From an optimization exercise on the open Yosys and OpenROAD flow, aimed at small area, a short achievable clock period and few clock cycles per item; shortcuts taken in it are not production practice. RTL that was checked went through simulation tests only; none was proved equivalent to the original. Not every run is shown, and edits may drop behaviour that the tests do not exercise. No functional check of the RTL was part of runs 3 to 5.

<file path="design/flow/run.sh">
#!/bin/bash
# synth_recipe.tcl (not shown) runs the flow's synth.tcl, then flattens the netlist and writes it again
# the make line also repeats each setting of config.mk as NAME=value (left out here)
make -C /OpenROAD-flow-scripts/flow DESIGN_CONFIG=/design/flow/config.mk WORK_HOME=/design/flow/orfs CLKGATE_MAP_FILE= SYNTH_SCRIPT=/design/flow/synth_recipe.tcl finish
</file>
<file path="design/flow/config.mk">
export PLATFORM = sky130hd
export DESIGN_NAME = mul_op
export DESIGN_NICKNAME = mul_op
export VERILOG_FILES = /design/flow/design.v
export SDC_FILE = /design/flow/constraint.sdc
export NUM_CORES = 4
export LEC_CHECK = 0
export CAP_MARGIN = 20
export CORE_MARGIN = 2
export CORE_UTILIZATION = 40
export SLEW_MARGIN = 20
</file>
<file path="design/flow/constraint.sdc">
create_clock -name core_clock -period 8.0 [get_ports {clk}]
set_input_delay 1.6000 -clock core_clock [delete_from_list [all_inputs] [get_ports {clk}]]
set_output_delay 1.6000 -clock core_clock [all_outputs]
set_load 0.01 [all_outputs]
</file>
<file path="design/flow/design.v">
module joinC #(parameter N = 2)(
	input [N - 1 : 0] valid_in,
	output reg  [N - 1 : 0] ready_in,
	output valid_out,
	input ready_out
);
	assign valid_out = &valid_in; 
	reg[N - 1 : 0] singleValid;
	integer i, j;
	always @(*)begin
		for(i = 0; i < N; i = i + 1)begin
			singleValid[i] = 1;
			for(j = 0; j < N; j = j + 1)
				if(i != j)
					singleValid[i] = singleValid[i] & valid_in[j];
		end
		for(i = 0; i < N; i = i + 1)begin
			ready_in[i] = singleValid[i] & ready_out;
		end
	end
endmodule
module OEHB #(parameter INPUTS = 2,
		parameter OUTPUTS = 1,
		parameter DATA_IN_SIZE = 32,
		parameter DATA_OUT_SIZE = 32)
	(
		input clk,
		input rst,
		input [INPUTS * (DATA_IN_SIZE)- 1 : 0]data_in_bus,
		input [INPUTS - 1 : 0]valid_in_bus,
		output [INPUTS - 1 : 0] ready_in_bus,
		output [OUTPUTS * (DATA_OUT_SIZE) - 1 : 0]data_out_bus,
		output reg [OUTPUTS - 1 : 0]valid_out_bus,
		input 	[OUTPUTS - 1 : 0] ready_out_bus
);
	wire reg_en;
	reg [DATA_IN_SIZE - 1 : 0] data_reg;
	always@(posedge clk, posedge rst)
		if(rst)
			valid_out_bus[0] <= 0;
		else
			valid_out_bus[0] <= valid_in_bus[0] | ~ready_in_bus[0];
	always@(posedge clk, posedge rst)
		if(rst)
			data_reg <= 0;
		else if(reg_en)
			data_reg <= data_in_bus[0 * DATA_IN_SIZE +: DATA_IN_SIZE];
	assign data_out_bus[0 * DATA_OUT_SIZE +: DATA_OUT_SIZE] = data_reg;
	assign ready_in_bus[0] = ~valid_out_bus[0] | ready_out_bus[0];
	assign reg_en = ready_in_bus[0] & valid_in_bus[0];
endmodule
module delay_buffer #(parameter SIZE = 32) (
	input clk, rst,
	input valid_in, ready_in,
	output valid_out
);
	reg [SIZE - 1 : 0] shift_reg;
	always @(posedge clk)begin
		if(ready_in | rst)
			shift_reg[0] <= valid_in;
	end
	always @(posedge clk)begin
		if(rst)
			shift_reg[SIZE - 1 : 1] <= 0;
		else if(ready_in)
			shift_reg[SIZE - 1 : 1] <= shift_reg[SIZE - 2 : 0];
	end
	assign valid_out = shift_reg[SIZE - 1];
endmodule
module mul_4_stage (
	input clk, ce,
	input[31 : 0] a,
	input [31 : 0] b,
	output [31 : 0] p
);
	reg [31 : 0] a_reg, b_reg, q0, q1, q2;
	wire [63 : 0] mul_wire;
	assign mul_wire = a_reg * b_reg;
	wire [31 : 0] mul;
	assign mul = mul_wire[31 : 0];
	always @(posedge clk)
		if(ce)begin
			a_reg <= a;
			b_reg <= b;
			q0 <= mul;
			q1 <= q0;
			q2 <= q1;
		end
	assign p = q2;
endmodule
module mul_op #(parameter INPUTS = 2,
		parameter OUTPUTS = 1,
		parameter DATA_IN_SIZE = 32,
		parameter DATA_OUT_SIZE = 32)
		(
		input clk,
		input rst,
		input [INPUTS * (DATA_IN_SIZE)- 1 : 0]data_in_bus,
		input [INPUTS - 1 : 0]valid_in_bus,
		output [INPUTS - 1 : 0] ready_in_bus,
		output [OUTPUTS * (DATA_OUT_SIZE) - 1 : 0]data_out_bus,
		output [OUTPUTS - 1 : 0]valid_out_bus,
		input 	[OUTPUTS - 1 : 0] ready_out_bus
);
	localparam LATENCY = 4;
	wire [2 * DATA_OUT_SIZE - 1 : 0] temp_result;
	wire join_valid;
	wire buff_valid, oehb_valid, oehb_ready;
	wire oehb_dataOut, oehb_datain;
	joinC #(.N(INPUTS)) add_fork(.valid_in(valid_in_bus), .ready_in(ready_in_bus), .valid_out(join_valid), .ready_out(oehb_ready));
	mul_4_stage multiply_unit (.clk(clk), .ce(oehb_ready), .a(data_in_bus[0 * DATA_IN_SIZE +: DATA_IN_SIZE]), .b(data_in_bus[1 * DATA_IN_SIZE +: DATA_IN_SIZE]), .p(data_out_bus[0 * DATA_OUT_SIZE +: DATA_OUT_SIZE]));
	delay_buffer #(.SIZE(LATENCY - 1))delay_buff(.clk(clk), .rst(rst), .valid_in(join_valid), .ready_in(oehb_ready), .valid_out(buff_valid));
	OEHB #(.INPUTS(1), .OUTPUTS(1), .DATA_IN_SIZE(1), .DATA_OUT_SIZE(1)) oehb_buffer (.clk(clk), .rst(rst),
										 .data_in_bus(1'b0), .valid_in_bus(buff_valid), .ready_in_bus(oehb_ready),
										 .data_out_bus(oehb_dataOut), .valid_out_bus(valid_out_bus[0]), .ready_out_bus(ready_out_bus[0]));
endmodule
</file>
run_1/floorplan.png
Pins as bars on the die edge. Tap cells in grey.
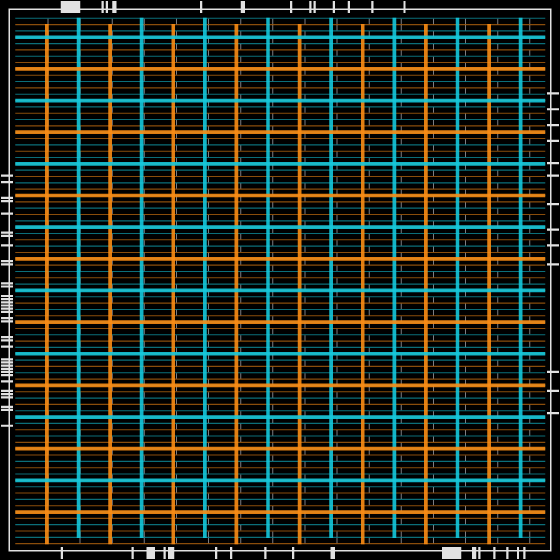
| colour | net |
|---|---|
| cyan | VDD |
| orange | VSS |
tap cells: 680
signal pins: 104
Vert. Die Dim: 232 um

run_1/port_trees.png
Bar = 50 um.
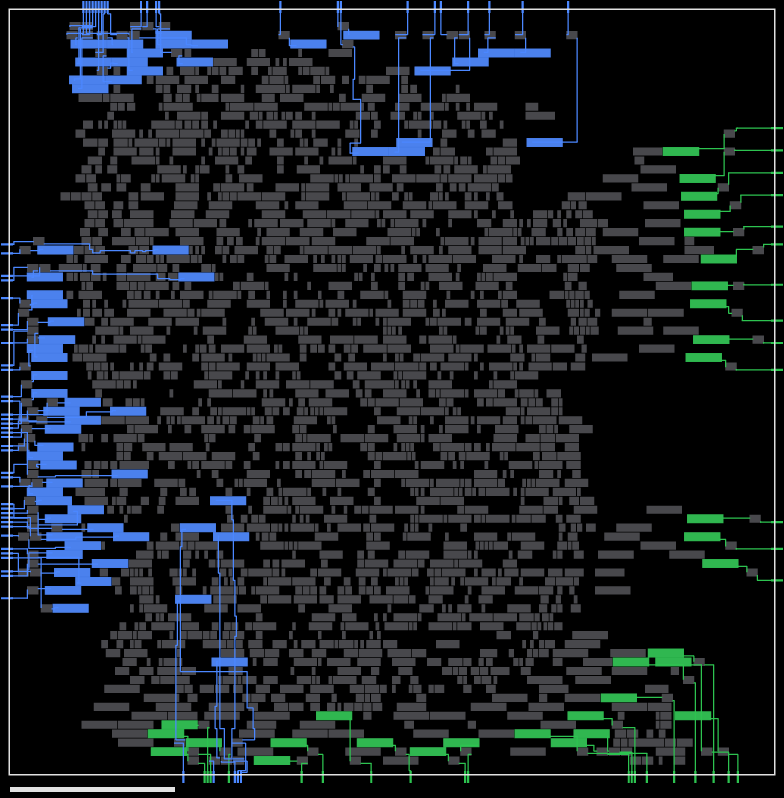
| colour | port | bits | direction | edge | end cells | buffers | wire |
|---|---|---|---|---|---|---|---|
| green | `data_out_bus` | 32 | output | 19 bottom, 13 right | 32 | 32 | 575 um |
| blue | `data_in_bus` | 64 | input | 36 left, 23 top, 5 bottom | 64 | 64 | 1640 um |
num ports: 104
port bufs: 103

run_1/layers.png
Two of the layers only.
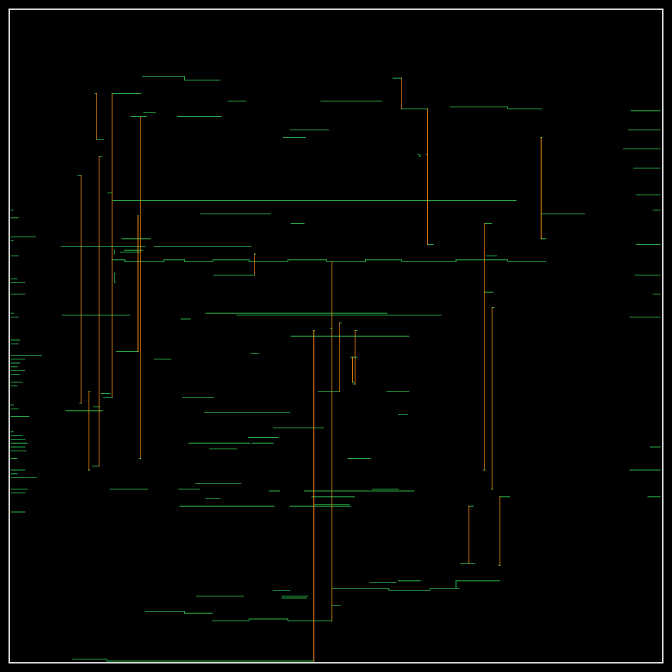
| colour | layer | wire length |
|---|---|---|
| green | M3 | 1740 um |
| orange | M4 | 1110 um |

==> run 1: final cells by class <==
class	instances	area, um2
clock inverters	14	169
inverters	366	1370
multi-input cells	1273	14200
well taps	680	851
clock buffers	18	429
flip-flops and latches	164	4900
fillers	4740	28300
repair buffers	120	1180
==> run 1: per-layer routing <==
layer | GRT usage | wire [um] | vias up
li1 | - | - | 5770
met1 | 0.257 | 21400 | 6575
met2 | 0.313 | 23000 | 226
met3 | 0.0338 | 1740 | 48
met4 | 0.0615 | 1110 | 0
met5 | 0 | 0 | -
==> run 1: synth_stat cells, types with 7 or more instances <==
library cell / n
a21o_1: 12
a21oi_1: 20
and2_1: 370
clkbuf_1: 81
edfxtp_1: 161
fa_1: 408
ha_1: 123
inv_1: 366
nand2_1: 163
nor2_1: 17
o21ai_0: 7
xnor2_1: 64
xor2_1: 20
==> run 1: kinds of logic (layout without fill, tap and decap cells) <==
family | Yosys count | after routing | share of synthesized area
mux | 2 | 2 | 0.000963
xor+xnor | 84 | 84 | 0.0354
compound gates | 78 | 78 | 0.0282
buf+inv | 448 | 518 | 0.0809
fa+ha+maj | 531 | 531 | 0.467
flops | 164 | 164 | 0.236
simple gates | 578 | 578 | 0.152
==> run 1: layout by cell type (no fill, tap or decap), types with 2 or more instances in the layout <==
cell             instances
inv_8                    4
buf_4                   14
nand2b_1                 4
clkbuf_16               17
inv_6                    2
and2_1                 370
a21oi_1                 20
clkinvlp_4               5
bufinv_16                2
edfxtp_1               161
clkdlybuf4s50_1        103
o21ai_2                  3
o21bai_1                 5
a21oi_2                  3
mux2i_1                  2
nand2_1                163
dfxtp_1                  2
nand3_1                  5
a311oi_2                 2
inv_1                  366
a21o_1                  12
o31ai_1                  3
ha_1                   123
xor2_1                  20
fa_1                   408
o21a_1                   6
and3_1                   4
nor3_1                   4
buf_8                    3
xnor2_1                 64
a31oi_1                  2
nand4_1                  3
a211o_1                  2
o21ai_0                  7
o21ai_1                  2
a2111oi_2                2
nor2_1                  17
==> reports/metrics.sh, run 1 <==
LARGEST_NET_DEGREE_AT_THE_START_OF_GLOBAL_ROUTING=73
DETAIL-ROUTE-ANTENNA-NETS=0
CLK_TRANSITION_REPORTED_PATHS_NS=0.07
PLACE_CONGESTION=0.844
PLACE_WS_NS=0.582
R2R_END='multiply_unit.q0[31]'
ANTENNA_CELLS=0
MAXSLEWVIOLCOUNT=0
CRITICAL_PATH_CELL_COUNT=21
SYNTH.YOSYS.SEQ_AREA_SHARE=0.236
POST-ROUTE-MIN-PERIOD_NS=7.41
TIMING.CRITICAL_PATH.ARRIVAL_NS=7.63
FINAL_LAYOUT_SIZE_SUFFIX_GT1_FRAC=0.0338
MOST_COMMON_CELL_TYPE_ON_THE_CRITICAL_PATH='fa_1'
CORE-AREA_UM2=51400
ASYNC_RESET_FF_FRAC=0.00610
SHARE_OF_THE_SYNTHESIZED_AREA_IN_THE_TOP_CELL_TYPE=0.393
WORSTHOLDPATHCELLS=0
SYNTHESIS.AREA_PER_INSTANCE_UM2=11.0
CRITPATHMAXFANOUT=24
CTS_TREE='built'
POST_LAYOUT_NONFILLER_INSTANCES=2635
CP_CELL_SEQUENCE='nand2_1 -> fa_1 -> inv_1 -> fa_1 -> fa_1 -> inv_1 -> fa_1 -> inv_1 -> fa_1 -> fa_1 -> fa_1 -> fa_1 -> ha_1 -> a21o_1 -> a21oi_2 -> o21ai_1 -> a221o_1 -> a21oi_2 -> o31ai_4 -> a311oi_2 -> xnor2_1'
DRT-WIRELENGTH-PER-CELL_UM=17.9
TIMING.FINAL.CRIT_SHARE=0.927
CP_SLOWEST_STAGE_DELAY_NS=1.01
WIRELENGTH_MM=47.3
DRC_ERRORS=0
START_UTIL=0.405
HOLD_PATH_END='multiply_unit.q2[9]'
HPWL_MM=37.9
CRITICAL_PATH_BUF_INV_COUNT=3
CRITPATHLAUNCH='multiply_unit.b_reg[8]'
TIMING.REG2REG.SETUP_SLACK_NS=0.59
DR_TOTAL_VIAS=12619
POST-PLACE-CELLS=2600
POST-ROUTE-UTIL=0.450
CTS_BUFFER_DEPTH=2
FINALCLOCKSKEW_NS=0.0138
CRITPATHCAPTURETYPE='flip-flop'
PLACEMENT.CELL_AREA_UM2=22500
WORST_SLEW_MARGIN_REL=0.244
SETUP_WS_NS=0.585
POSTCTSSETUPREPAIRBUFS=0
OUTCOME='complete, no violations'
WORST_SETUP_PATH_ENDPOINT='multiply_unit.q0[31]'
SYNTH_AREA_UM2=20800
CRITICALPATHCATEGORY='reg2reg'
FIRST_GLOBAL_VIAS=13901
SYN_INST=1885
SYNTH-EDFF-COUNT=161
UNREPAIRED_SETUP_ENDPOINTS_AFTER_GLOBAL_ROUTING='false'
TIMING.CRITICAL_PATH.FROM_TYPE='flip-flop'
SYNTH.FF_LATCH_COUNT=164
HTREEDEPTH=4
ACTUAL_SLEW_AT_THE_WORST_MAX_SLEW_PIN_NS=1.13
MIN_PATH_TYPE='reg2reg'
DETAILEDROUTE.FIRSTITERATIONVIOLATIONS=621
Testbench counts for the RTL of run 1, summed over its fixed seeds: cycles 2,432, items 2,400.
run_1/gates.png
Bar = 50 um.
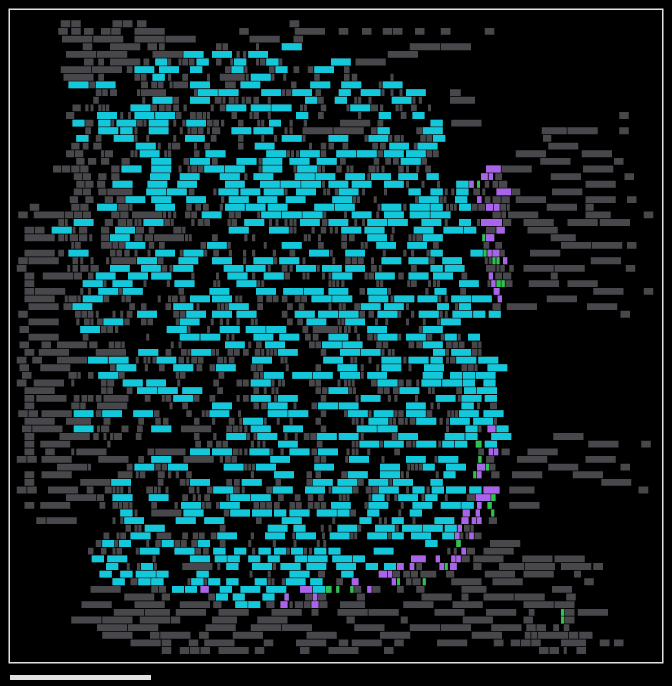

--- run 2 (changed files replaced; the others as in run 1) ---
removed: design/flow/run.sh
==> design/flow/design.v <==
module mul_op #(parameter INPUTS = 2,
		parameter OUTPUTS = 1,
		parameter DATA_IN_SIZE = 32,
		parameter DATA_OUT_SIZE = 32)
		(
		input clk,
		input rst,
		input [INPUTS * (DATA_IN_SIZE)- 1 : 0]data_in_bus,
		input [INPUTS - 1 : 0]valid_in_bus,
		output [INPUTS - 1 : 0] ready_in_bus,
		output [OUTPUTS * (DATA_OUT_SIZE) - 1 : 0]data_out_bus,
		output [OUTPUTS - 1 : 0]valid_out_bus,
		input 	[OUTPUTS - 1 : 0] ready_out_bus
);
  reg [1:0] v;
  wire ce = ~v[1] | ready_out_bus[0];
  assign ready_in_bus[0] = valid_in_bus[1] & ce;
  assign ready_in_bus[1] = valid_in_bus[0] & ce;
  wire join_valid = valid_in_bus[0] & valid_in_bus[1];
  always @(posedge clk, posedge rst)
    if (rst) v <= 0;
    else if (ce) v <= {v[0:0], join_valid};
  assign valid_out_bus[0] = v[1];
  reg [31:0] p_reg;
  assign data_out_bus[31:0] = p_reg;
  wire [31:0] a_s = data_in_bus[31:0];
  wire [31:0] b_s = data_in_bus[63:32];
  wire [31:0] pp0;
  wire [2:0] sel0;
  wire [29:0] pp1;
  wire [2:0] sel1;
  wire [27:0] pp2;
  wire [2:0] sel2;
  wire [25:0] pp3;
  wire [2:0] sel3;
  wire [23:0] pp4;
  wire [2:0] sel4;
  wire [21:0] pp5;
  wire [2:0] sel5;
  wire [19:0] pp6;
  wire [2:0] sel6;
  wire [17:0] pp7;
  wire [2:0] sel7;
  wire [15:0] pp8;
  wire [2:0] sel8;
  wire [13:0] pp9;
  wire [2:0] sel9;
  wire [11:0] pp10;
  wire [2:0] sel10;
  wire [9:0] pp11;
  wire [2:0] sel11;
  wire [7:0] pp12;
  wire [2:0] sel12;
  wire [5:0] pp13;
  wire [2:0] sel13;
  wire [3:0] pp14;
  wire [2:0] sel14;
  wire [1:0] pp15;
  wire [2:0] sel15;
  wire n1;
  wire n2;
  wire n3;
  wire n4;
  wire n5;
  wire n6;
  wire n7;
  wire n8;
  wire n9;
  wire n10;
  wire n11;
  wire n12;
  wire n13;
  wire n14;
  wire n15;
  wire n16;
  wire n17;
  wire n18;
  wire n19;
  wire n20;
  wire n21;
  wire n22;
  wire n23;
  wire n24;
  wire n25;
  wire n26;
  wire n27;
  wire n28;
  wire n29;
  wire n30;
  wire n31;
  wire n32;
  wire n33;
  wire n34;
  wire n35;
  wire n36;
  wire n37;
  wire n38;
  wire n39;
  wire n40;
  wire n41;
  wire n42;
  wire n43;
  wire n44;
  wire n45;
  wire n46;
  wire n47;
  wire n48;
  wire n49;
  wire n50;
  wire n51;
  wire n52;
  wire n53;
  wire n54;
  wire n55;
  wire n56;
  wire n57;
  wire n58;
  wire n59;
  wire n60;
  wire n61;
  wire n62;
  wire n63;
  wire n64;
  wire n65;
  wire n66;
  wire n67;
  wire n68;
  wire n69;
  wire n70;
  wire n71;
  wire n72;
  wire n73;
  wire n74;
  wire n75;
  wire n76;
  wire n77;
  wire n78;
  wire n79;
  wire n80;
  wire n81;
  wire n82;
  wire n83;
  wire n84;
  wire n85;
  wire n86;
  wire n87;
  wire n88;
  wire n89;
  wire n90;
  wire n91;
  wire n92;
  wire n93;
  wire n94;
  wire n95;
  wire n96;
  wire n97;
  wire n98;
  wire n99;
  wire n100;
  wire n101;
  wire n102;
  wire n103;
  wire n104;
  wire n105;
  wire n106;
  wire n107;
  wire n108;
  wire n109;
  wire n110;
  wire n111;
  wire n112;
  wire n113;
  wire n114;
  wire n115;
  wire n116;
  wire n117;
  wire n118;
  wire n119;
  wire n120;
  wire n121;
  wire n122;
  wire n123;
  wire n124;
  wire n125;
  wire n126;
  wire n127;
  wire n128;
  wire n129;
  wire n130;
  wire n131;
  wire n132;
  wire n133;
  wire n134;
  wire n135;
  wire n136;
  wire n137;
  wire n138;
  wire n139;
  wire n140;
  wire n141;
  wire n142;
  wire n143;
  wire n144;
  wire n145;
  wire n146;
  wire n147;
  wire n148;
  wire n149;
  wire n150;
  wire n151;
  wire n152;
  wire n153;
  wire n154;
  wire n155;
  wire n156;
  wire n157;
  wire n158;
  wire n159;
  wire n160;
  wire n161;
  wire n162;
  wire n163;
  wire n164;
  wire n165;
  wire n166;
  wire n167;
  wire n168;
  wire n169;
  wire n170;
  wire n171;
  wire n172;
  wire n173;
  wire n174;
  wire n175;
  wire n176;
  wire n177;
  wire n178;
  wire n179;
  wire n180;
  wire n181;
  wire n182;
  wire n183;
  wire n184;
  wire n185;
  wire n186;
  wire n187;
  wire n188;
  wire n189;
  wire n190;
  wire n191;
  wire n192;
  wire n193;
  wire n194;
  wire n195;
  wire n196;
  wire n197;
  wire n198;
  wire n199;
  wire n200;
  wire n201;
  wire n202;
  wire n203;
  wire n204;
  wire n205;
  wire n206;
  wire n207;
  wire n208;
  wire n209;
  wire n210;
  wire n211;
  wire n212;
  wire n213;
  wire n214;
  wire n215;
  wire n216;
  wire n217;
  wire n218;
  wire n219;
  wire n220;
  wire n221;
  wire n222;
  wire n223;
  wire n224;
  wire n225;
  wire n226;
  wire n227;
  wire n228;
  wire n229;
  wire n230;
  wire n231;
  wire n232;
  wire n233;
  wire n234;
  wire n235;
  wire n236;
  wire n237;
  wire n238;
  wire n239;
  wire n240;
  wire n241;
  wire n242;
  wire n243;
  wire n244;
  wire n245;
  wire n246;
  wire n247;
  wire n248;
  wire n249;
  wire n250;
  wire n251;
  wire n252;
  wire n253;
  wire n254;
  wire n255;
  wire n256;
  wire n257;
  wire n258;
  wire n259;
  wire n260;
  wire n261;
  wire n262;
  wire n263;
  wire n264;
  wire n265;
  wire n266;
  wire n267;
  wire n268;
  wire n269;
  wire n270;
  wire n271;
  wire n272;
  wire n273;
  wire n274;
  wire n275;
  wire n276;
  wire n277;
  wire n278;
  wire n279;
  wire n280;
  wire n281;
  wire n282;
  wire n283;
  wire n284;
  wire n285;
  wire n286;
  wire n287;
  wire n288;
  wire n289;
  wire n290;
  wire n291;
  wire n292;
  wire n293;
  wire n294;
  wire n295;
  wire n296;
  wire n297;
  wire n298;
  wire n299;
  wire n300;
  wire n301;
  wire n302;
  wire n303;
  wire n304;
  wire n305;
  wire n306;
  wire n307;
  wire n308;
  wire n309;
  wire n310;
  wire n311;
  wire n312;
  wire n313;
  wire n314;
  wire n315;
  wire n316;
  wire n317;
  wire n318;
  wire n319;
  wire n320;
  wire n321;
  wire n322;
  wire n323;
  wire n324;
  wire n325;
  wire n326;
  wire n327;
  wire n328;
  wire n329;
  wire n330;
  wire n331;
  wire n332;
  wire n333;
  wire n334;
  wire n335;
  wire n336;
  wire n337;
  wire n338;
  wire n339;
  wire n340;
  wire n341;
  wire n342;
  wire n343;
  wire n344;
  wire n345;
  wire n346;
  wire n347;
  wire n348;
  wire n349;
  wire n350;
  wire n351;
  wire n352;
  wire n353;
  wire n354;
  wire n355;
  wire n356;
  wire n357;
  wire n358;
  wire n359;
  wire n360;
  wire n361;
  wire n362;
  wire n363;
  wire n364;
  wire n365;
  wire n366;
  wire n367;
  wire n368;
  wire n369;
  wire n370;
  wire n371;
  wire n372;
  wire n373;
  wire n374;
  wire n375;
  wire n376;
  wire n377;
  wire n378;
  wire n379;
  wire n380;
  wire n381;
  wire n382;
  wire n383;
  wire n384;
  wire n385;
  wire n386;
  wire n387;
  wire [8:0] lsum;
  reg [104:0] rc4;
  wire n388;
  wire n389;
  wire n390;
  wire n391;
  wire n392;
  wire n393;
  wire n394;
  wire n395;
  wire n396;
  wire n397;
  wire n398;
  wire n399;
  wire n400;
  wire n401;
  wire n402;
  wire n403;
  wire n404;
  wire n405;
  wire n406;
  wire n407;
  wire n408;
  wire n409;
  wire n410;
  wire n411;
  wire n412;
  wire n413;
  wire n414;
  wire n415;
  wire n416;
  wire n417;
  wire n418;
  wire n419;
  wire n420;
  wire n421;
  wire n422;
  wire n423;
  wire n424;
  wire n425;
  wire n426;
  wire n427;
  wire n428;
  wire n429;
  wire n430;
  wire n431;
  wire n432;
  wire n433;
  wire n434;
  wire n435;
  wire n436;
  wire n437;
  wire n438;
  wire n439;
  wire n440;
  wire n441;
  wire n442;
  wire n443;
  wire n444;
  wire n445;
  wire n446;
  wire n447;
  wire n448;
  wire n449;
  wire n450;
  wire n451;
  wire n452;
  wire n453;
  wire n454;
  wire n455;
  wire n456;
  wire n457;
  wire n458;
  wire n459;
  wire n460;
  wire n461;
  wire n462;
  wire n463;
  wire n464;
  wire n465;
  wire n466;
  wire n467;
  wire n468;
  wire n469;
  wire n470;
  wire n471;
  wire n472;
  wire n473;
  wire n474;
  wire n475;
  wire n476;
  wire n477;
  wire n478;
  wire n479;
  wire n480;
  wire n481;
  wire n482;
  wire n483;
  mul_benc enc0 (.b({b_s[1], b_s[0], 1'b0}), .sel(sel0));
  mul_row #(.W(32)) row0 (.sel(sel0), .a(a_s[31:0]), .p(pp0));
  mul_benc enc1 (.b({b_s[3], b_s[2], b_s[1]}), .sel(sel1));
  mul_row #(.W(30)) row1 (.sel(sel1), .a(a_s[29:0]), .p(pp1));
  mul_benc enc2 (.b({b_s[5], b_s[4], b_s[3]}), .sel(sel2));
  mul_row #(.W(28)) row2 (.sel(sel2), .a(a_s[27:0]), .p(pp2));
  mul_benc enc3 (.b({b_s[7], b_s[6], b_s[5]}), .sel(sel3));
  mul_row #(.W(26)) row3 (.sel(sel3), .a(a_s[25:0]), .p(pp3));
  mul_benc enc4 (.b({b_s[9], b_s[8], b_s[7]}), .sel(sel4));
  mul_row #(.W(24)) row4 (.sel(sel4), .a(a_s[23:0]), .p(pp4));
  mul_benc enc5 (.b({b_s[11], b_s[10], b_s[9]}), .sel(sel5));
  mul_row #(.W(22)) row5 (.sel(sel5), .a(a_s[21:0]), .p(pp5));
  mul_benc enc6 (.b({b_s[13], b_s[12], b_s[11]}), .sel(sel6));
  mul_row #(.W(20)) row6 (.sel(sel6), .a(a_s[19:0]), .p(pp6));
  mul_benc enc7 (.b({b_s[15], b_s[14], b_s[13]}), .sel(sel7));
  mul_row #(.W(18)) row7 (.sel(sel7), .a(a_s[17:0]), .p(pp7));
  mul_benc enc8 (.b({b_s[17], b_s[16], b_s[15]}), .sel(sel8));
  mul_row #(.W(16)) row8 (.sel(sel8), .a(a_s[15:0]), .p(pp8));
  mul_benc enc9 (.b({b_s[19], b_s[18], b_s[17]}), .sel(sel9));
  mul_row #(.W(14)) row9 (.sel(sel9), .a(a_s[13:0]), .p(pp9));
  mul_benc enc10 (.b({b_s[21], b_s[20], b_s[19]}), .sel(sel10));
  mul_row #(.W(12)) row10 (.sel(sel10), .a(a_s[11:0]), .p(pp10));
  mul_benc enc11 (.b({b_s[23], b_s[22], b_s[21]}), .sel(sel11));
  mul_row #(.W(10)) row11 (.sel(sel11), .a(a_s[9:0]), .p(pp11));
  mul_benc enc12 (.b({b_s[25], b_s[24], b_s[23]}), .sel(sel12));
  mul_row #(.W(8)) row12 (.sel(sel12), .a(a_s[7:0]), .p(pp12));
  mul_benc enc13 (.b({b_s[27], b_s[26], b_s[25]}), .sel(sel13));
  mul_row #(.W(6)) row13 (.sel(sel13), .a(a_s[5:0]), .p(pp13));
  mul_benc enc14 (.b({b_s[29], b_s[28], b_s[27]}), .sel(sel14));
  mul_row #(.W(4)) row14 (.sel(sel14), .a(a_s[3:0]), .p(pp14));
  mul_benc enc15 (.b({b_s[31], b_s[30], b_s[29]}), .sel(sel15));
  mul_row #(.W(2)) row15 (.sel(sel15), .a(a_s[1:0]), .p(pp15));
  mul_ha ha1 (.a(b_s[3]), .b(pp0[2]), .s(n1), .co(n2));
  mul_ha ha2 (.a(pp0[3]), .b(pp1[1]), .s(n3), .co(n4));
  mul_fx fx1 (.a(b_s[5]), .b(pp0[4]), .c(pp1[2]), .s(n5), .co(n6));
  mul_fx fx2 (.a(pp0[5]), .b(pp1[3]), .c(pp2[1]), .s(n7), .co(n8));
  mul_fx fx3 (.a(b_s[7]), .b(pp0[6]), .c(pp1[4]), .s(n9), .co(n10));
  mul_ha ha3 (.a(pp2[2]), .b(pp3[0]), .s(n11), .co(n12));
  mul_fx fx4 (.a(pp0[7]), .b(pp1[5]), .c(pp2[3]), .s(n13), .co(n14));
  mul_ha ha4 (.a(b_s[25]), .b(pp0[24]), .s(n15), .co(n16));
  mul_ha ha5 (.a(pp0[25]), .b(pp10[5]), .s(n17), .co(n18));
  mul_fx fx5 (.a(b_s[27]), .b(pp0[26]), .c(pp10[6]), .s(n19), .co(n20));
  mul_ha ha6 (.a(pp11[4]), .b(pp12[2]), .s(n21), .co(n22));
  mul_fx fx6 (.a(pp0[27]), .b(pp10[7]), .c(pp11[5]), .s(n23), .co(n24));
  mul_ha ha7 (.a(pp12[3]), .b(pp13[1]), .s(n25), .co(n26));
  mul_fx fx7 (.a(b_s[29]), .b(pp0[28]), .c(pp10[8]), .s(n27), .co(n28));
  mul_fx fx8 (.a(pp11[6]), .b(pp12[4]), .c(pp13[2]), .s(n29), .co(n30));
  mul_ha ha8 (.a(pp14[0]), .b(pp1[26]), .s(n31), .co(n32));
  mul_fx fx9 (.a(pp0[29]), .b(pp10[9]), .c(pp11[7]), .s(n33), .co(n34));
  mul_fx fx10 (.a(pp12[5]), .b(pp13[3]), .c(pp14[1]), .s(n35), .co(n36));
  mul_ha ha9 (.a(pp1[27]), .b(pp2[25]), .s(n37), .co(n38));
  mul_fx fx11 (.a(b_s[31]), .b(pp0[30]), .c(pp10[10]), .s(n39), .co(n40));
  mul_fx fx12 (.a(pp11[8]), .b(pp12[6]), .c(pp13[4]), .s(n41), .co(n42));
  mul_fx fx13 (.a(pp14[2]), .b(pp15[0]), .c(pp1[28]), .s(n43), .co(n44));
  mul_ha ha10 (.a(pp2[26]), .b(pp3[24]), .s(n45), .co(n46));
  mul_xor xr1 (.a(pp0[31]), .b(pp10[11]), .y(n47));
  mul_xor xr2 (.a(pp11[9]), .b(pp12[7]), .y(n48));
  mul_xor xr3 (.a(pp13[5]), .b(pp14[3]), .y(n49));
  mul_xor xr4 (.a(pp15[1]), .b(pp1[29]), .y(n50));
  mul_xor xr5 (.a(pp2[27]), .b(pp3[25]), .y(n51));
  mul_xor xr6 (.a(pp4[23]), .b(pp5[21]), .y(n52));
  mul_xor xr7 (.a(pp6[19]), .b(pp7[17]), .y(n53));
  mul_ha ha11 (.a(pp2[0]), .b(n4), .s(n54), .co(n55));
  mul_ha ha12 (.a(n6), .b(n7), .s(n56), .co(n57));
  mul_fx fx14 (.a(n11), .b(n8), .c(n9), .s(n58), .co(n59));
  mul_fx fx15 (.a(pp3[1]), .b(n12), .c(n10), .s(n60), .co(n61));
  mul_ha ha13 (.a(b_s[17]), .b(pp0[16]), .s(n62), .co(n63));
  mul_ha ha14 (.a(pp0[17]), .b(pp1[15]), .s(n64), .co(n65));
  mul_fx fx16 (.a(b_s[19]), .b(pp0[18]), .c(pp1[16]), .s(n66), .co(n67));
  mul_ha ha15 (.a(pp2[14]), .b(pp3[12]), .s(n68), .co(n69));
  mul_fx fx17 (.a(pp0[19]), .b(pp1[17]), .c(pp2[15]), .s(n70), .co(n71));
  mul_ha ha16 (.a(pp3[13]), .b(pp4[11]), .s(n72), .co(n73));
  mul_fx fx18 (.a(b_s[21]), .b(pp0[20]), .c(pp10[0]), .s(n74), .co(n75));
  mul_fx fx19 (.a(pp1[18]), .b(pp2[16]), .c(pp3[14]), .s(n76), .co(n77));
  mul_ha ha17 (.a(pp4[12]), .b(pp5[10]), .s(n78), .co(n79));
  mul_fx fx20 (.a(pp0[21]), .b(pp10[1]), .c(pp1[19]), .s(n80), .co(n81));
  mul_fx fx21 (.a(pp2[17]), .b(pp3[15]), .c(pp4[13]), .s(n82), .co(n83));
  mul_ha ha18 (.a(pp5[11]), .b(pp6[9]), .s(n84), .co(n85));
  mul_fx fx22 (.a(b_s[23]), .b(pp0[22]), .c(pp10[2]), .s(n86), .co(n87));
  mul_fx fx23 (.a(pp11[0]), .b(pp1[20]), .c(pp2[18]), .s(n88), .co(n89));
  mul_fx fx24 (.a(pp3[16]), .b(pp4[14]), .c(pp5[12]), .s(n90), .co(n91));
  mul_ha ha19 (.a(pp6[10]), .b(pp7[8]), .s(n92), .co(n93));
  mul_fx fx25 (.a(pp0[23]), .b(pp10[3]), .c(pp11[1]), .s(n94), .co(n95));
  mul_fx fx26 (.a(pp1[21]), .b(pp2[19]), .c(pp3[17]), .s(n96), .co(n97));
  mul_fx fx27 (.a(pp4[15]), .b(pp5[13]), .c(pp6[11]), .s(n98), .co(n99));
  mul_ha ha20 (.a(pp7[9]), .b(pp8[7]), .s(n100), .co(n101));
  mul_fx fx28 (.a(pp10[4]), .b(pp11[2]), .c(pp12[0]), .s(n102), .co(n103));
  mul_fx fx29 (.a(pp1[22]), .b(pp2[20]), .c(pp3[18]), .s(n104), .co(n105));
  mul_fx fx30 (.a(pp4[16]), .b(pp5[14]), .c(pp6[12]), .s(n106), .co(n107));
  mul_fx fx31 (.a(pp7[10]), .b(pp8[8]), .c(pp9[6]), .s(n108), .co(n109));
  mul_fx fx32 (.a(pp11[3]), .b(pp12[1]), .c(pp1[23]), .s(n110), .co(n111));
  mul_fx fx33 (.a(pp2[21]), .b(pp3[19]), .c(pp4[17]), .s(n112), .co(n113));
  mul_fx fx34 (.a(pp5[15]), .b(pp6[13]), .c(pp7[11]), .s(n114), .co(n115));
  mul_fx fx35 (.a(pp8[9]), .b(pp9[7]), .c(n16), .s(n116), .co(n117));
  mul_fx fx36 (.a(pp13[0]), .b(pp1[24]), .c(pp2[22]), .s(n118), .co(n119));
  mul_fx fx37 (.a(pp3[20]), .b(pp4[18]), .c(pp5[16]), .s(n120), .co(n121));
  mul_fx fx38 (.a(pp6[14]), .b(pp7[12]), .c(pp8[10]), .s(n122), .co(n123));
  mul_fx fx39 (.a(pp9[8]), .b(n18), .c(n21), .s(n124), .co(n125));
  mul_fx fx40 (.a(pp1[25]), .b(pp2[23]), .c(pp3[21]), .s(n126), .co(n127));
  mul_fx fx41 (.a(pp4[19]), .b(pp5[17]), .c(pp6[15]), .s(n128), .co(n129));
  mul_fx fx42 (.a(pp7[13]), .b(pp8[11]), .c(pp9[9]), .s(n130), .co(n131));
  mul_fx fx43 (.a(n22), .b(n20), .c(n25), .s(n132), .co(n133));
  mul_fx fx44 (.a(pp2[24]), .b(pp3[22]), .c(pp4[20]), .s(n134), .co(n135));
  mul_fx fx45 (.a(pp5[18]), .b(pp6[16]), .c(pp7[14]), .s(n136), .co(n137));
  mul_fx fx46 (.a(pp8[12]), .b(pp9[10]), .c(n26), .s(n138), .co(n139));
  mul_fx fx47 (.a(n24), .b(n31), .c(n27), .s(n140), .co(n141));
  mul_fx fx48 (.a(pp3[23]), .b(pp4[21]), .c(pp5[19]), .s(n142), .co(n143));
  mul_fx fx49 (.a(pp6[17]), .b(pp7[15]), .c(pp8[13]), .s(n144), .co(n145));
  mul_fx fx50 (.a(pp9[11]), .b(n32), .c(n28), .s(n146), .co(n147));
  mul_fx fx51 (.a(n30), .b(n37), .c(n33), .s(n148), .co(n149));
  mul_fx fx52 (.a(pp4[22]), .b(pp5[20]), .c(pp6[18]), .s(n150), .co(n151));
  mul_fx fx53 (.a(pp7[16]), .b(pp8[14]), .c(pp9[12]), .s(n152), .co(n153));
  mul_fx fx54 (.a(n38), .b(n34), .c(n36), .s(n154), .co(n155));
  mul_fx fx55 (.a(n45), .b(n39), .c(n41), .s(n156), .co(n157));
  mul_xor xr8 (.a(pp8[15]), .b(pp9[13]), .y(n158));
  mul_xor xr9 (.a(n158), .b(n47), .y(n159));
  mul_xor xr10 (.a(n48), .b(n49), .y(n160));
  mul_xor xr11 (.a(n50), .b(n51), .y(n161));
  mul_xor xr12 (.a(n52), .b(n53), .y(n162));
  mul_xor xr13 (.a(n46), .b(n40), .y(n163));
  mul_xor xr14 (.a(n42), .b(n44), .y(n164));
  mul_xor xr15 (.a(n159), .b(n160), .y(n165));
  mul_ha ha21 (.a(n13), .b(n60), .s(n166), .co(n167));
  mul_fx fx56 (.a(b_s[9]), .b(pp0[8]), .c(pp1[6]), .s(n168), .co(n169));
  mul_ha ha22 (.a(pp2[4]), .b(pp3[2]), .s(n170), .co(n171));
  mul_ha ha23 (.a(pp0[9]), .b(pp1[7]), .s(n172), .co(n173));
  mul_fx fx57 (.a(b_s[11]), .b(pp0[10]), .c(pp1[8]), .s(n174), .co(n175));
  mul_ha ha24 (.a(pp0[11]), .b(pp1[9]), .s(n176), .co(n177));
  mul_fx fx58 (.a(b_s[13]), .b(pp0[12]), .c(pp1[10]), .s(n178), .co(n179));
  mul_ha ha25 (.a(pp2[8]), .b(pp3[6]), .s(n180), .co(n181));
  mul_fx fx59 (.a(pp0[13]), .b(pp1[11]), .c(pp2[9]), .s(n182), .co(n183));
  mul_ha ha26 (.a(pp3[7]), .b(pp4[5]), .s(n184), .co(n185));
  mul_fx fx60 (.a(b_s[15]), .b(pp0[14]), .c(pp1[12]), .s(n186), .co(n187));
  mul_fx fx61 (.a(pp2[10]), .b(pp3[8]), .c(pp4[6]), .s(n188), .co(n189));
  mul_ha ha27 (.a(pp5[4]), .b(pp6[2]), .s(n190), .co(n191));
  mul_fx fx62 (.a(pp0[15]), .b(pp1[13]), .c(pp2[11]), .s(n192), .co(n193));
  mul_fx fx63 (.a(pp3[9]), .b(pp4[7]), .c(pp5[5]), .s(n194), .co(n195));
  mul_ha ha28 (.a(pp6[3]), .b(pp7[1]), .s(n196), .co(n197));
  mul_fx fx64 (.a(pp1[14]), .b(pp2[12]), .c(pp3[10]), .s(n198), .co(n199));
  mul_fx fx65 (.a(pp4[8]), .b(pp5[6]), .c(pp6[4]), .s(n200), .co(n201));
  mul_fx fx66 (.a(pp7[2]), .b(pp8[0]), .c(n62), .s(n202), .co(n203));
  mul_fx fx67 (.a(pp2[13]), .b(pp3[11]), .c(pp4[9]), .s(n204), .co(n205));
  mul_fx fx68 (.a(pp5[7]), .b(pp6[5]), .c(pp7[3]), .s(n206), .co(n207));
  mul_fx fx69 (.a(pp8[1]), .b(n63), .c(n64), .s(n208), .co(n209));
  mul_fx fx70 (.a(pp4[10]), .b(pp5[8]), .c(pp6[6]), .s(n210), .co(n211));
  mul_fx fx71 (.a(pp7[4]), .b(pp8[2]), .c(pp9[0]), .s(n212), .co(n213));
  mul_fx fx72 (.a(n65), .b(n68), .c(n66), .s(n214), .co(n215));
  mul_fx fx73 (.a(pp5[9]), .b(pp6[7]), .c(pp7[5]), .s(n216), .co(n217));
  mul_fx fx74 (.a(pp8[3]), .b(pp9[1]), .c(n69), .s(n218), .co(n219));
  mul_fx fx75 (.a(n67), .b(n72), .c(n70), .s(n220), .co(n221));
  mul_fx fx76 (.a(pp6[8]), .b(pp7[6]), .c(pp8[4]), .s(n222), .co(n223));
  mul_fx fx77 (.a(pp9[2]), .b(n73), .c(n71), .s(n224), .co(n225));
  mul_fx fx78 (.a(n78), .b(n74), .c(n76), .s(n226), .co(n227));
  mul_fx fx79 (.a(pp7[7]), .b(pp8[5]), .c(pp9[3]), .s(n228), .co(n229));
  mul_fx fx80 (.a(n79), .b(n75), .c(n77), .s(n230), .co(n231));
  mul_fx fx81 (.a(n84), .b(n80), .c(n82), .s(n232), .co(n233));
  mul_fx fx82 (.a(pp8[6]), .b(pp9[4]), .c(n85), .s(n234), .co(n235));
  mul_fx fx83 (.a(n81), .b(n83), .c(n92), .s(n236), .co(n237));
  mul_fx fx84 (.a(n86), .b(n88), .c(n90), .s(n238), .co(n239));
  mul_fx fx85 (.a(pp9[5]), .b(n93), .c(n100), .s(n240), .co(n241));
  mul_fx fx86 (.a(n87), .b(n89), .c(n91), .s(n242), .co(n243));
  mul_fx fx87 (.a(n94), .b(n96), .c(n98), .s(n244), .co(n245));
  mul_fx fx88 (.a(n101), .b(n15), .c(n95), .s(n246), .co(n247));
  mul_fx fx89 (.a(n97), .b(n99), .c(n102), .s(n248), .co(n249));
  mul_fx fx90 (.a(n104), .b(n106), .c(n108), .s(n250), .co(n251));
  mul_fx fx91 (.a(n103), .b(n105), .c(n107), .s(n252), .co(n253));
  mul_fx fx92 (.a(n109), .b(n17), .c(n110), .s(n254), .co(n255));
  mul_fx fx93 (.a(n112), .b(n114), .c(n116), .s(n256), .co(n257));
  mul_fx fx94 (.a(n111), .b(n113), .c(n115), .s(n258), .co(n259));
  mul_fx fx95 (.a(n118), .b(n120), .c(n122), .s(n260), .co(n261));
  mul_fx fx96 (.a(n19), .b(n117), .c(n124), .s(n262), .co(n263));
  mul_fx fx97 (.a(n119), .b(n121), .c(n123), .s(n264), .co(n265));
  mul_fx fx98 (.a(n126), .b(n128), .c(n130), .s(n266), .co(n267));
  mul_fx fx99 (.a(n23), .b(n125), .c(n132), .s(n268), .co(n269));
  mul_fx fx100 (.a(n127), .b(n129), .c(n131), .s(n270), .co(n271));
  mul_fx fx101 (.a(n134), .b(n136), .c(n29), .s(n272), .co(n273));
  mul_fx fx102 (.a(n138), .b(n133), .c(n140), .s(n274), .co(n275));
  mul_fx fx103 (.a(n135), .b(n137), .c(n142), .s(n276), .co(n277));
  mul_fx fx104 (.a(n144), .b(n35), .c(n139), .s(n278), .co(n279));
  mul_fx fx105 (.a(n146), .b(n141), .c(n148), .s(n280), .co(n281));
  mul_fx fx106 (.a(n143), .b(n145), .c(n150), .s(n282), .co(n283));
  mul_fx fx107 (.a(n152), .b(n43), .c(n147), .s(n284), .co(n285));
  mul_fx fx108 (.a(n149), .b(n154), .c(n156), .s(n286), .co(n287));
  mul_xor xr16 (.a(n151), .b(n153), .y(n288));
  mul_xor xr17 (.a(n161), .b(n162), .y(n289));
  mul_xor xr18 (.a(n163), .b(n164), .y(n290));
  mul_xor xr19 (.a(n288), .b(n165), .y(n291));
  mul_xor xr20 (.a(n289), .b(n155), .y(n292));
  mul_xor xr21 (.a(n290), .b(n157), .y(n293));
  mul_fx fx109 (.a(pp4[0]), .b(n14), .c(n170), .s(n294), .co(n295));
  mul_fx fx110 (.a(pp2[5]), .b(pp3[3]), .c(pp4[1]), .s(n296), .co(n297));
  mul_ha ha29 (.a(n171), .b(n169), .s(n298), .co(n299));
  mul_fx fx111 (.a(pp2[6]), .b(pp3[4]), .c(pp4[2]), .s(n300), .co(n301));
  mul_fx fx112 (.a(pp5[0]), .b(n173), .c(n174), .s(n302), .co(n303));
  mul_fx fx113 (.a(pp2[7]), .b(pp3[5]), .c(pp4[3]), .s(n304), .co(n305));
  mul_fx fx114 (.a(pp5[1]), .b(n175), .c(n176), .s(n306), .co(n307));
  mul_fx fx115 (.a(pp4[4]), .b(pp5[2]), .c(pp6[0]), .s(n308), .co(n309));
  mul_fx fx116 (.a(n177), .b(n180), .c(n178), .s(n310), .co(n311));
  mul_fx fx117 (.a(pp5[3]), .b(pp6[1]), .c(n181), .s(n312), .co(n313));
  mul_fx fx118 (.a(n179), .b(n184), .c(n182), .s(n314), .co(n315));
  mul_fx fx119 (.a(pp7[0]), .b(n185), .c(n183), .s(n316), .co(n317));
  mul_fx fx120 (.a(n190), .b(n186), .c(n188), .s(n318), .co(n319));
  mul_fx fx121 (.a(n191), .b(n187), .c(n189), .s(n320), .co(n321));
  mul_fx fx122 (.a(n196), .b(n192), .c(n194), .s(n322), .co(n323));
  mul_fx fx123 (.a(n197), .b(n193), .c(n195), .s(n324), .co(n325));
  mul_fx fx124 (.a(n198), .b(n200), .c(n202), .s(n326), .co(n327));
  mul_fx fx125 (.a(n199), .b(n201), .c(n204), .s(n328), .co(n329));
  mul_fx fx126 (.a(n206), .b(n208), .c(n203), .s(n330), .co(n331));
  mul_fx fx127 (.a(n205), .b(n207), .c(n210), .s(n332), .co(n333));
  mul_fx fx128 (.a(n212), .b(n209), .c(n214), .s(n334), .co(n335));
  mul_fx fx129 (.a(n211), .b(n213), .c(n216), .s(n336), .co(n337));
  mul_fx fx130 (.a(n218), .b(n215), .c(n220), .s(n338), .co(n339));
  mul_fx fx131 (.a(n217), .b(n222), .c(n219), .s(n340), .co(n341));
  mul_fx fx132 (.a(n224), .b(n221), .c(n226), .s(n342), .co(n343));
  mul_fx fx133 (.a(n223), .b(n228), .c(n225), .s(n344), .co(n345));
  mul_fx fx134 (.a(n227), .b(n230), .c(n232), .s(n346), .co(n347));
  mul_fx fx135 (.a(n229), .b(n234), .c(n231), .s(n348), .co(n349));
  mul_fx fx136 (.a(n233), .b(n236), .c(n238), .s(n350), .co(n351));
  mul_fx fx137 (.a(n235), .b(n240), .c(n237), .s(n352), .co(n353));
  mul_fx fx138 (.a(n239), .b(n242), .c(n244), .s(n354), .co(n355));
  mul_fx fx139 (.a(n241), .b(n243), .c(n245), .s(n356), .co(n357));
  mul_fx fx140 (.a(n246), .b(n248), .c(n250), .s(n358), .co(n359));
  mul_fx fx141 (.a(n247), .b(n249), .c(n251), .s(n360), .co(n361));
  mul_fx fx142 (.a(n252), .b(n254), .c(n256), .s(n362), .co(n363));
  mul_fx fx143 (.a(n253), .b(n255), .c(n258), .s(n364), .co(n365));
  mul_fx fx144 (.a(n257), .b(n260), .c(n262), .s(n366), .co(n367));
  mul_fx fx145 (.a(n259), .b(n261), .c(n264), .s(n368), .co(n369));
  mul_fx fx146 (.a(n266), .b(n263), .c(n268), .s(n370), .co(n371));
  mul_fx fx147 (.a(n265), .b(n267), .c(n270), .s(n372), .co(n373));
  mul_fx fx148 (.a(n272), .b(n274), .c(n269), .s(n374), .co(n375));
  mul_fx fx149 (.a(n271), .b(n273), .c(n276), .s(n376), .co(n377));
  mul_fx fx150 (.a(n278), .b(n275), .c(n280), .s(n378), .co(n379));
  mul_fx fx151 (.a(n277), .b(n282), .c(n284), .s(n380), .co(n381));
  mul_fx fx152 (.a(n279), .b(n281), .c(n286), .s(n382), .co(n383));
  mul_xor xr22 (.a(n283), .b(n291), .y(n384));
  mul_xor xr23 (.a(n292), .b(n293), .y(n385));
  mul_xor xr24 (.a(n384), .b(n285), .y(n386));
  mul_xor xr25 (.a(n385), .b(n287), .y(n387));
  assign lsum = {1'b0, n59, n57, n55, n5, n2, pp1[0], pp0[1], b_s[1]} + {1'b0, n166, n58, n56, n54, n3, n1, 1'b0, pp0[0]};
  mul_fa fa1 (.a(rc4[10]), .b(rc4[11]), .c(rc4[12]), .s(n388), .co(n389));
  mul_fa fa2 (.a(rc4[13]), .b(rc4[14]), .c(rc4[15]), .s(n390), .co(n391));
  mul_fa fa3 (.a(rc4[17]), .b(rc4[18]), .c(rc4[19]), .s(n392), .co(n393));
  mul_fa fa4 (.a(rc4[21]), .b(rc4[22]), .c(rc4[23]), .s(n394), .co(n395));
  mul_fa fa5 (.a(rc4[25]), .b(rc4[26]), .c(rc4[27]), .s(n396), .co(n397));
  mul_fa fa6 (.a(rc4[29]), .b(rc4[30]), .c(rc4[31]), .s(n398), .co(n399));
  mul_fa fa7 (.a(rc4[33]), .b(rc4[34]), .c(rc4[35]), .s(n400), .co(n401));
  mul_fa fa8 (.a(rc4[37]), .b(rc4[38]), .c(rc4[39]), .s(n402), .co(n403));
  mul_fa fa9 (.a(rc4[41]), .b(rc4[42]), .c(rc4[43]), .s(n404), .co(n405));
  mul_fa fa10 (.a(rc4[45]), .b(rc4[46]), .c(rc4[47]), .s(n406), .co(n407));
  mul_fa fa11 (.a(rc4[49]), .b(rc4[50]), .c(rc4[51]), .s(n408), .co(n409));
  mul_fa fa12 (.a(rc4[53]), .b(rc4[54]), .c(rc4[55]), .s(n410), .co(n411));
  mul_fa fa13 (.a(rc4[57]), .b(rc4[58]), .c(rc4[59]), .s(n412), .co(n413));
  mul_fa fa14 (.a(rc4[61]), .b(rc4[62]), .c(rc4[63]), .s(n414), .co(n415));
  mul_fa fa15 (.a(rc4[65]), .b(rc4[66]), .c(rc4[67]), .s(n416), .co(n417));
  mul_fa fa16 (.a(rc4[69]), .b(rc4[70]), .c(rc4[71]), .s(n418), .co(n419));
  mul_fa fa17 (.a(rc4[73]), .b(rc4[74]), .c(rc4[75]), .s(n420), .co(n421));
  mul_fa fa18 (.a(rc4[77]), .b(rc4[78]), .c(rc4[79]), .s(n422), .co(n423));
  mul_fa fa19 (.a(rc4[81]), .b(rc4[82]), .c(rc4[83]), .s(n424), .co(n425));
  mul_fa fa20 (.a(rc4[85]), .b(rc4[86]), .c(rc4[87]), .s(n426), .co(n427));
  mul_fa fa21 (.a(rc4[89]), .b(rc4[90]), .c(rc4[91]), .s(n428), .co(n429));
  mul_fa fa22 (.a(rc4[93]), .b(rc4[94]), .c(rc4[95]), .s(n430), .co(n431));
  mul_fa fa23 (.a(rc4[100]), .b(rc4[97]), .c(rc4[98]), .s(n432), .co(n433));
  mul_xor xr26 (.a(rc4[101]), .b(rc4[102]), .y(n434));
  mul_xor xr27 (.a(rc4[103]), .b(rc4[104]), .y(n435));
  mul_ha ha30 (.a(rc4[8]), .b(rc4[9]), .s(n436), .co(n437));
  mul_fa fa24 (.a(rc4[16]), .b(n389), .c(n390), .s(n438), .co(n439));
  mul_fa fa25 (.a(rc4[20]), .b(n391), .c(n392), .s(n440), .co(n441));
  mul_fa fa26 (.a(rc4[24]), .b(n393), .c(n394), .s(n442), .co(n443));
  mul_fa fa27 (.a(rc4[28]), .b(n395), .c(n396), .s(n444), .co(n445));
  mul_fa fa28 (.a(rc4[32]), .b(n397), .c(n398), .s(n446), .co(n447));
  mul_fa fa29 (.a(rc4[36]), .b(n399), .c(n400), .s(n448), .co(n449));
  mul_fa fa30 (.a(rc4[40]), .b(n401), .c(n402), .s(n450), .co(n451));
  mul_fa fa31 (.a(rc4[44]), .b(n403), .c(n404), .s(n452), .co(n453));
  mul_fa fa32 (.a(rc4[48]), .b(n405), .c(n406), .s(n454), .co(n455));
  mul_fa fa33 (.a(rc4[52]), .b(n407), .c(n408), .s(n456), .co(n457));
  mul_fa fa34 (.a(rc4[56]), .b(n409), .c(n410), .s(n458), .co(n459));
  mul_fa fa35 (.a(rc4[60]), .b(n411), .c(n412), .s(n460), .co(n461));
  mul_fa fa36 (.a(rc4[64]), .b(n413), .c(n414), .s(n462), .co(n463));
  mul_fa fa37 (.a(rc4[68]), .b(n415), .c(n416), .s(n464), .co(n465));
  mul_fa fa38 (.a(rc4[72]), .b(n417), .c(n418), .s(n466), .co(n467));
  mul_fa fa39 (.a(rc4[76]), .b(n419), .c(n420), .s(n468), .co(n469));
  mul_fa fa40 (.a(rc4[80]), .b(n421), .c(n422), .s(n470), .co(n471));
  mul_fa fa41 (.a(rc4[84]), .b(n423), .c(n424), .s(n472), .co(n473));
  mul_fa fa42 (.a(rc4[88]), .b(n425), .c(n426), .s(n474), .co(n475));
  mul_fa fa43 (.a(rc4[92]), .b(n427), .c(n428), .s(n476), .co(n477));
  mul_fa fa44 (.a(rc4[96]), .b(n429), .c(n430), .s(n478), .co(n479));
  mul_fa fa45 (.a(rc4[99]), .b(n431), .c(n432), .s(n480), .co(n481));
  mul_xor xr28 (.a(n434), .b(n435), .y(n482));
  mul_xor xr29 (.a(n482), .b(n433), .y(n483));
  wire [23:0] x0 = {n483, n480, n478, n476, n474, n472, n470, n468, n466, n464, n462, n460, n458, n456, n454, n452, n450, n448, n446, n444, n442, n440, n438, n388};
  wire [23:0] x1 = {n481, n479, n477, n475, n473, n471, n469, n467, n465, n463, n461, n459, n457, n455, n453, n451, n449, n447, n445, n443, n441, n439, n437, n436};
  wire [31:0] prod = {x0 + x1, rc4[7], rc4[6], rc4[5], rc4[4], rc4[3], rc4[2], rc4[1], rc4[0]};
  always @(posedge clk) if (ce) begin
    rc4[0] <= lsum[0];
    rc4[1] <= lsum[1];
    rc4[2] <= lsum[2];
    rc4[3] <= lsum[3];
    rc4[4] <= lsum[4];
    rc4[5] <= lsum[5];
    rc4[6] <= lsum[6];
    rc4[7] <= lsum[7];
    rc4[8] <= n168;
    rc4[9] <= n61;
    rc4[10] <= n167;
    rc4[11] <= n294;
    rc4[12] <= lsum[8];
    rc4[13] <= n172;
    rc4[14] <= n296;
    rc4[15] <= n298;
    rc4[16] <= n295;
    rc4[17] <= n300;
    rc4[18] <= n302;
    rc4[19] <= n297;
    rc4[20] <= n299;
    rc4[21] <= n304;
    rc4[22] <= n306;
    rc4[23] <= n301;
    rc4[24] <= n303;
    rc4[25] <= n308;
    rc4[26] <= n310;
    rc4[27] <= n305;
    rc4[28] <= n307;
    rc4[29] <= n312;
    rc4[30] <= n314;
    rc4[31] <= n309;
    rc4[32] <= n311;
    rc4[33] <= n316;
    rc4[34] <= n318;
    rc4[35] <= n313;
    rc4[36] <= n315;
    rc4[37] <= n320;
    rc4[38] <= n322;
    rc4[39] <= n317;
    rc4[40] <= n319;
    rc4[41] <= n324;
    rc4[42] <= n326;
    rc4[43] <= n321;
    rc4[44] <= n323;
    rc4[45] <= n328;
    rc4[46] <= n330;
    rc4[47] <= n325;
    rc4[48] <= n327;
    rc4[49] <= n332;
    rc4[50] <= n334;
    rc4[51] <= n329;
    rc4[52] <= n331;
    rc4[53] <= n336;
    rc4[54] <= n338;
    rc4[55] <= n333;
    rc4[56] <= n335;
    rc4[57] <= n340;
    rc4[58] <= n342;
    rc4[59] <= n337;
    rc4[60] <= n339;
    rc4[61] <= n344;
    rc4[62] <= n346;
    rc4[63] <= n341;
    rc4[64] <= n343;
    rc4[65] <= n348;
    rc4[66] <= n350;
    rc4[67] <= n345;
    rc4[68] <= n347;
    rc4[69] <= n352;
    rc4[70] <= n354;
    rc4[71] <= n349;
    rc4[72] <= n351;
    rc4[73] <= n356;
    rc4[74] <= n358;
    rc4[75] <= n353;
    rc4[76] <= n355;
    rc4[77] <= n360;
    rc4[78] <= n362;
    rc4[79] <= n357;
    rc4[80] <= n359;
    rc4[81] <= n364;
    rc4[82] <= n366;
    rc4[83] <= n361;
    rc4[84] <= n363;
    rc4[85] <= n368;
    rc4[86] <= n370;
    rc4[87] <= n365;
    rc4[88] <= n367;
    rc4[89] <= n372;
    rc4[90] <= n374;
    rc4[91] <= n369;
    rc4[92] <= n371;
    rc4[93] <= n376;
    rc4[94] <= n378;
    rc4[95] <= n373;
    rc4[96] <= n375;
    rc4[97] <= n380;
    rc4[98] <= n382;
    rc4[99] <= n377;
    rc4[100] <= n379;
    rc4[101] <= n386;
    rc4[102] <= n387;
    rc4[103] <= n381;
    rc4[104] <= n383;
  end
  always @(posedge clk) if (ce) p_reg <= prod;
endmodule
module mul_benc (input [2:0] b, output [2:0] sel);
  assign sel[0] = b[1] ^ b[0];
  assign sel[1] = (b[2] & ~b[1] & ~b[0]) | (~b[2] & b[1] & b[0]);
  assign sel[2] = b[2];
endmodule
module mul_row #(parameter W = 32) (input [2:0] sel, input [W-1:0] a, output [W-1:0] p);
  wire one = sel[0];
  wire two = sel[1];
  wire neg = sel[2];
  wire [W-1:0] a1 = {a[W-2:0], 1'b0};
  assign p = (({W{one}} & a) | ({W{two}} & a1)) ^ {W{neg}};
endmodule
module mul_fa (input a, input b, input c, output s, output co);
  assign s = a ^ b ^ c;
  assign co = (a & b) | (a & c) | (b & c);
endmodule
module mul_fx (input a, input b, input c, output s, output co);
  wire ab;
  mul_xor x0 (.a(a), .b(b), .y(ab));
  mul_xor x1 (.a(ab), .b(c), .y(s));
  assign co = (a & b) | (a & c) | (b & c);
endmodule
module mul_ha (input a, input b, output s, output co);
  assign s = a ^ b;
  assign co = a & b;
endmodule
module mul_xor (input a, input b, output y);
  assign y = a ^ b;
endmodule
==> design/flow/flow/run.sh <==
#!/bin/bash
# The standard layout, with resizing free to change a cell's footprint (so the
# port buffers and other cells can be swapped for faster ones) and port
# buffers that are plain buffers rather than delay cells.
set -euo pipefail
bash standard.sh MATCH_CELL_FOOTPRINT=0 BUFFER_PORTS_ARGS="-buffer_cell sky130_fd_sc_hd__buf_2" finish > standard.log 2>&1
==> design/flow/standard.sh <==
#!/bin/bash
# synth_recipe.tcl (not shown) runs the flow's synth.tcl, then flattens the netlist and writes it again
# the make line also repeats each setting of config.mk as NAME=value (left out here)
make -C /OpenROAD-flow-scripts/flow DESIGN_CONFIG=/design/flow/config.mk WORK_HOME=/design/flow/orfs CLKGATE_MAP_FILE= SYNTH_SCRIPT=/design/flow/synth_recipe.tcl "${@:-finish}"
==> design/flow/config.mk <==
export PLATFORM = sky130hd
export DESIGN_NAME = mul_op
export DESIGN_NICKNAME = mul_op
export VERILOG_FILES = /design/flow/design.v
export SDC_FILE = /design/flow/constraint.sdc
export NUM_CORES = 4
export LEC_CHECK = 0
export CAP_MARGIN = 20
export CORE_MARGIN = 2
export CORE_UTILIZATION = 40
export SETUP_SLACK_MARGIN = 4
export SLEW_MARGIN = 20
export SYNTH_HIERARCHICAL = 1
run_2/gates.png
Bar = 50 um.
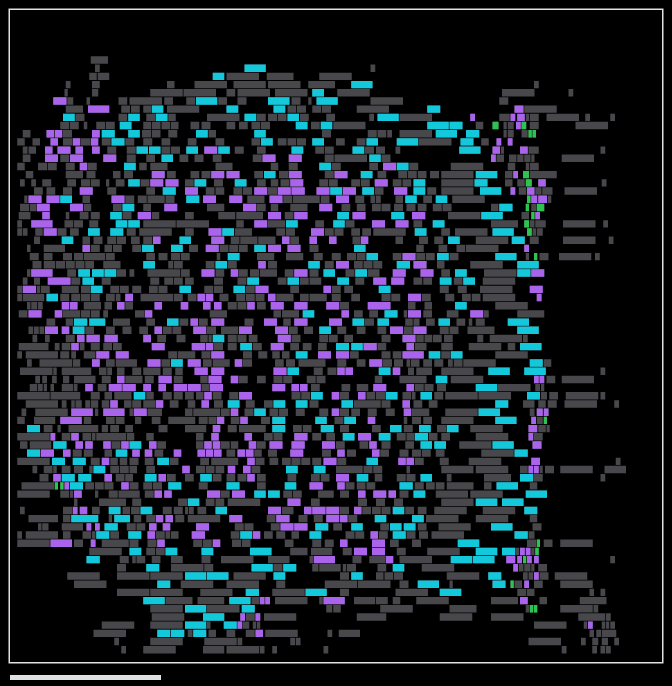
| colour | family | cells |
|---|---|---|
| purple | aoi and oai cells | 331 |
| green | nor cells | 22 |
| cyan | fa/ha/maj cells | 259 |

run_2/critical_path.png
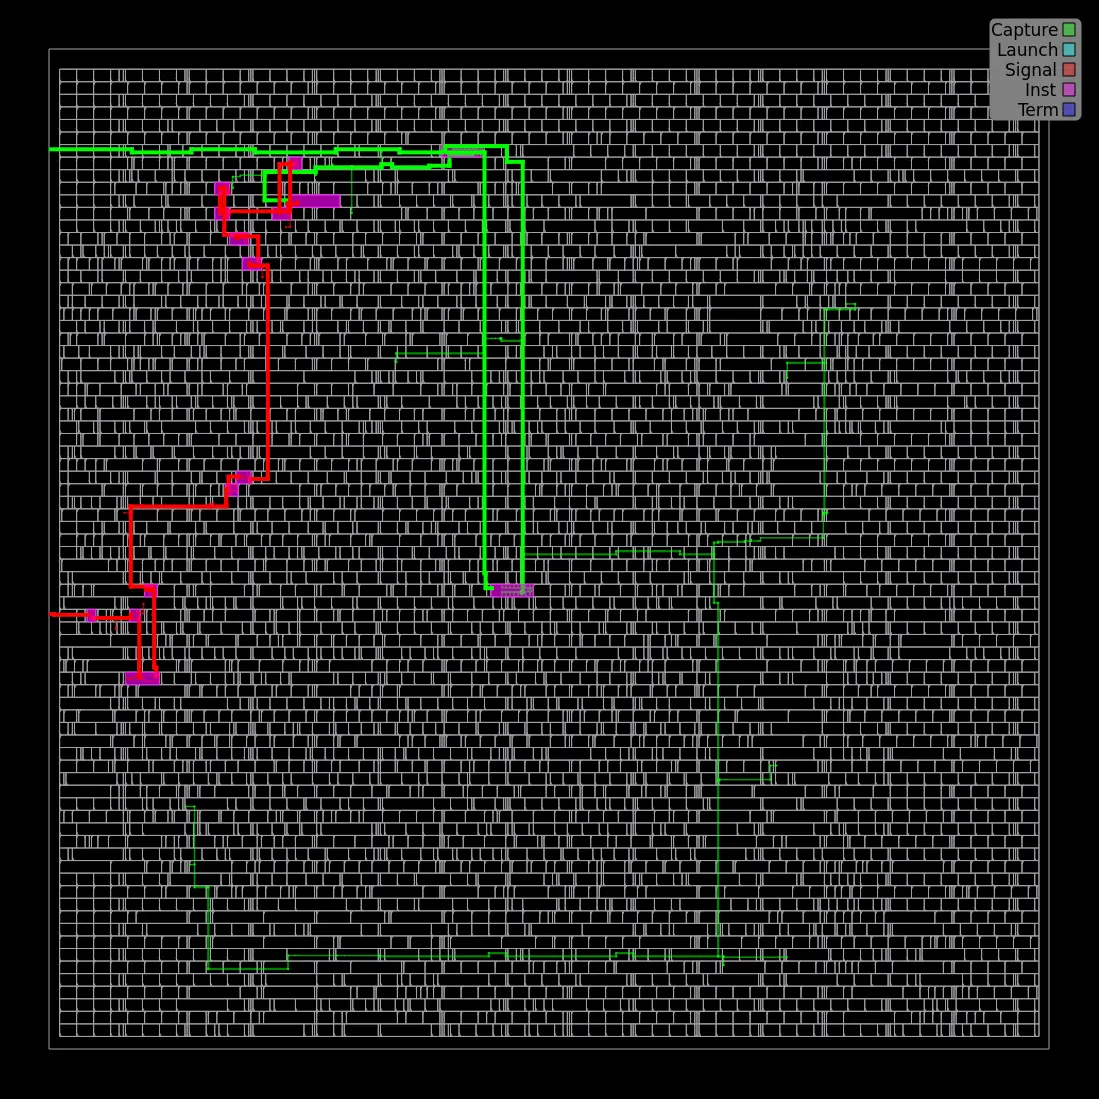
count of non-filler cells in the finished layout: 2367
min cycle time layout: 3.98 ns
setup ws final: 4.02 ns
final design utilization: 0.469

==> run 2 against run 1 <==
Compared with the run above: hold slack better by 0.0044 ns; non-clock buffer count up 100; largest cell class unchanged; critical path depth decreased by 9; first-iteration DRC count up 47%; flip-flop and latch count is 25 lower; fmax is 86% higher.
==> reports/metrics.sh, run 2 <==
R2R_END='p_reg[28]'
HOLD_PATH_END='p_reg[2]'
CTS_ROOT_BUFFER='clkbuf_16'
MOST-COMMON-LAYOUT-CELLS='xor2_1, xnor2_1, maj3_2'
SYNTH.YOSYS.SEQ_AREA_SHARE=0.230  # -0.00511
DRT-WIRELENGTH-PER-CELL_UM=21.7  # +21%
YS_WARN_COUNT=7
CTS.SINKS=139
CLK_TRANSITION_REPORTED_PATHS_NS=0.06  # about the same
UNREPAIRED_SETUP_ENDPOINTS_AFTER_GLOBAL_ROUTING='true'
DETAILEDROUTE.FIRSTPASSITERATIONCOUNT=5
CLOCK_INSERTION_DELAY_WORST_SKEW_NS=0.46
TIMING.CRITICAL_PATH.FROM_TYPE='input pin'
CP_SLOWEST_STAGE_DELAY_NS=0.37  # -0.64 ns
PLACEMENT.CELL_AREA_UM2=18700  # -17%
DRC_ERRORS=0  # unchanged
ASYNC_RESET_FF_FRAC=0.0144  # +0.00829
DIEHEIGHT_UM=217  # -6.7%
AREA_GROWTH_SYN_TO_LAYOUT_PCT=15.2
WORST_SLEW_MARGIN_REL=0.317  # +0.0724
SYNTH.FF_LATCH_COUNT=139  # -15%
ACTUAL_SLEW_AT_THE_WORST_MAX_SLEW_PIN_NS=1.02  # -0.109 ns
TIMING.CRITICAL_PATH.ARRIVAL_NS=4.18  # -3.45 ns
REG_TO_REG_START='rc4[25]'
DETAIL-ROUTE-ANTENNA-NETS=0  # unchanged
GRT_UTIL_ALL_LAYERS=0.216
POST_DRT_VIA_CELL_RATIO=5.59
SHARE_OF_THE_SYNTHESIZED_AREA_IN_THE_TOP_CELL_TYPE=0.228  # -0.165
LARGEST_NET_DEGREE_AT_THE_START_OF_GLOBAL_ROUTING=77  # +5.5%
CRITICALPATHCATEGORY='in2reg'
GLOBAL_ROUTE.OVERFLOW_TOTAL=0
IO-PIN-COUNT=104  # unchanged
TIMING.REG2REG.SETUP_SLACK_NS=4.22  # +3.63 ns
CTS_BUFFER_DEPTH=2  # unchanged
CRIT_PATH_TOP_DELAY_CELL='maj3_2'
NFILLCELLS=4062  # -14%
WORSTHOLDPATHCELLS=0  # unchanged
GRT_PASS1_WL_MM=77.5
IO_BUFFERS=103  # unchanged
CTS_MADE_BUFFERS=17
CP_CELL_SEQUENCE='buf_2 -> nand2b_1 -> o22ai_4 -> buf_4 -> a22oi_1 -> xnor2_1 -> maj3_2 -> maj3_2 -> xor2_1 -> xor2_1 -> buf_4 -> maj3_2'
WIRELENGTH_MM=51.3  # +8.5%
SYNTH_AREA_UM2=18100  # -13%
CORE-AREA_UM2=44400  # -14%
LARGEST_REGISTER_FF_COUNT=105
DETAILEDROUTE.FIRSTITERATIONVIOLATIONS=911  # +47%
START_UTIL=0.407  # +0.00219
FINAL_LAYOUT_SIZE_SUFFIX_GT1_FRAC=0.338  # +0.304
SYN_INST=1626  # -14%
FINAL.HOLD.WORST_SLACK_NS=0.423
MIN_PATH_TYPE='reg2reg'
MAXSLEWVIOLCOUNT=0  # unchanged
OUTCOME='complete, no violations'
SYNTHESIS.AREA_PER_INSTANCE_UM2=11.1  # +0.70%
CTS_TREE='built'
HTREEDEPTH=4  # unchanged
POSTCTSSETUPREPAIRBUFS=32  # +32
DIE_W_UM=217
LEADING_POST_SYNTHESIS_CELLS_BY_CELL_AREA='edfxtp_1, xor2_1, xnor2_1, maj3_2, a22oi_2'
TIMING.FINAL.CRIT_SHARE=0.498  # -0.429
SYNTH-EDFF-COUNT=137  # -15%
DR_TOTAL_VIAS=13222  # +4.8%
FIRST_GLOBAL_VIAS=13243  # -4.7%
PLACE_WS_NS=2.37  # +1.79 ns
FP.DIEAREA_UM2=46900
SYNTHTOPCELLSBYCOUNT='xor2_1, xnor2_1, maj3_2'
CRITPATHMAXFANOUT=7  # -71%
AREA.SEQUENTIAL_UM2=4160  # -15%
HPWL_MM=34.6  # -8.8%
LAYOUT_COMMONEST_CELL='xor2_1'
FINALCLOCKSKEW_NS=0.0112  # -0.00256 ns
CRITPATHCAPTURETYPE='flip-flop'
YOSYS.CELL_COUNT.TOP_TYPE='xor2_1'
MULTI_INPUT_AREA_UM2=13400  # -5.6%
MOST_COMMON_CELL_TYPE_ON_THE_CRITICAL_PATH='maj3_2'
PLACE_CONGESTION=0.812  # -3.8%
Testbench counts for the RTL of run 2, summed over its fixed seeds: cycles 2,416, items 2,400.
## run 2: cells by family after synthesis
kind of cell / count (synthesis) / share of synthesized area
DFF: 139 / 0.230
other: 1 / 0.000208
adders and majority gates: 259 / 0.188
AOI/OAI and AO/OA: 356 / 0.186
xor gates and xnor gates: 645 / 0.313
buffers and inverters: 113 / 0.0522
and+or+nand+nor: 112 / 0.0296
muxes: 1 / 0.000554
## run 2: per-stage QoR
| step | cells |
|---|---|
| after floorplan | 1628 |
| after global placement | 2249 |
| after detailed placement | 2250 |
| after CTS | 2315 |
| after global routing | 2366 |
| final | 2367 |
## run 2: area by class of cell
type / instances / area share
antenna: 1 / 0.000120
clock buffer: 18 / 0.0206
multi-input combinational: 1376 / 0.645
tap: 592 / 0.0356
sequential: 139 / 0.200
timing repair buffer: 220 / 0.0914
inverter: 8 / 0.00144
clock inverter: 13 / 0.00613
## run 2: metal layers
layer,part of all wire,wire length (um),vias to the layer above,GRT usage
met2,0.47,24200,421,0.350
li1,-,-,6125,-
met1,0.44,22700,6584,0.288
met4,0.029,1510,2,0.0801
met3,0.058,2950,90,0.0392
met5,0.00021,11,-,0
## run 2: worst max path at each step
stage,from,end,cells after the start
floorplan,ready_out_bus[0],ready_in_bus[0],2
global placement,data_in_bus[33],rc4[7],13
detailed placement,data_in_bus[33],rc4[7],14
CTS,data_in_bus[5],rc4[7],11
global route,data_in_bus[37],rc4[7],13
finish,data_in_bus[32],rc4[96],12
## run 2: critical path: cells and delay by family
family	cells	cell delay [ns]
compound gates	2	0.31
simple gates	1	0.19
fa+ha+maj	3	0.99
buf+inv	3	0.49
xor+xnor	3	0.61
## run 2: modules after synthesis (local to each module, per instance), excerpt
module | flops+latches | cells inside
mul_fx | 0 | 1
mul_benc | 0 | 5
mul_xor | 0 | 1
mul_ha | 0 | 1
mul_fa | 0 | 1
mul_op | 139 | 359
run_2/floorplan.png
Pins as bars on the die edge. Tap cells in grey.
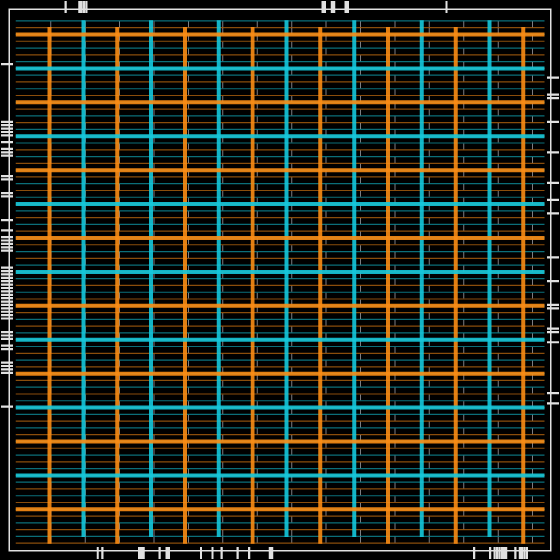

==> run 3: too many edits to list; what changed since run 2 <==
design/flow/design.v: 974 -> 1506 lines; modules unchanged: 6
  mul_op: edited, 945 -> 1459 lines
  mul_xnor: new, 3 lines
  mul_nand2: new, 3 lines
  mul_nor2: new, 3 lines
  mul_inv: new, 3 lines
  mul_aoi21: new, 3 lines
  mul_oai21: new, 3 lines
==> module mul_aoi21 as of run 3 <==
module mul_aoi21 (input a, input b, input c, output y);
  assign y = ~((a & b) | c);
endmodule
==> module mul_nor2 as of run 3 <==
module mul_nor2 (input a, input b, output y);
  assign y = ~(a | b);
endmodule
==> module mul_inv as of run 3 <==
module mul_inv (input a, output y);
  assign y = ~a;
endmodule
==> module mul_xnor as of run 3 <==
module mul_xnor (input a, input b, output y);
  assign y = ~(a ^ b);
endmodule
==> module mul_oai21 as of run 3 <==
module mul_oai21 (input a, input b, input c, output y);
  assign y = ~((a | b) & c);
endmodule
==> module mul_nand2 as of run 3 <==
module mul_nand2 (input a, input b, output y);
  assign y = ~(a & b);
endmodule
--- a/design/flow/config.mk
+++ b/design/flow/config.mk
@@ -9,5 +9,5 @@
 export CORE_MARGIN = 2
 export CORE_UTILIZATION = 40
-export SETUP_SLACK_MARGIN = 4
+export SETUP_SLACK_MARGIN = 4.2
 export SLEW_MARGIN = 20
 export SYNTH_HIERARCHICAL = 1
run_3/floorplan.png
Pins as bars on the die edge. Tap cells in grey.
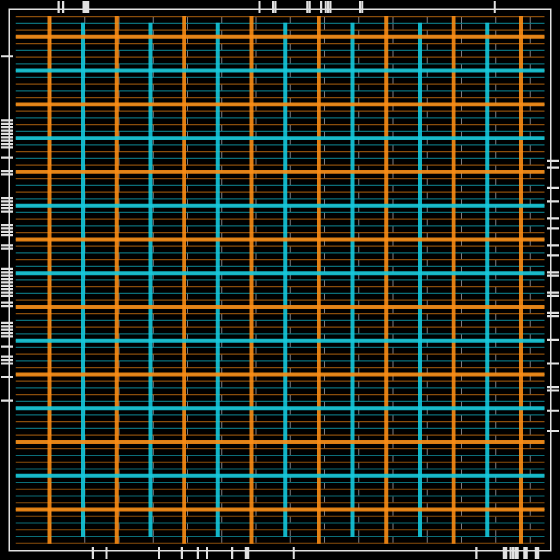
| colour | net |
|---|---|
| cyan | VDD |
| orange | VSS |
rows: 78
signal pins: 104
met5 straps: 15
tap cells: 600
Vert. Die Dim: 218 um
CORE AREA: 45200 um2
horizontal die dimension: 218 um

run_3/port_trees.png
Bar = 50 um.
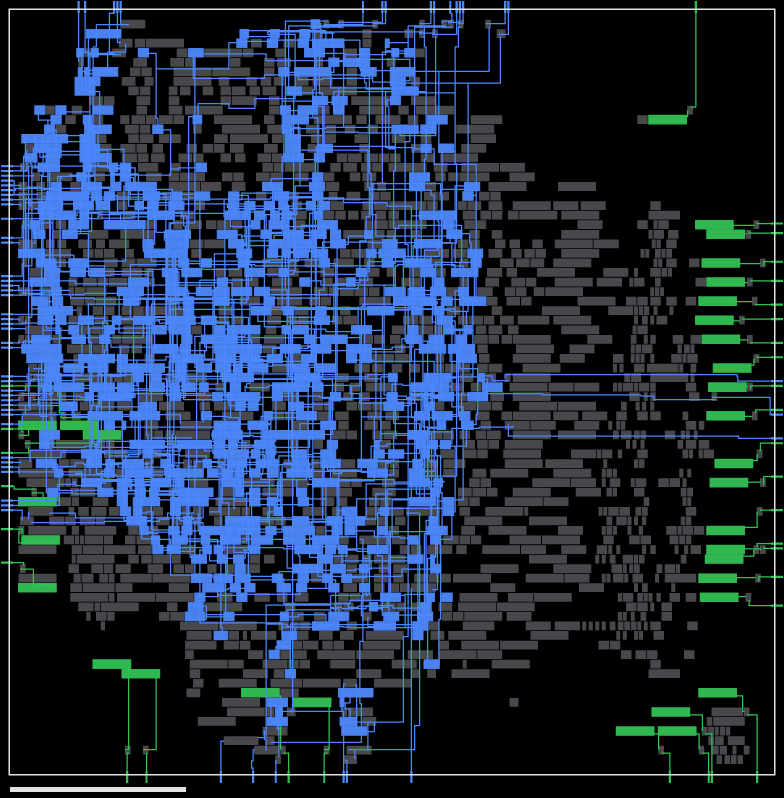
| colour | port | bits | direction | edge | end cells | buffers | wire |
|---|---|---|---|---|---|---|---|
| green | `data_out_bus` | 32 | output | 17 right, 8 bottom, 6 left, 1 top | 32 | 32 | 510 um |
| blue | `data_in_bus` | 64 | input | 39 left, 16 top, 6 bottom, 3 right | 638 | 105 | 16500 um |

==> run 3 against run 2 <==
Compared with the run above: still clean on timing, DRC and antenna; highest routed layer is now met4; worst setup slack gained 0.10 ns; count of clock-buffer cells in the layout is 1 lower; utilization increased by 2.3 points.
==> reports/metrics.sh, run 3 <==
OUTCOME='complete, no violations'
PLACE_CONGESTION=0.865  # +6.5%
SETUP_VIOL=0
TIMING.CRITICAL_PATH.FROM_TYPE='input pin'
CTS_HOLD_BUFFERS=0
FMAXACHIEVABLE_GHz=0.258
SETUP_WS_NS=4.12  # +0.105 ns
UNREPAIRED_SETUP_ENDPOINTS_AFTER_GLOBAL_ROUTING='true'
SYNTH.YOSYS.SEQ_AREA_SHARE=0.228  # -0.00217
CRITICALPATHCATEGORY='in2reg'
LAYOUT_COMMONEST_CELL='xor2_1'
FINAL.HOLD.WORST_SLACK_NS=0.428  # +0.00426 ns
POST_DRT_VIA_CELL_RATIO=5.46  # -2.2%
DETAILEDROUTE.FIRSTPASSITERATIONCOUNT=5  # unchanged
POST-ROUTE-MIN-PERIOD_NS=3.88  # -0.105 ns
HPWL_MM=37.0  # +6.9%
TIMING.REG2REG.SETUP_SLACK_NS=4.75  # +0.53 ns
POST-ROUTE-UTIL=0.491  # +0.0226
GRT_UTIL_ALL_LAYERS=0.225  # +0.00891
CTS_ROOT_BUFFER='clkbuf_16'
POST_LAYOUT_NET_COUNT=2043
MIN_PATH_TYPE='reg2reg'
MOST-COMMON-LAYOUT-CELLS='xor2_1, xnor2_1, maj3_2'
CRITPATHMAXFANOUT=6  # -1
REQUIRED_TIME_AT_THE_ENDPOINT_OF_THE_CRITICAL_PATH_NS=8.23
IO-PIN-COUNT=104  # unchanged
ASYNC_RESET_FF_FRAC=0.0144  # unchanged
IO_BUFFERS=103  # unchanged
GRT_ANTENNA_BEFORE_REPAIR=0
POSTCTSSETUPREPAIRBUFS=53  # +66%
SYNTH.FF_LATCH_COUNT=139  # unchanged
LEADING_POST_SYNTHESIS_CELLS_BY_CELL_AREA='edfxtp_1, xor2_1, xnor2_1, maj3_2, a22oi_2'
AREA_GROWTH_SYN_TO_LAYOUT_PCT=21.7
FP.DIEAREA_UM2=47300  # +0.93%
FINALCLOCKSKEW_NS=0.0109  # -0.000263 ns
SYNTH_TOP_AREA_CELL='edfxtp_1'
FINAL_LAYOUT_SIZE_SUFFIX_GT1_FRAC=0.390  # +0.0526
LARGEST_REGISTER_FF_COUNT=105  # unchanged
DETAILEDROUTE.FIRSTITERATIONVIOLATIONS=837  # -8.1%
MAXSLEWVIOLCOUNT=0  # unchanged
SETUP_TOTAL_NEGATIVE_SLACK_NS=0
PLACE_WS_NS=2.32  # -0.0465 ns
FINALHOLDVIOLATIONS=0
DETAIL-ROUTE-ANTENNA-NETS=0  # unchanged
YOSYS.CELL_COUNT.TOP_TYPE='xor2_1'
POST_LAYOUT_NONFILLER_INSTANCES=2504  # +5.8%
YS_WARN_COUNT=7  # unchanged
DRC_ERRORS=0  # unchanged
ACTUAL_SLEW_AT_THE_WORST_MAX_SLEW_PIN_NS=0.836  # -0.189 ns
CTS.SINKS=139  # unchanged
YS.FLOP_TYPE='edfxtp_1'
TIMING.CRITICAL_PATH.ARRIVAL_NS=4.11  # -0.07 ns
CRITPATHCAPTURETYPE='flip-flop'
ANTENNA_CELLS=0  # -1
SYN_INST=1697  # +4.4%
SYNTHTOPCELLSBYCOUNT='xor2_1, xnor2_1, maj3_2'
SHARE_OF_THE_SYNTHESIZED_AREA_IN_THE_TOP_CELL_TYPE=0.226  # -0.00214
DR_TOTAL_VIAS=13682  # +3.5%
SYNTH-EDFF-COUNT=137  # unchanged
CAP_VIOL_MAX_COUNT=0
DRT-WIRELENGTH-PER-CELL_UM=21.4  # -1.4%
PLACEMENTROWS=78
START_UTIL=0.404  # -0.00316
CLOCK_INSERTION_DELAY_WORST_SKEW_NS=0.49  # +0.03 ns
SYNTH_AREA_UM2=18200  # +0.95%
TIMING.FINAL.CRIT_SHARE=0.485  # -0.0131
HTREEDEPTH=4  # unchanged
WORST_SLEW_MARGIN_REL=0.443  # +0.126
CTS_BUFFER_DEPTH=2  # unchanged
SYNTH.DISTINCT_CELLS=39
FINAL_AREA_UM2=22200
CTS_TREE='built'
POST-PLACE-CELLS=2329  # +3.5%
SYNTHESIS.AREA_PER_INSTANCE_UM2=10.7  # -3.3%
GRT_PASS1_WL_MM=80.3  # +3.6%
GLOBAL_ROUTE.OVERFLOW_TOTAL=0  # unchanged
CTS_MADE_BUFFERS=17  # unchanged
LARGEST_NET_DEGREE_AT_THE_START_OF_GLOBAL_ROUTING=62  # -19%
WIRELENGTH_MM=53.5  # +4.3%
FIRST_GLOBAL_VIAS=13313  # +0.53%
CLK_TRANSITION_REPORTED_PATHS_NS=0.07  # about the same
TOTAL_OF_CELLS_RESIZED_AFTER_CLOCK_TREE_SYNTHESIS=131
PLACEMENT.CELL_AREA_UM2=19000  # +1.4%
run 3: cell families (layout without fill, tap and decap cells):
family                     count (synthesis)  count (layout)  share of synthesized area
AOI/OAI and AO/OA                        366             366                      0.188
xor gates and xnor gates                 672             674                      0.323
adders and majority gates                235             235                      0.169
buffers and inverters                    109             311                     0.0506
DFF                                      139             139                      0.228
muxes                                      1               1                   0.000549
other                                      1               3                   0.000206
and+or+nand+nor                          174             175                     0.0401
run 3: path summary, 6_finish.rpt:
kind,start,to,cells past startpoint
max in group asynchronous,rst,v[0],2
hold reg to reg,rc4[2],p_reg[2],0
hold / removal,rc4[2],p_reg[2],0
min in group asynchronous,rst,v[1],2
setup / recovery,data_in_bus[34],rc4[7],14
setup reg to reg,rc4[10],p_reg[30],9
run 3: worst max-delay path, stage by stage:
cell	delay, ns
buf_4	0.14
nand2b_4	0.14
o22ai_4	0.22
buf_12	0.16
a22oi_2	0.07
xnor2_2	0.19
buf_4	0.14
maj3_2	0.31
xor2_1	0.17
xor2_1	0.16
ha_1	0.30
nor2b_4	0.14
a221oi_2	0.26
nand2_1	0.09
run 3: modules after synthesis, one instance, submodules excluded, a selection:
module / cells inside / flip-flops and latches / times used / cell area, um2
mul_oai21: 1 / 0 / 48 / 5.00
mul_nor2: 1 / 0 / 58 / 3.75
mul_nand2: 1 / 0 / 49 / 3.75
mul_xnor: 1 / 0 / 11 / 8.76
mul_xor: 1 / 0 / 369 / 8.76
mul_benc: 5 / 0 / 16 / 38.8
mul_ha: 1 / 0 / 30 / 12.5
mul_aoi21: 1 / 0 / 36 / 8.76
mul_fa: 1 / 0 / 45 / 20.0
mul_op: 185 / 139 / 1 / 4510
mul_fx: 1 / 0 / 152 / 11.3
mul_inv: 1 / 0 / 7 / 3.75
run 3: per-layer routing:
layer	part of all wire	wire [um]	track usage	up-vias
li1	-	-	-	6403
met1	0.45	23900	0.306	6796
met2	0.47	25100	0.360	409
met3	0.059	3160	0.0428	74
met4	0.025	1350	0.0728	0
met5	0	0	0	-
run 3: layout make-up:
cell class / instances / area, um2
tap: 600 / 751
inverter: 10 / 40.0
fill: 4033 / 23000
clock buffer: 17 / 425
sequential: 139 / 4160
timing repair buffer: 269 / 2540
multi-input combinational: 1454 / 14100
clock inverter: 15 / 163
run_3/congestion_map.png
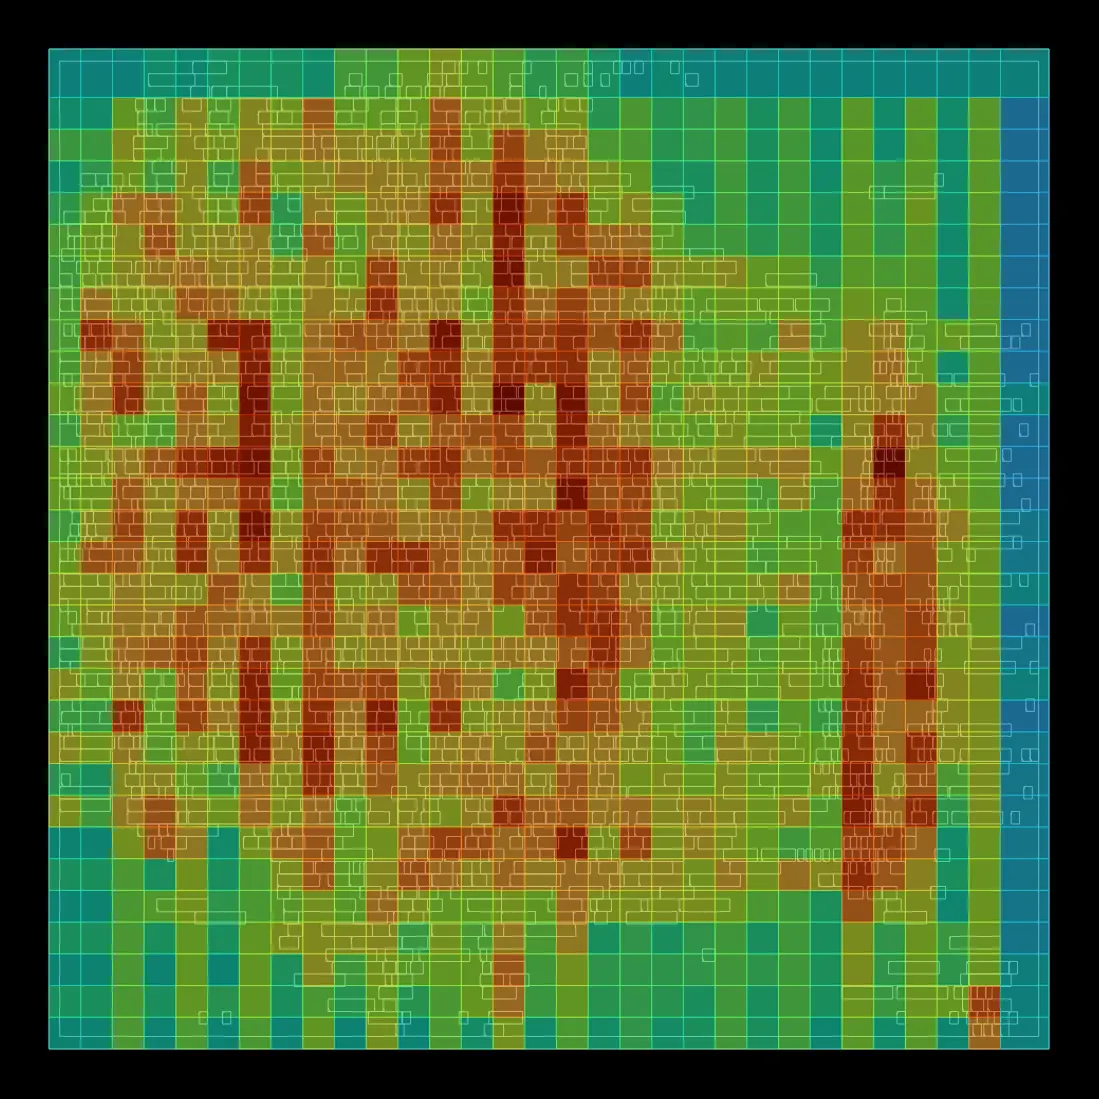

==> run 3 -> run 4 <==
--- a/design/flow/design.v
+++ b/design/flow/design.v
@@ -12,19 +12,34 @@
 		output [OUTPUTS - 1 : 0]valid_out_bus,
 		input 	[OUTPUTS - 1 : 0] ready_out_bus
 );
+  reg fa, fb;
+  reg [31:0] a_s, b_s;
+  reg sv;             
+  wire ce = ~sv;      
+  wire fire = fa & fb & ce;
+  assign ready_in_bus[0] = ~fa | fire;
+  assign ready_in_bus[1] = ~fb | fire;
+  always @(posedge clk, posedge rst)
+    if (rst) begin fa <= 1'b0; fb <= 1'b0; end
+    else begin
+      if (ready_in_bus[0]) fa <= valid_in_bus[0];
+      if (ready_in_bus[1]) fb <= valid_in_bus[1];
+    end
+  always @(posedge clk) begin
+    if (ready_in_bus[0]) a_s <= data_in_bus[31:0];
+    if (ready_in_bus[1]) b_s <= data_in_bus[63:32];
+  end
   reg [1:0] v;
-  wire ce = ~v[1] | ready_out_bus[0];
-  assign ready_in_bus[0] = valid_in_bus[1] & ce;
-  assign ready_in_bus[1] = valid_in_bus[0] & ce;
-  wire join_valid = valid_in_bus[0] & valid_in_bus[1];
   always @(posedge clk, posedge rst)
     if (rst) v <= 0;
-    else if (ce) v <= {v[0:0], join_valid};
-  assign valid_out_bus[0] = v[1];
-  reg [31:0] p_reg;
-  assign data_out_bus[31:0] = p_reg;
-  wire [31:0] a_s = data_in_bus[31:0];
-  wire [31:0] b_s = data_in_bus[63:32];
+    else if (ce) v <= {v[0:0], fire};
+  reg [31:0] s_reg, p_reg;
+  always @(posedge clk, posedge rst)
+    if (rst) sv <= 1'b0;
+    else sv <= sv ? ~ready_out_bus[0] : (v[1] & ~ready_out_bus[0]);
+  always @(posedge clk) if (ce) s_reg <= p_reg;
+  assign valid_out_bus[0] = sv | v[1];
+  assign data_out_bus[31:0] = sv ? s_reg : p_reg;
   wire [31:0] pp0;
   wire [2:0] sel0;
   wire [29:0] pp1;
--- a/design/flow/config.mk
+++ b/design/flow/config.mk
@@ -8,6 +8,6 @@
 export CAP_MARGIN = 20
 export CORE_MARGIN = 2
 export CORE_UTILIZATION = 40
-export SETUP_SLACK_MARGIN = 4.2
+export SETUP_SLACK_MARGIN = 5
 export SLEW_MARGIN = 20
 export SYNTH_HIERARCHICAL = 1
run_4/congestion_map.png
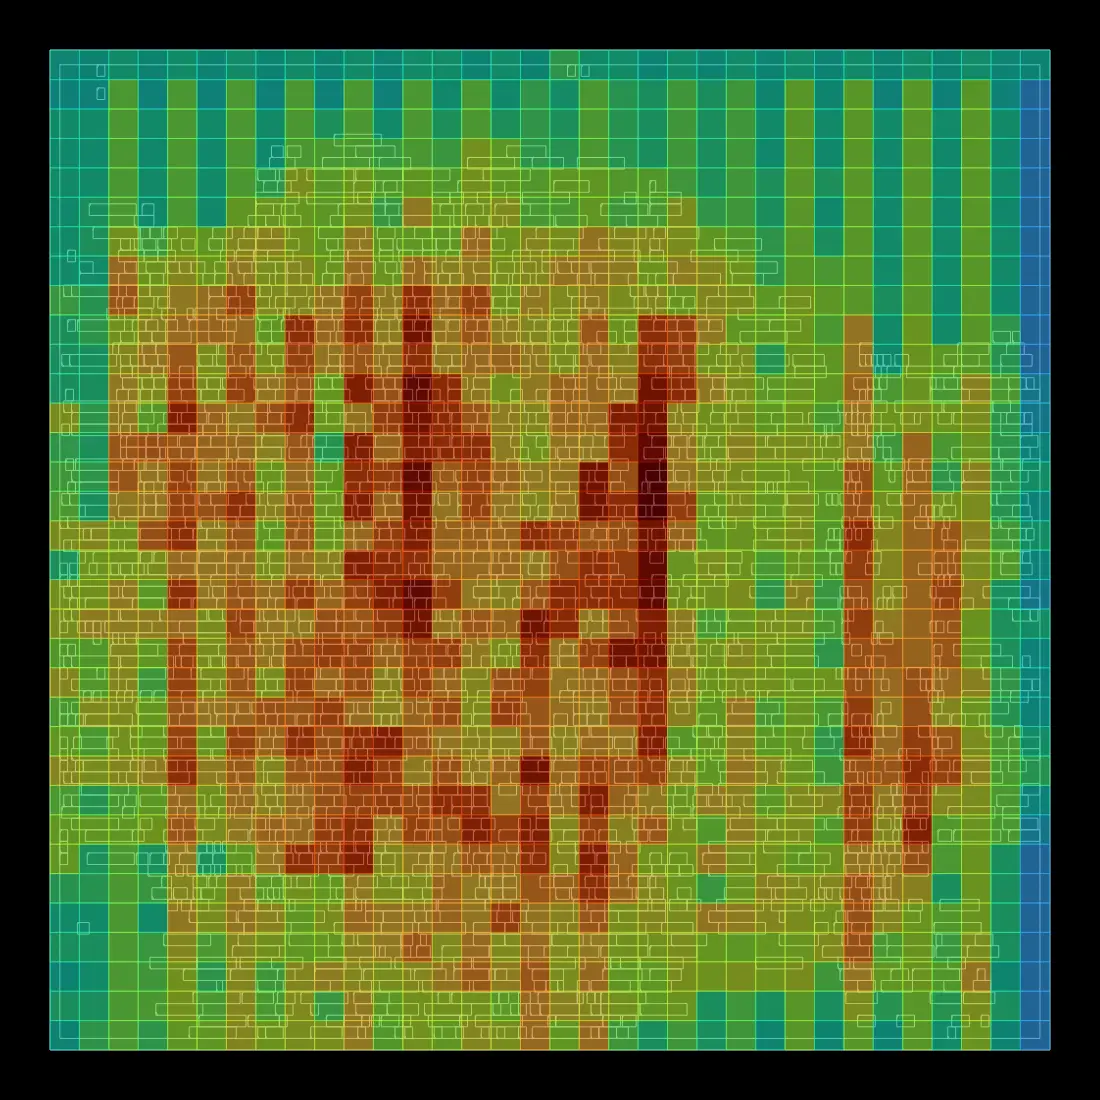
GR Util met1: 0.292
per-cell routed wire length: 22.1 um
all-layer global routing usage: 0.217
most congested layer reported by global routing: met2

==> run 4 against run 3 <==
Compared with the run above: utilization grew 2.9 points; non-clock buffer count grew 123; largest cell class unchanged; synthesized cell count grew 8.2%; routed wire length grew 18%; final area grew 23%; clock skew grew 0.023 ns; still clean; count of clock-buffer cells in the layout grew 23.
==> reports/metrics.sh, run 4 <==
OUTCOME='complete, no violations'
WIRELENGTH_MM=63.4  # +18%
POST-PLACE-CELLS=2572  # +10%
ANTENNA_CELLS=0  # unchanged
CTS_ROOT_BUFFER='clkbuf_16'
FINALHOLDVIOLATIONS=0  # unchanged
FINAL_LAYOUT_SIZE_SUFFIX_GT1_FRAC=0.457  # +0.0664
CORE-AREA_UM2=52600  # +16%
SYNTH-EDFF-COUNT=201  # +47%
GLOBAL_ROUTE.OVERFLOW_TOTAL=0  # unchanged
DIE_W_UM=235  # +7.9%
SHARE_OF_THE_SYNTHESIZED_AREA_IN_THE_TOP_CELL_TYPE=0.284  # +0.0581
CLOCK_INSERTION_DELAY_WORST_SKEW_NS=0.56  # +0.07 ns
SETUP_VIOL=0  # unchanged
CRITPATHMAXFANOUT=5  # -1
SETUP_TOTAL_NEGATIVE_SLACK_NS=0  # unchanged
POST-ROUTE-MIN-PERIOD_NS=3.42  # -0.453 ns
HTREEDEPTH=1  # -3
SYNTH_AREA_UM2=21300  # +17%
FIRST_GLOBAL_VIAS=15313  # +15%
DETAILEDROUTE.FIRSTPASSITERATIONCOUNT=5  # unchanged
YS.FLOP_TYPE='edfxtp_1'
DETAIL-ROUTE-ANTENNA-NETS=0  # unchanged
ASYNC_RESET_FF_FRAC=0.0210  # +0.00662
IO_BUFFERS=103  # unchanged
SYNTH_TOP_AREA_CELL='edfxtp_1'
SYN_INST=1836  # +8.2%
TIMING.CRITICAL_PATH.FROM_TYPE='flip-flop'
PLACEMENT.CELL_AREA_UM2=22300  # +17%
LEADING_POST_SYNTHESIS_CELLS_BY_CELL_AREA='edfxtp_1, xor2_1, xnor2_1, maj3_2, a22oi_2'
CRITICALPATHCATEGORY='reg2out'
CLK_TRANSITION_REPORTED_PATHS_NS=0.06  # about the same
SYNTHESIS.AREA_PER_INSTANCE_UM2=11.6  # +7.8%
POST_DRT_VIA_CELL_RATIO=5.40  # -1.2%
MOST-COMMON-LAYOUT-CELLS='xor2_1, xnor2_1, edfxtp_1'
POST-ROUTE-UTIL=0.520  # +0.0287
GRT_ANTENNA_BEFORE_REPAIR=0  # unchanged
CTS_HOLD_BUFFERS=0  # unchanged
YS_WARN_COUNT=7  # unchanged
DR_TOTAL_VIAS=15474  # +13%
GRT_PASS1_WL_MM=93.2  # +16%
FINALCLOCKSKEW_NS=0.0338  # +0.0228 ns
SYNTH_ADDER_AREA_SHARE=0.145  # -0.0242
CRIT_PATH_TOP_DELAY_CELL='dfrtp_4'
FMAXACHIEVABLE_GHz=0.292  # +13%
PLACE_WS_NS=3.22  # +0.897 ns
SYNTH.FF_LATCH_COUNT=238  # +71%
CRITICAL-PATH-TOP-DELAY-FAMILY='flip-flops'
MAXSLEWVIOLCOUNT=0  # unchanged
CAP_VIOL_MAX_COUNT=0  # unchanged
CP_SLOWEST_STAGE_DELAY_NS=0.52  # +0.21 ns
DRC_ERRORS=0  # unchanged
DETAILEDROUTE.FIRSTITERATIONVIOLATIONS=1088  # +30%
YOSYS.AREA_SHARE.SIMPLE=0.0347  # -0.00532
FINAL.HOLD.WORST_SLACK_NS=0.419  # -0.00864 ns
POST_LAYOUT_NET_COUNT=2311  # +13%
DIEHEIGHT_UM=235  # +7.9%
CTS.SINKS=238  # +71%
SYNTH.DISTINCT_CELLS=43  # +10%
CRITICAL_PATH_BUF_INV_COUNT=3  # unchanged
LAYOUT_COMMONEST_CELL='xor2_1'
CTS_TREE='built'
CTS_MADE_BUFFERS=27  # +10
CTS_BUFFER_DEPTH=3  # +1
MULTIPLEXER_SHARE_OF_THE_SYNTHESIZED_AREA=0.0175  # +0.0169
YOSYS.CELL_COUNT.TOP_TYPE='xor2_1'
SYNTHTOPCELLSBYCOUNT='xor2_1, xnor2_1, edfxtp_1'
AREA_GROWTH_SYN_TO_LAYOUT_PCT=28.4
CP_CELL_SEQUENCE='buf_12 -> buf_4 -> mux2_2 -> buf_2'
SYNTH.YOSYS.SEQ_AREA_SHARE=0.320  # +0.0913
ACTUAL_SLEW_AT_THE_WORST_MAX_SLEW_PIN_NS=0.939  # +0.103 ns
HPWL_MM=39.6  # +7.1%
IO-PIN-COUNT=104  # unchanged
WORST_SLEW_MARGIN_REL=0.374  # -0.0689
TIMING.CRITICAL_PATH.ARRIVAL_NS=1.82  # -2.29 ns
REQUIRED_TIME_AT_THE_ENDPOINT_OF_THE_CRITICAL_PATH_NS=6.40  # -1.83 ns
LARGEST_REGISTER_FF_COUNT=105  # unchanged
PLACE_CONGESTION=0.840  # -2.9%
SYNTH_XOR_AREA_FRAC=0.277  # -0.0461
POST_LAYOUT_NONFILLER_INSTANCES=2867  # +14%
TOP_REGISTER='rc4'
UNREPAIRED_SETUP_ENDPOINTS_AFTER_GLOBAL_ROUTING='true'
TIMING.FINAL.CRIT_SHARE=0.428  # -0.0566
PLACEMENTROWS=84  # +7.7%
SETUP_WS_NS=4.58  # +0.453 ns
CRITPATHCAPTURETYPE='output port'
LARGEST_FAMILY_OF_LOGIC_CELLS_BY_SYNTHESIZED_AREA='XOR/XNOR gates'
LARGEST_NET_DEGREE_AT_THE_START_OF_GLOBAL_ROUTING=73  # +18%
FINAL_AREA_UM2=27300  # +23%
FP.DIEAREA_UM2=55100  # +16%
START_UTIL=0.405  # +0.00134
MIN_PATH_TYPE='reg2reg'
COMPOUND_GATE_PORTION_OF_THE_SYNTHESIZED_AREA=0.162  # -0.0262
run_4/port_trees.png
Bar = 50 um.
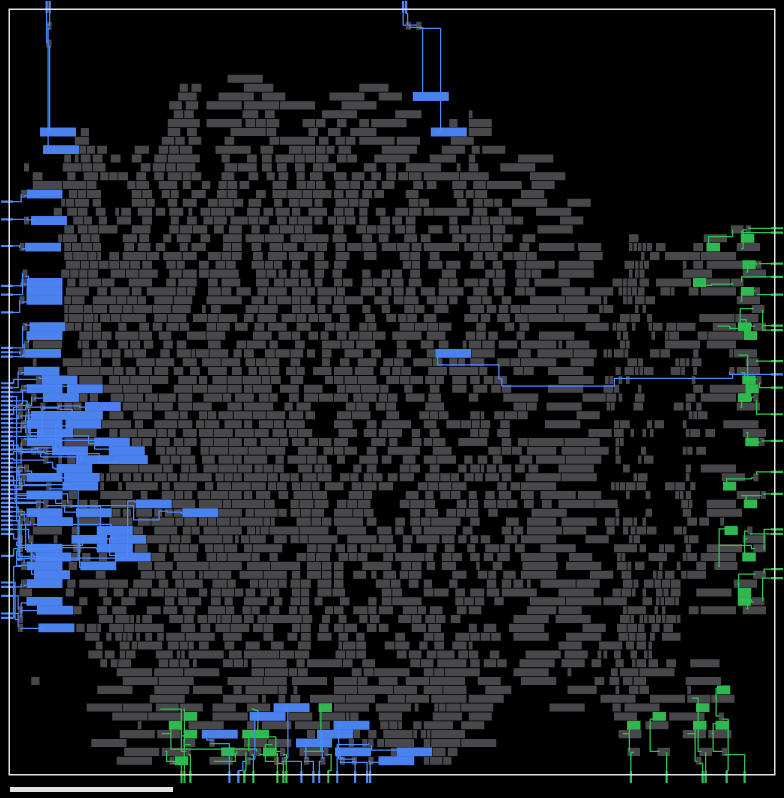
| colour | port | bits | direction | edge | end cells | buffers | wire |
|---|---|---|---|---|---|---|---|
| blue | `data_in_bus` | 64 | input | 50 left, 9 bottom, 4 top, 1 right | 64 | 64 | 1560 um |
| green | `data_out_bus` | 32 | output | 17 right, 15 bottom | 32 | 32 | 642 um |

-- run 4: cell count changes after synthesis, moves of 3 or more --
cell | before | now
dfxtp_1 | 0 | 32
mux2_2 | 0 | 33
dfrtp_1 | 2 | 5
edfxtp_1 | 137 | 201
buf_2 | 20 | 24
-- run 4: final cells by class --
| class | count | area [um2] |
|---|---|---|
| Sequential cell | 238 | 6810 |
| Clock inverter | 9 | 80.1 |
| Inverter | 10 | 41.3 |
| Fill cell | 4507 | 25200 |
| Timing Repair Buffer | 392 | 3730 |
| Tap cell | 688 | 861 |
| Multi-Input combinational cell | 1490 | 15100 |
| Clock buffer | 40 | 756 |
-- run 4: kinds of logic (layout without fill, tap and decap cells) --
kind of cell / count (synthesis) / in the layout
xor+xnor: 672 / 673
compound gates: 369 / 371
flops: 238 / 238
fa+ha+maj: 235 / 235
simple gates: 175 / 175
buf+inv: 113 / 451
mux: 33 / 33
other cells: 1 / 3
-- run 4: per-layer routing --
layer  track usage  vias up  share of wire
met4        0.0635        0          0.033
met2         0.367      500           0.48
met1         0.292     7696           0.43
met5             0        -              0
li1              -     7166              -
met3        0.0250      112          0.055
-- run 4: Yosys stat by module (local to each module, per instance), a selection --
module | flip-flops and latches | area [um2]
mul_op | 238 | 7550
mul_inv | 0 | 3.75
mul_fa | 0 | 20.0
mul_ha | 0 | 12.5
mul_xnor | 0 | 8.76
mul_xor | 0 | 8.76
mul_nand2 | 0 | 3.75
-- run 4: worst paths after layout --
check | start | end | cells after the start | slack (ns)
setup / recovery | sv | data_out_bus[1] | 4 | 4.58
hold / removal | rc4[0] | p_reg[0] | 0 | 0.42
setup reg to reg | b_s[5] | rc4[7] | 14 | 4.67
hold reg to reg | rc4[0] | p_reg[0] | 0 | 0.42
max in group asynchronous | rst | sv | 2 | 6.86
min in group asynchronous | rst | fa | 2 | 0.92
-- run 4: timing repair --
action	CTS	global route
buffers inserted	126	98
cloned	16	6
endpoints found under the setup margin	141	94
gates resized for setup	189	148
pin swaps	67	142
run_4/floorplan.png
Pins as bars on the die edge. Tap cells in grey.
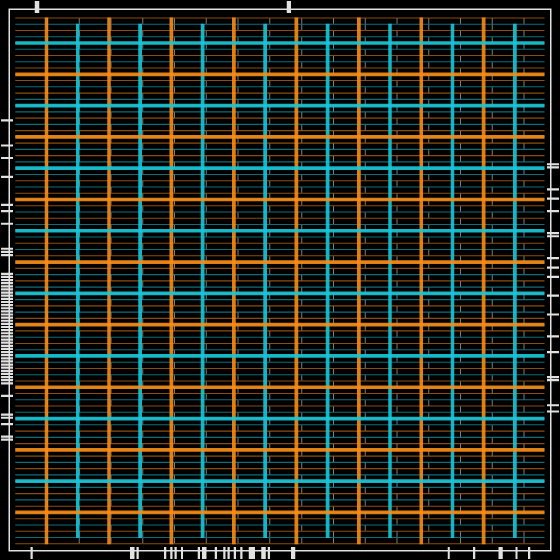

==> run 4 -> run 5 <==
--- a/design/flow/design.v
+++ b/design/flow/design.v
@@ -39,7 +39,14 @@
     else sv <= sv ? ~ready_out_bus[0] : (v[1] & ~ready_out_bus[0]);
   always @(posedge clk) if (ce) s_reg <= p_reg;
   assign valid_out_bus[0] = sv | v[1];
-  assign data_out_bus[31:0] = sv ? s_reg : p_reg;
+  reg [3:0] svo;
+  genvar gi;
+  generate for (gi = 0; gi < 4; gi = gi + 1) begin : svc
+    always @(posedge clk, posedge rst)
+      if (rst) svo[gi] <= 1'b0;
+      else svo[gi] <= svo[gi] ? ~ready_out_bus[0] : (v[1] & ~ready_out_bus[0]);
+    assign data_out_bus[gi*8 +: 8] = svo[gi] ? s_reg[gi*8 +: 8] : p_reg[gi*8 +: 8];
+  end endgenerate
   wire [31:0] pp0;
   wire [2:0] sel0;
   wire [29:0] pp1;
run_5/floorplan.png
Pins as bars on the die edge. Tap cells in grey.
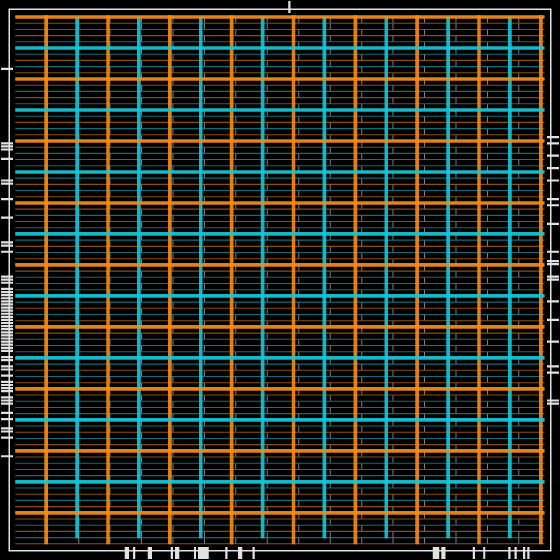
CORE AREA: 53700 um2
Vert. Die Dim: 237 um

==> run 5 against run 4 <==
Compared with the run above: fmax is 8.5% higher; final area up 2.4%; largest cell class unchanged; register-to-register slack improved by 0.23 ns; clock skew down 0.012 ns; flip-flop and latch count grew 4; global-route usage fell by 0.56 points.
==> reports/metrics.sh, run 5 <==
FINAL.HOLD.WORST_SLACK_NS=0.417  # -0.00174 ns
GLOBAL_ROUTE.OVERFLOW_TOTAL=0  # unchanged
ANTENNA_CELLS=0  # unchanged
DRT-WIRELENGTH-PER-CELL_UM=21.7  # -1.7%
WIRELENGTH_MM=62.4  # -1.5%
CRITPATHMAXFANOUT=4  # -1
HTREEDEPTH=1  # unchanged
POST_DRT_VIA_CELL_RATIO=5.42  # +0.50%
FP.DIEAREA_UM2=56200  # +2.0%
CTS_BUFFER_DEPTH=3  # unchanged
SYNTH-EDFF-COUNT=233  # +16%
CTS_ROOT_BUFFER='clkbuf_16'
HPWL_MM=39.2  # -1.1%
SYNTH.DISTINCT_CELLS=42  # -2.3%
MOST-COMMON-LAYOUT-CELLS='xor2_1, edfxtp_1, xnor2_1'
GRT_PASS1_WL_MM=91.1  # -2.2%
OUTCOME='complete, no violations'
CRITICALPATHCATEGORY='reg2out'
PLACE_WS_NS=3.87  # +0.649 ns
COMPOUND_GATE_PORTION_OF_THE_SYNTHESIZED_AREA=0.160  # -0.00192
POST-ROUTE-MIN-PERIOD_NS=3.16  # -0.268 ns
PLACE_CONGESTION=0.844  # +0.46%
TIMING.CRITICAL_PATH.FROM_TYPE='flip-flop'
SYNTHESIS.AREA_PER_INSTANCE_UM2=11.7  # +1.3%
FMAXACHIEVABLE_GHz=0.317  # +8.5%
MULTIPLEXER_SHARE_OF_THE_SYNTHESIZED_AREA=0.0171  # -0.000350
YOSYS.CELL_COUNT.TOP_TYPE='xor2_1'
GRT_ANTENNA_BEFORE_REPAIR=0  # unchanged
SYNTH_ADDER_AREA_SHARE=0.142  # -0.00291
CTS_TREE='built'
POST-PLACE-CELLS=2593  # +0.82%
GRT_UTIL_ALL_LAYERS=0.212  # -0.00559
DETAIL-ROUTE-ANTENNA-NETS=0  # unchanged
POST_LAYOUT_NONFILLER_INSTANCES=2875  # +0.28%
TIMING.FINAL.CRIT_SHARE=0.394  # -0.0335
DRC_ERRORS=0  # unchanged
FIRST_GLOBAL_VIAS=15400  # +0.57%
SYNTH.YOSYS.SEQ_AREA_SHARE=0.333  # +0.0130
DIE_W_UM=237  # +1.0%
FINALHOLDVIOLATIONS=0  # unchanged
SYNTH_XOR_AREA_FRAC=0.271  # -0.00514
TIMING.CRITICAL_PATH.ARRIVAL_NS=1.56  # -0.26 ns
HOLD_PATH_END='p_reg[3]'
MIN_PATH_TYPE='reg2reg'
REQUIRED_TIME_AT_THE_ENDPOINT_OF_THE_CRITICAL_PATH_NS=6.40  # about the same
IO-PIN-COUNT=104  # unchanged
TOP_REGISTER='rc4'
WORSTHOLDPATHCELLS=0  # unchanged
CRITPATHCAPTURETYPE='output port'
FINALCLOCKSKEW_NS=0.0223  # -0.0115 ns
WORST_SLEW_MARGIN_REL=0.373  # -0.00105
MAXSLEWVIOLCOUNT=0  # unchanged
HOLD_PATH.STARTPOINT='rc4[3]'
YS_WARN_COUNT=7  # unchanged
START_UTIL=0.404  # -0.000620
CTS.SINKS=242  # +1.7%
CLOCK_INSERTION_DELAY_WORST_SKEW_NS=0.57  # about the same
TIMING.REG2REG.SETUP_SLACK_NS=4.90  # +0.23 ns
IO_BUFFERS=103  # unchanged
DR_TOTAL_VIAS=15594  # +0.78%
LARGEST_FAMILY_OF_LOGIC_CELLS_BY_SYNTHESIZED_AREA='XOR/XNOR gates'
REG_TO_REG_START='b_s[5]'
CLK_TRANSITION_REPORTED_PATHS_NS=0.06  # about the same
YOSYS.AREA_SHARE.SIMPLE=0.0329  # -0.00185
SYNTH_AREA_UM2=21700  # +2.0%
SHARE_OF_THE_SYNTHESIZED_AREA_IN_THE_TOP_CELL_TYPE=0.322  # +0.0386
LARGEST_NET_DEGREE_AT_THE_START_OF_GLOBAL_ROUTING=170  # +130%
LARGEST_REGISTER_FF_COUNT=105  # unchanged
CTS_MADE_BUFFERS=29  # +7.4%
R2R_END='rc4[7]'
CAP_VIOL_MAX_COUNT=0  # unchanged
CTS_HOLD_BUFFERS=0  # unchanged
ACTUAL_SLEW_AT_THE_WORST_MAX_SLEW_PIN_NS=0.940  # +0.00158 ns
SYNTH.FF_LATCH_COUNT=242  # +1.7%
AREA_GROWTH_SYN_TO_LAYOUT_PCT=28.9
DETAILEDROUTE.FIRSTITERATIONVIOLATIONS=1167  # +7.3%
DETAILEDROUTE.FIRSTPASSITERATIONCOUNT=5  # unchanged
WORSTREGTOREGCELLS=14  # unchanged
SYN_INST=1849  # +0.71%
SETUP_WS_NS=4.84  # +0.268 ns
SYNTH_TOP_AREA_CELL='edfxtp_1'
YS.FLOP_TYPE='edfxtp_1'
SETUP_TOTAL_NEGATIVE_SLACK_NS=0  # unchanged
LEADING_POST_SYNTHESIS_CELLS_BY_CELL_AREA='edfxtp_1, xor2_1, xnor2_1, maj3_2, a22oi_2'
LAYOUT_COMMONEST_CELL='xor2_1'
ASYNC_RESET_FF_FRAC=0.0372  # +0.0162
SYNTHTOPCELLSBYCOUNT='xor2_1, xnor2_1, edfxtp_1'
FINAL_LAYOUT_SIZE_SUFFIX_GT1_FRAC=0.455  # -0.00138
PLACEMENTROWS=85  # +1.2%
SETUP_VIOL=0  # unchanged
POST_LAYOUT_NET_COUNT=2310  # -0.043%
UNREPAIRED_SETUP_ENDPOINTS_AFTER_GLOBAL_ROUTING='true'
run_5/gates.png
Bar = 50 um.
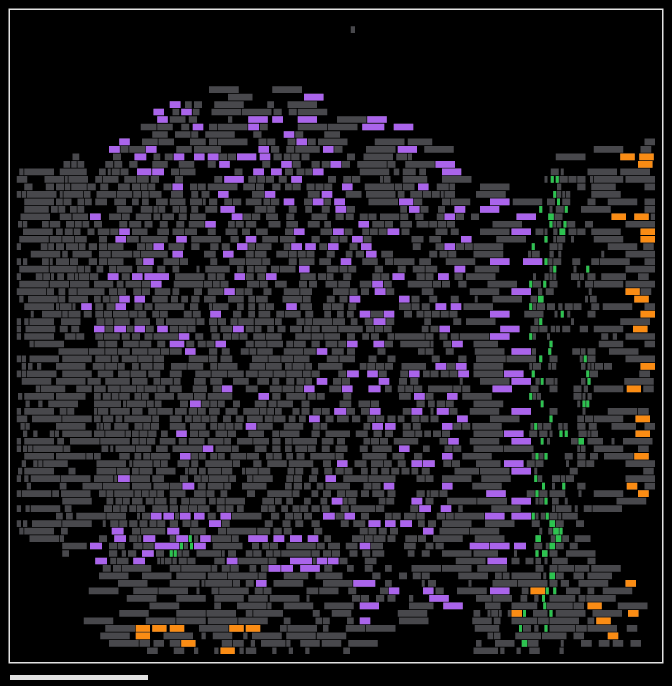
| colour | family | cells |
|---|---|---|
| orange | mux cells | 33 |
| purple | fa/ha/maj cells | 235 |
| green | nor cells | 72 |

## run 5: changes by cell type in the layout (fill, tap and decap cells not counted), moves of 6 or more
cell	before	now
mux2_2	33	6
clkbuf_1	11	5
buf_6	44	59
mux2_4	0	27
xnor2_1	234	228
nor2_1	47	60
buf_4	197	180
dfrtp_2	0	6
dfxtp_1	32	0
edfxtp_1	201	233
xor2_2	56	48
xnor2_2	51	59
buf_2	89	70
## run 5: metrics by stage
stage | utilization | area [um2]
final | 0.521 | 28000
after global routing | 0.521 | 28000
after CTS | 0.478 | 25700
after detailed placement | 0.422 | 22700
after global placement | 0.422 | 22700
after floorplan | - | 21700
## run 5: timing repair
item                       4_1_cts  5_1_grt
gates resized for setup        210      199
setup endpoints to repair      134       89
buffers inserted                98      111
gates cloned                    13        8
pin swaps                       25      126
## run 5: cell type report
class / instances / area, um2
repair buffers: 377 / 3770
fillers: 4530 / 25700
well taps: 696 / 871
clock inverters: 17 / 129
multi-input cells: 1496 / 15200
flip-flops and latches: 242 / 7230
clock buffers: 35 / 758
inverters: 12 / 48.8
## run 5: cells by family after synthesis
| group | after synthesis |
|---|---|
| flip-flops | 242 |
| AND/OR/NAND/NOR | 176 |
| other | 1 |
| multiplexers | 33 |
| XOR/XNOR | 673 |
| buffers and inverters | 115 |
| AO/OA/AOI/OAI | 374 |
| adder cells (fa/ha/maj) | 235 |
## run 5: critical path: stages (launching register included)
cell and delay, ns:
dfrtp_2 0.42, buf_6 0.15, mux2_4 0.30, buf_6 0.12
## run 5: per-layer routing
metal  vias up  global-route usage  part of all wire
li1       7204                   -                 -
met1      7823               0.277              0.44
met2       455               0.359              0.48
met3       112              0.0256             0.042
met4         0              0.0779             0.034
met5         -                   0                 0
## run 5: how the worst max path moves through the flow
stage,slack [ns],start,end,cells past startpoint
finish,4.84,svo[3],data_out_bus[26],3
global placement,4.01,b_s[1],rc4[7],13
floorplan,4.66,sv,p_reg[0],1
global route,4.80,svo[2],data_out_bus[17],3
CTS,4.81,svo[3],data_out_bus[28],3
detailed placement,3.87,b_s[1],rc4[7],12

==> layout pictures side by side <==
Routing congestion.
Plate I
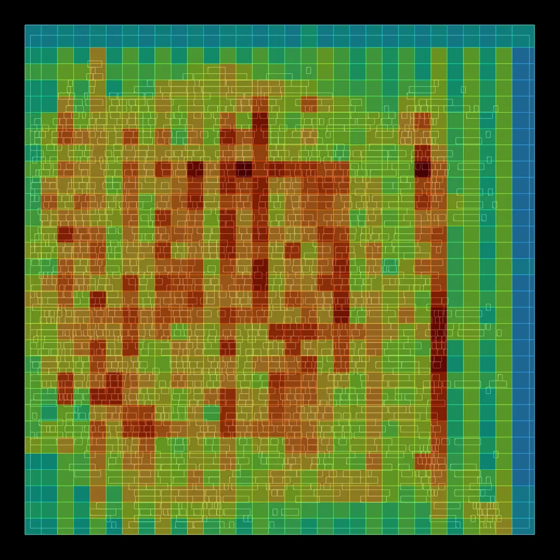
Plate II
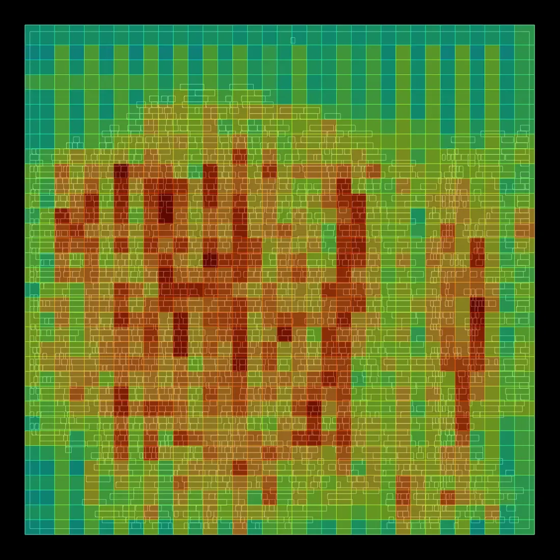
For run 5, see Plate II.
For run 2, see Plate I.


## Gallery

Worst path highlighted.
panel A
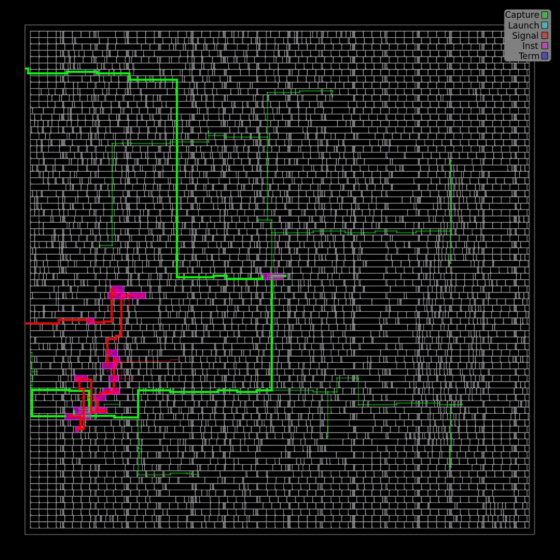
panel B
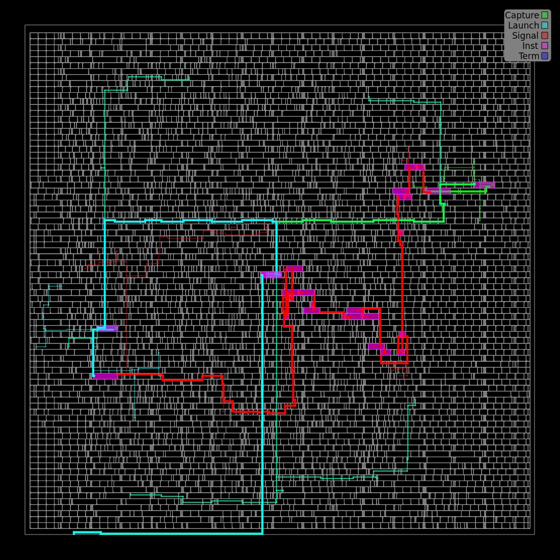
panel A -> run 3
panel B -> run 1

==> separate check: timing with driven ports <==
How much do the figures lean on ideal ports? The routed layouts below were timed once more, with nothing changed but the port constraints.
Step 1 assumes that a clkbuf_16 drives the clock port and a buf_2 every other input.
Step 2 times the ports against the registers' clock, not the clock port: input delays grow and output delays shrink by t, the midpoint of the rising clock arrivals with the driver on.
a / b / c = no drivers / after step 1 / after step 2; a / b = the first two.
run	t (ns)	slack for setup (ns)	worst hold slack (ns)	worst slew at a driven data input, ns
run 1	0.537	0.585 / 0.585 / 0.585	0.419 / 0.419 / 0.419	0.04
run 2	0.506	4.019 / 3.917 / 3.411	0.423 / 0.423 / 0.423	0.18
run 3	0.537	4.123 / 4.088 / 3.551	0.428 / 0.428 / 0.428	0.18
run 4	0.602	4.576 / 4.522 / 4.665	0.419 / 0.419 / 0.419	0.04
run 5	0.621	4.845 / 4.785 / 4.904	0.417 / 0.417 / 0.417	0.05
After both steps setup and hold are still met in every run listed. The setup slack of run 2, which loses most, moves by -0.102 ns with the drivers and by -0.608 ns with both steps.
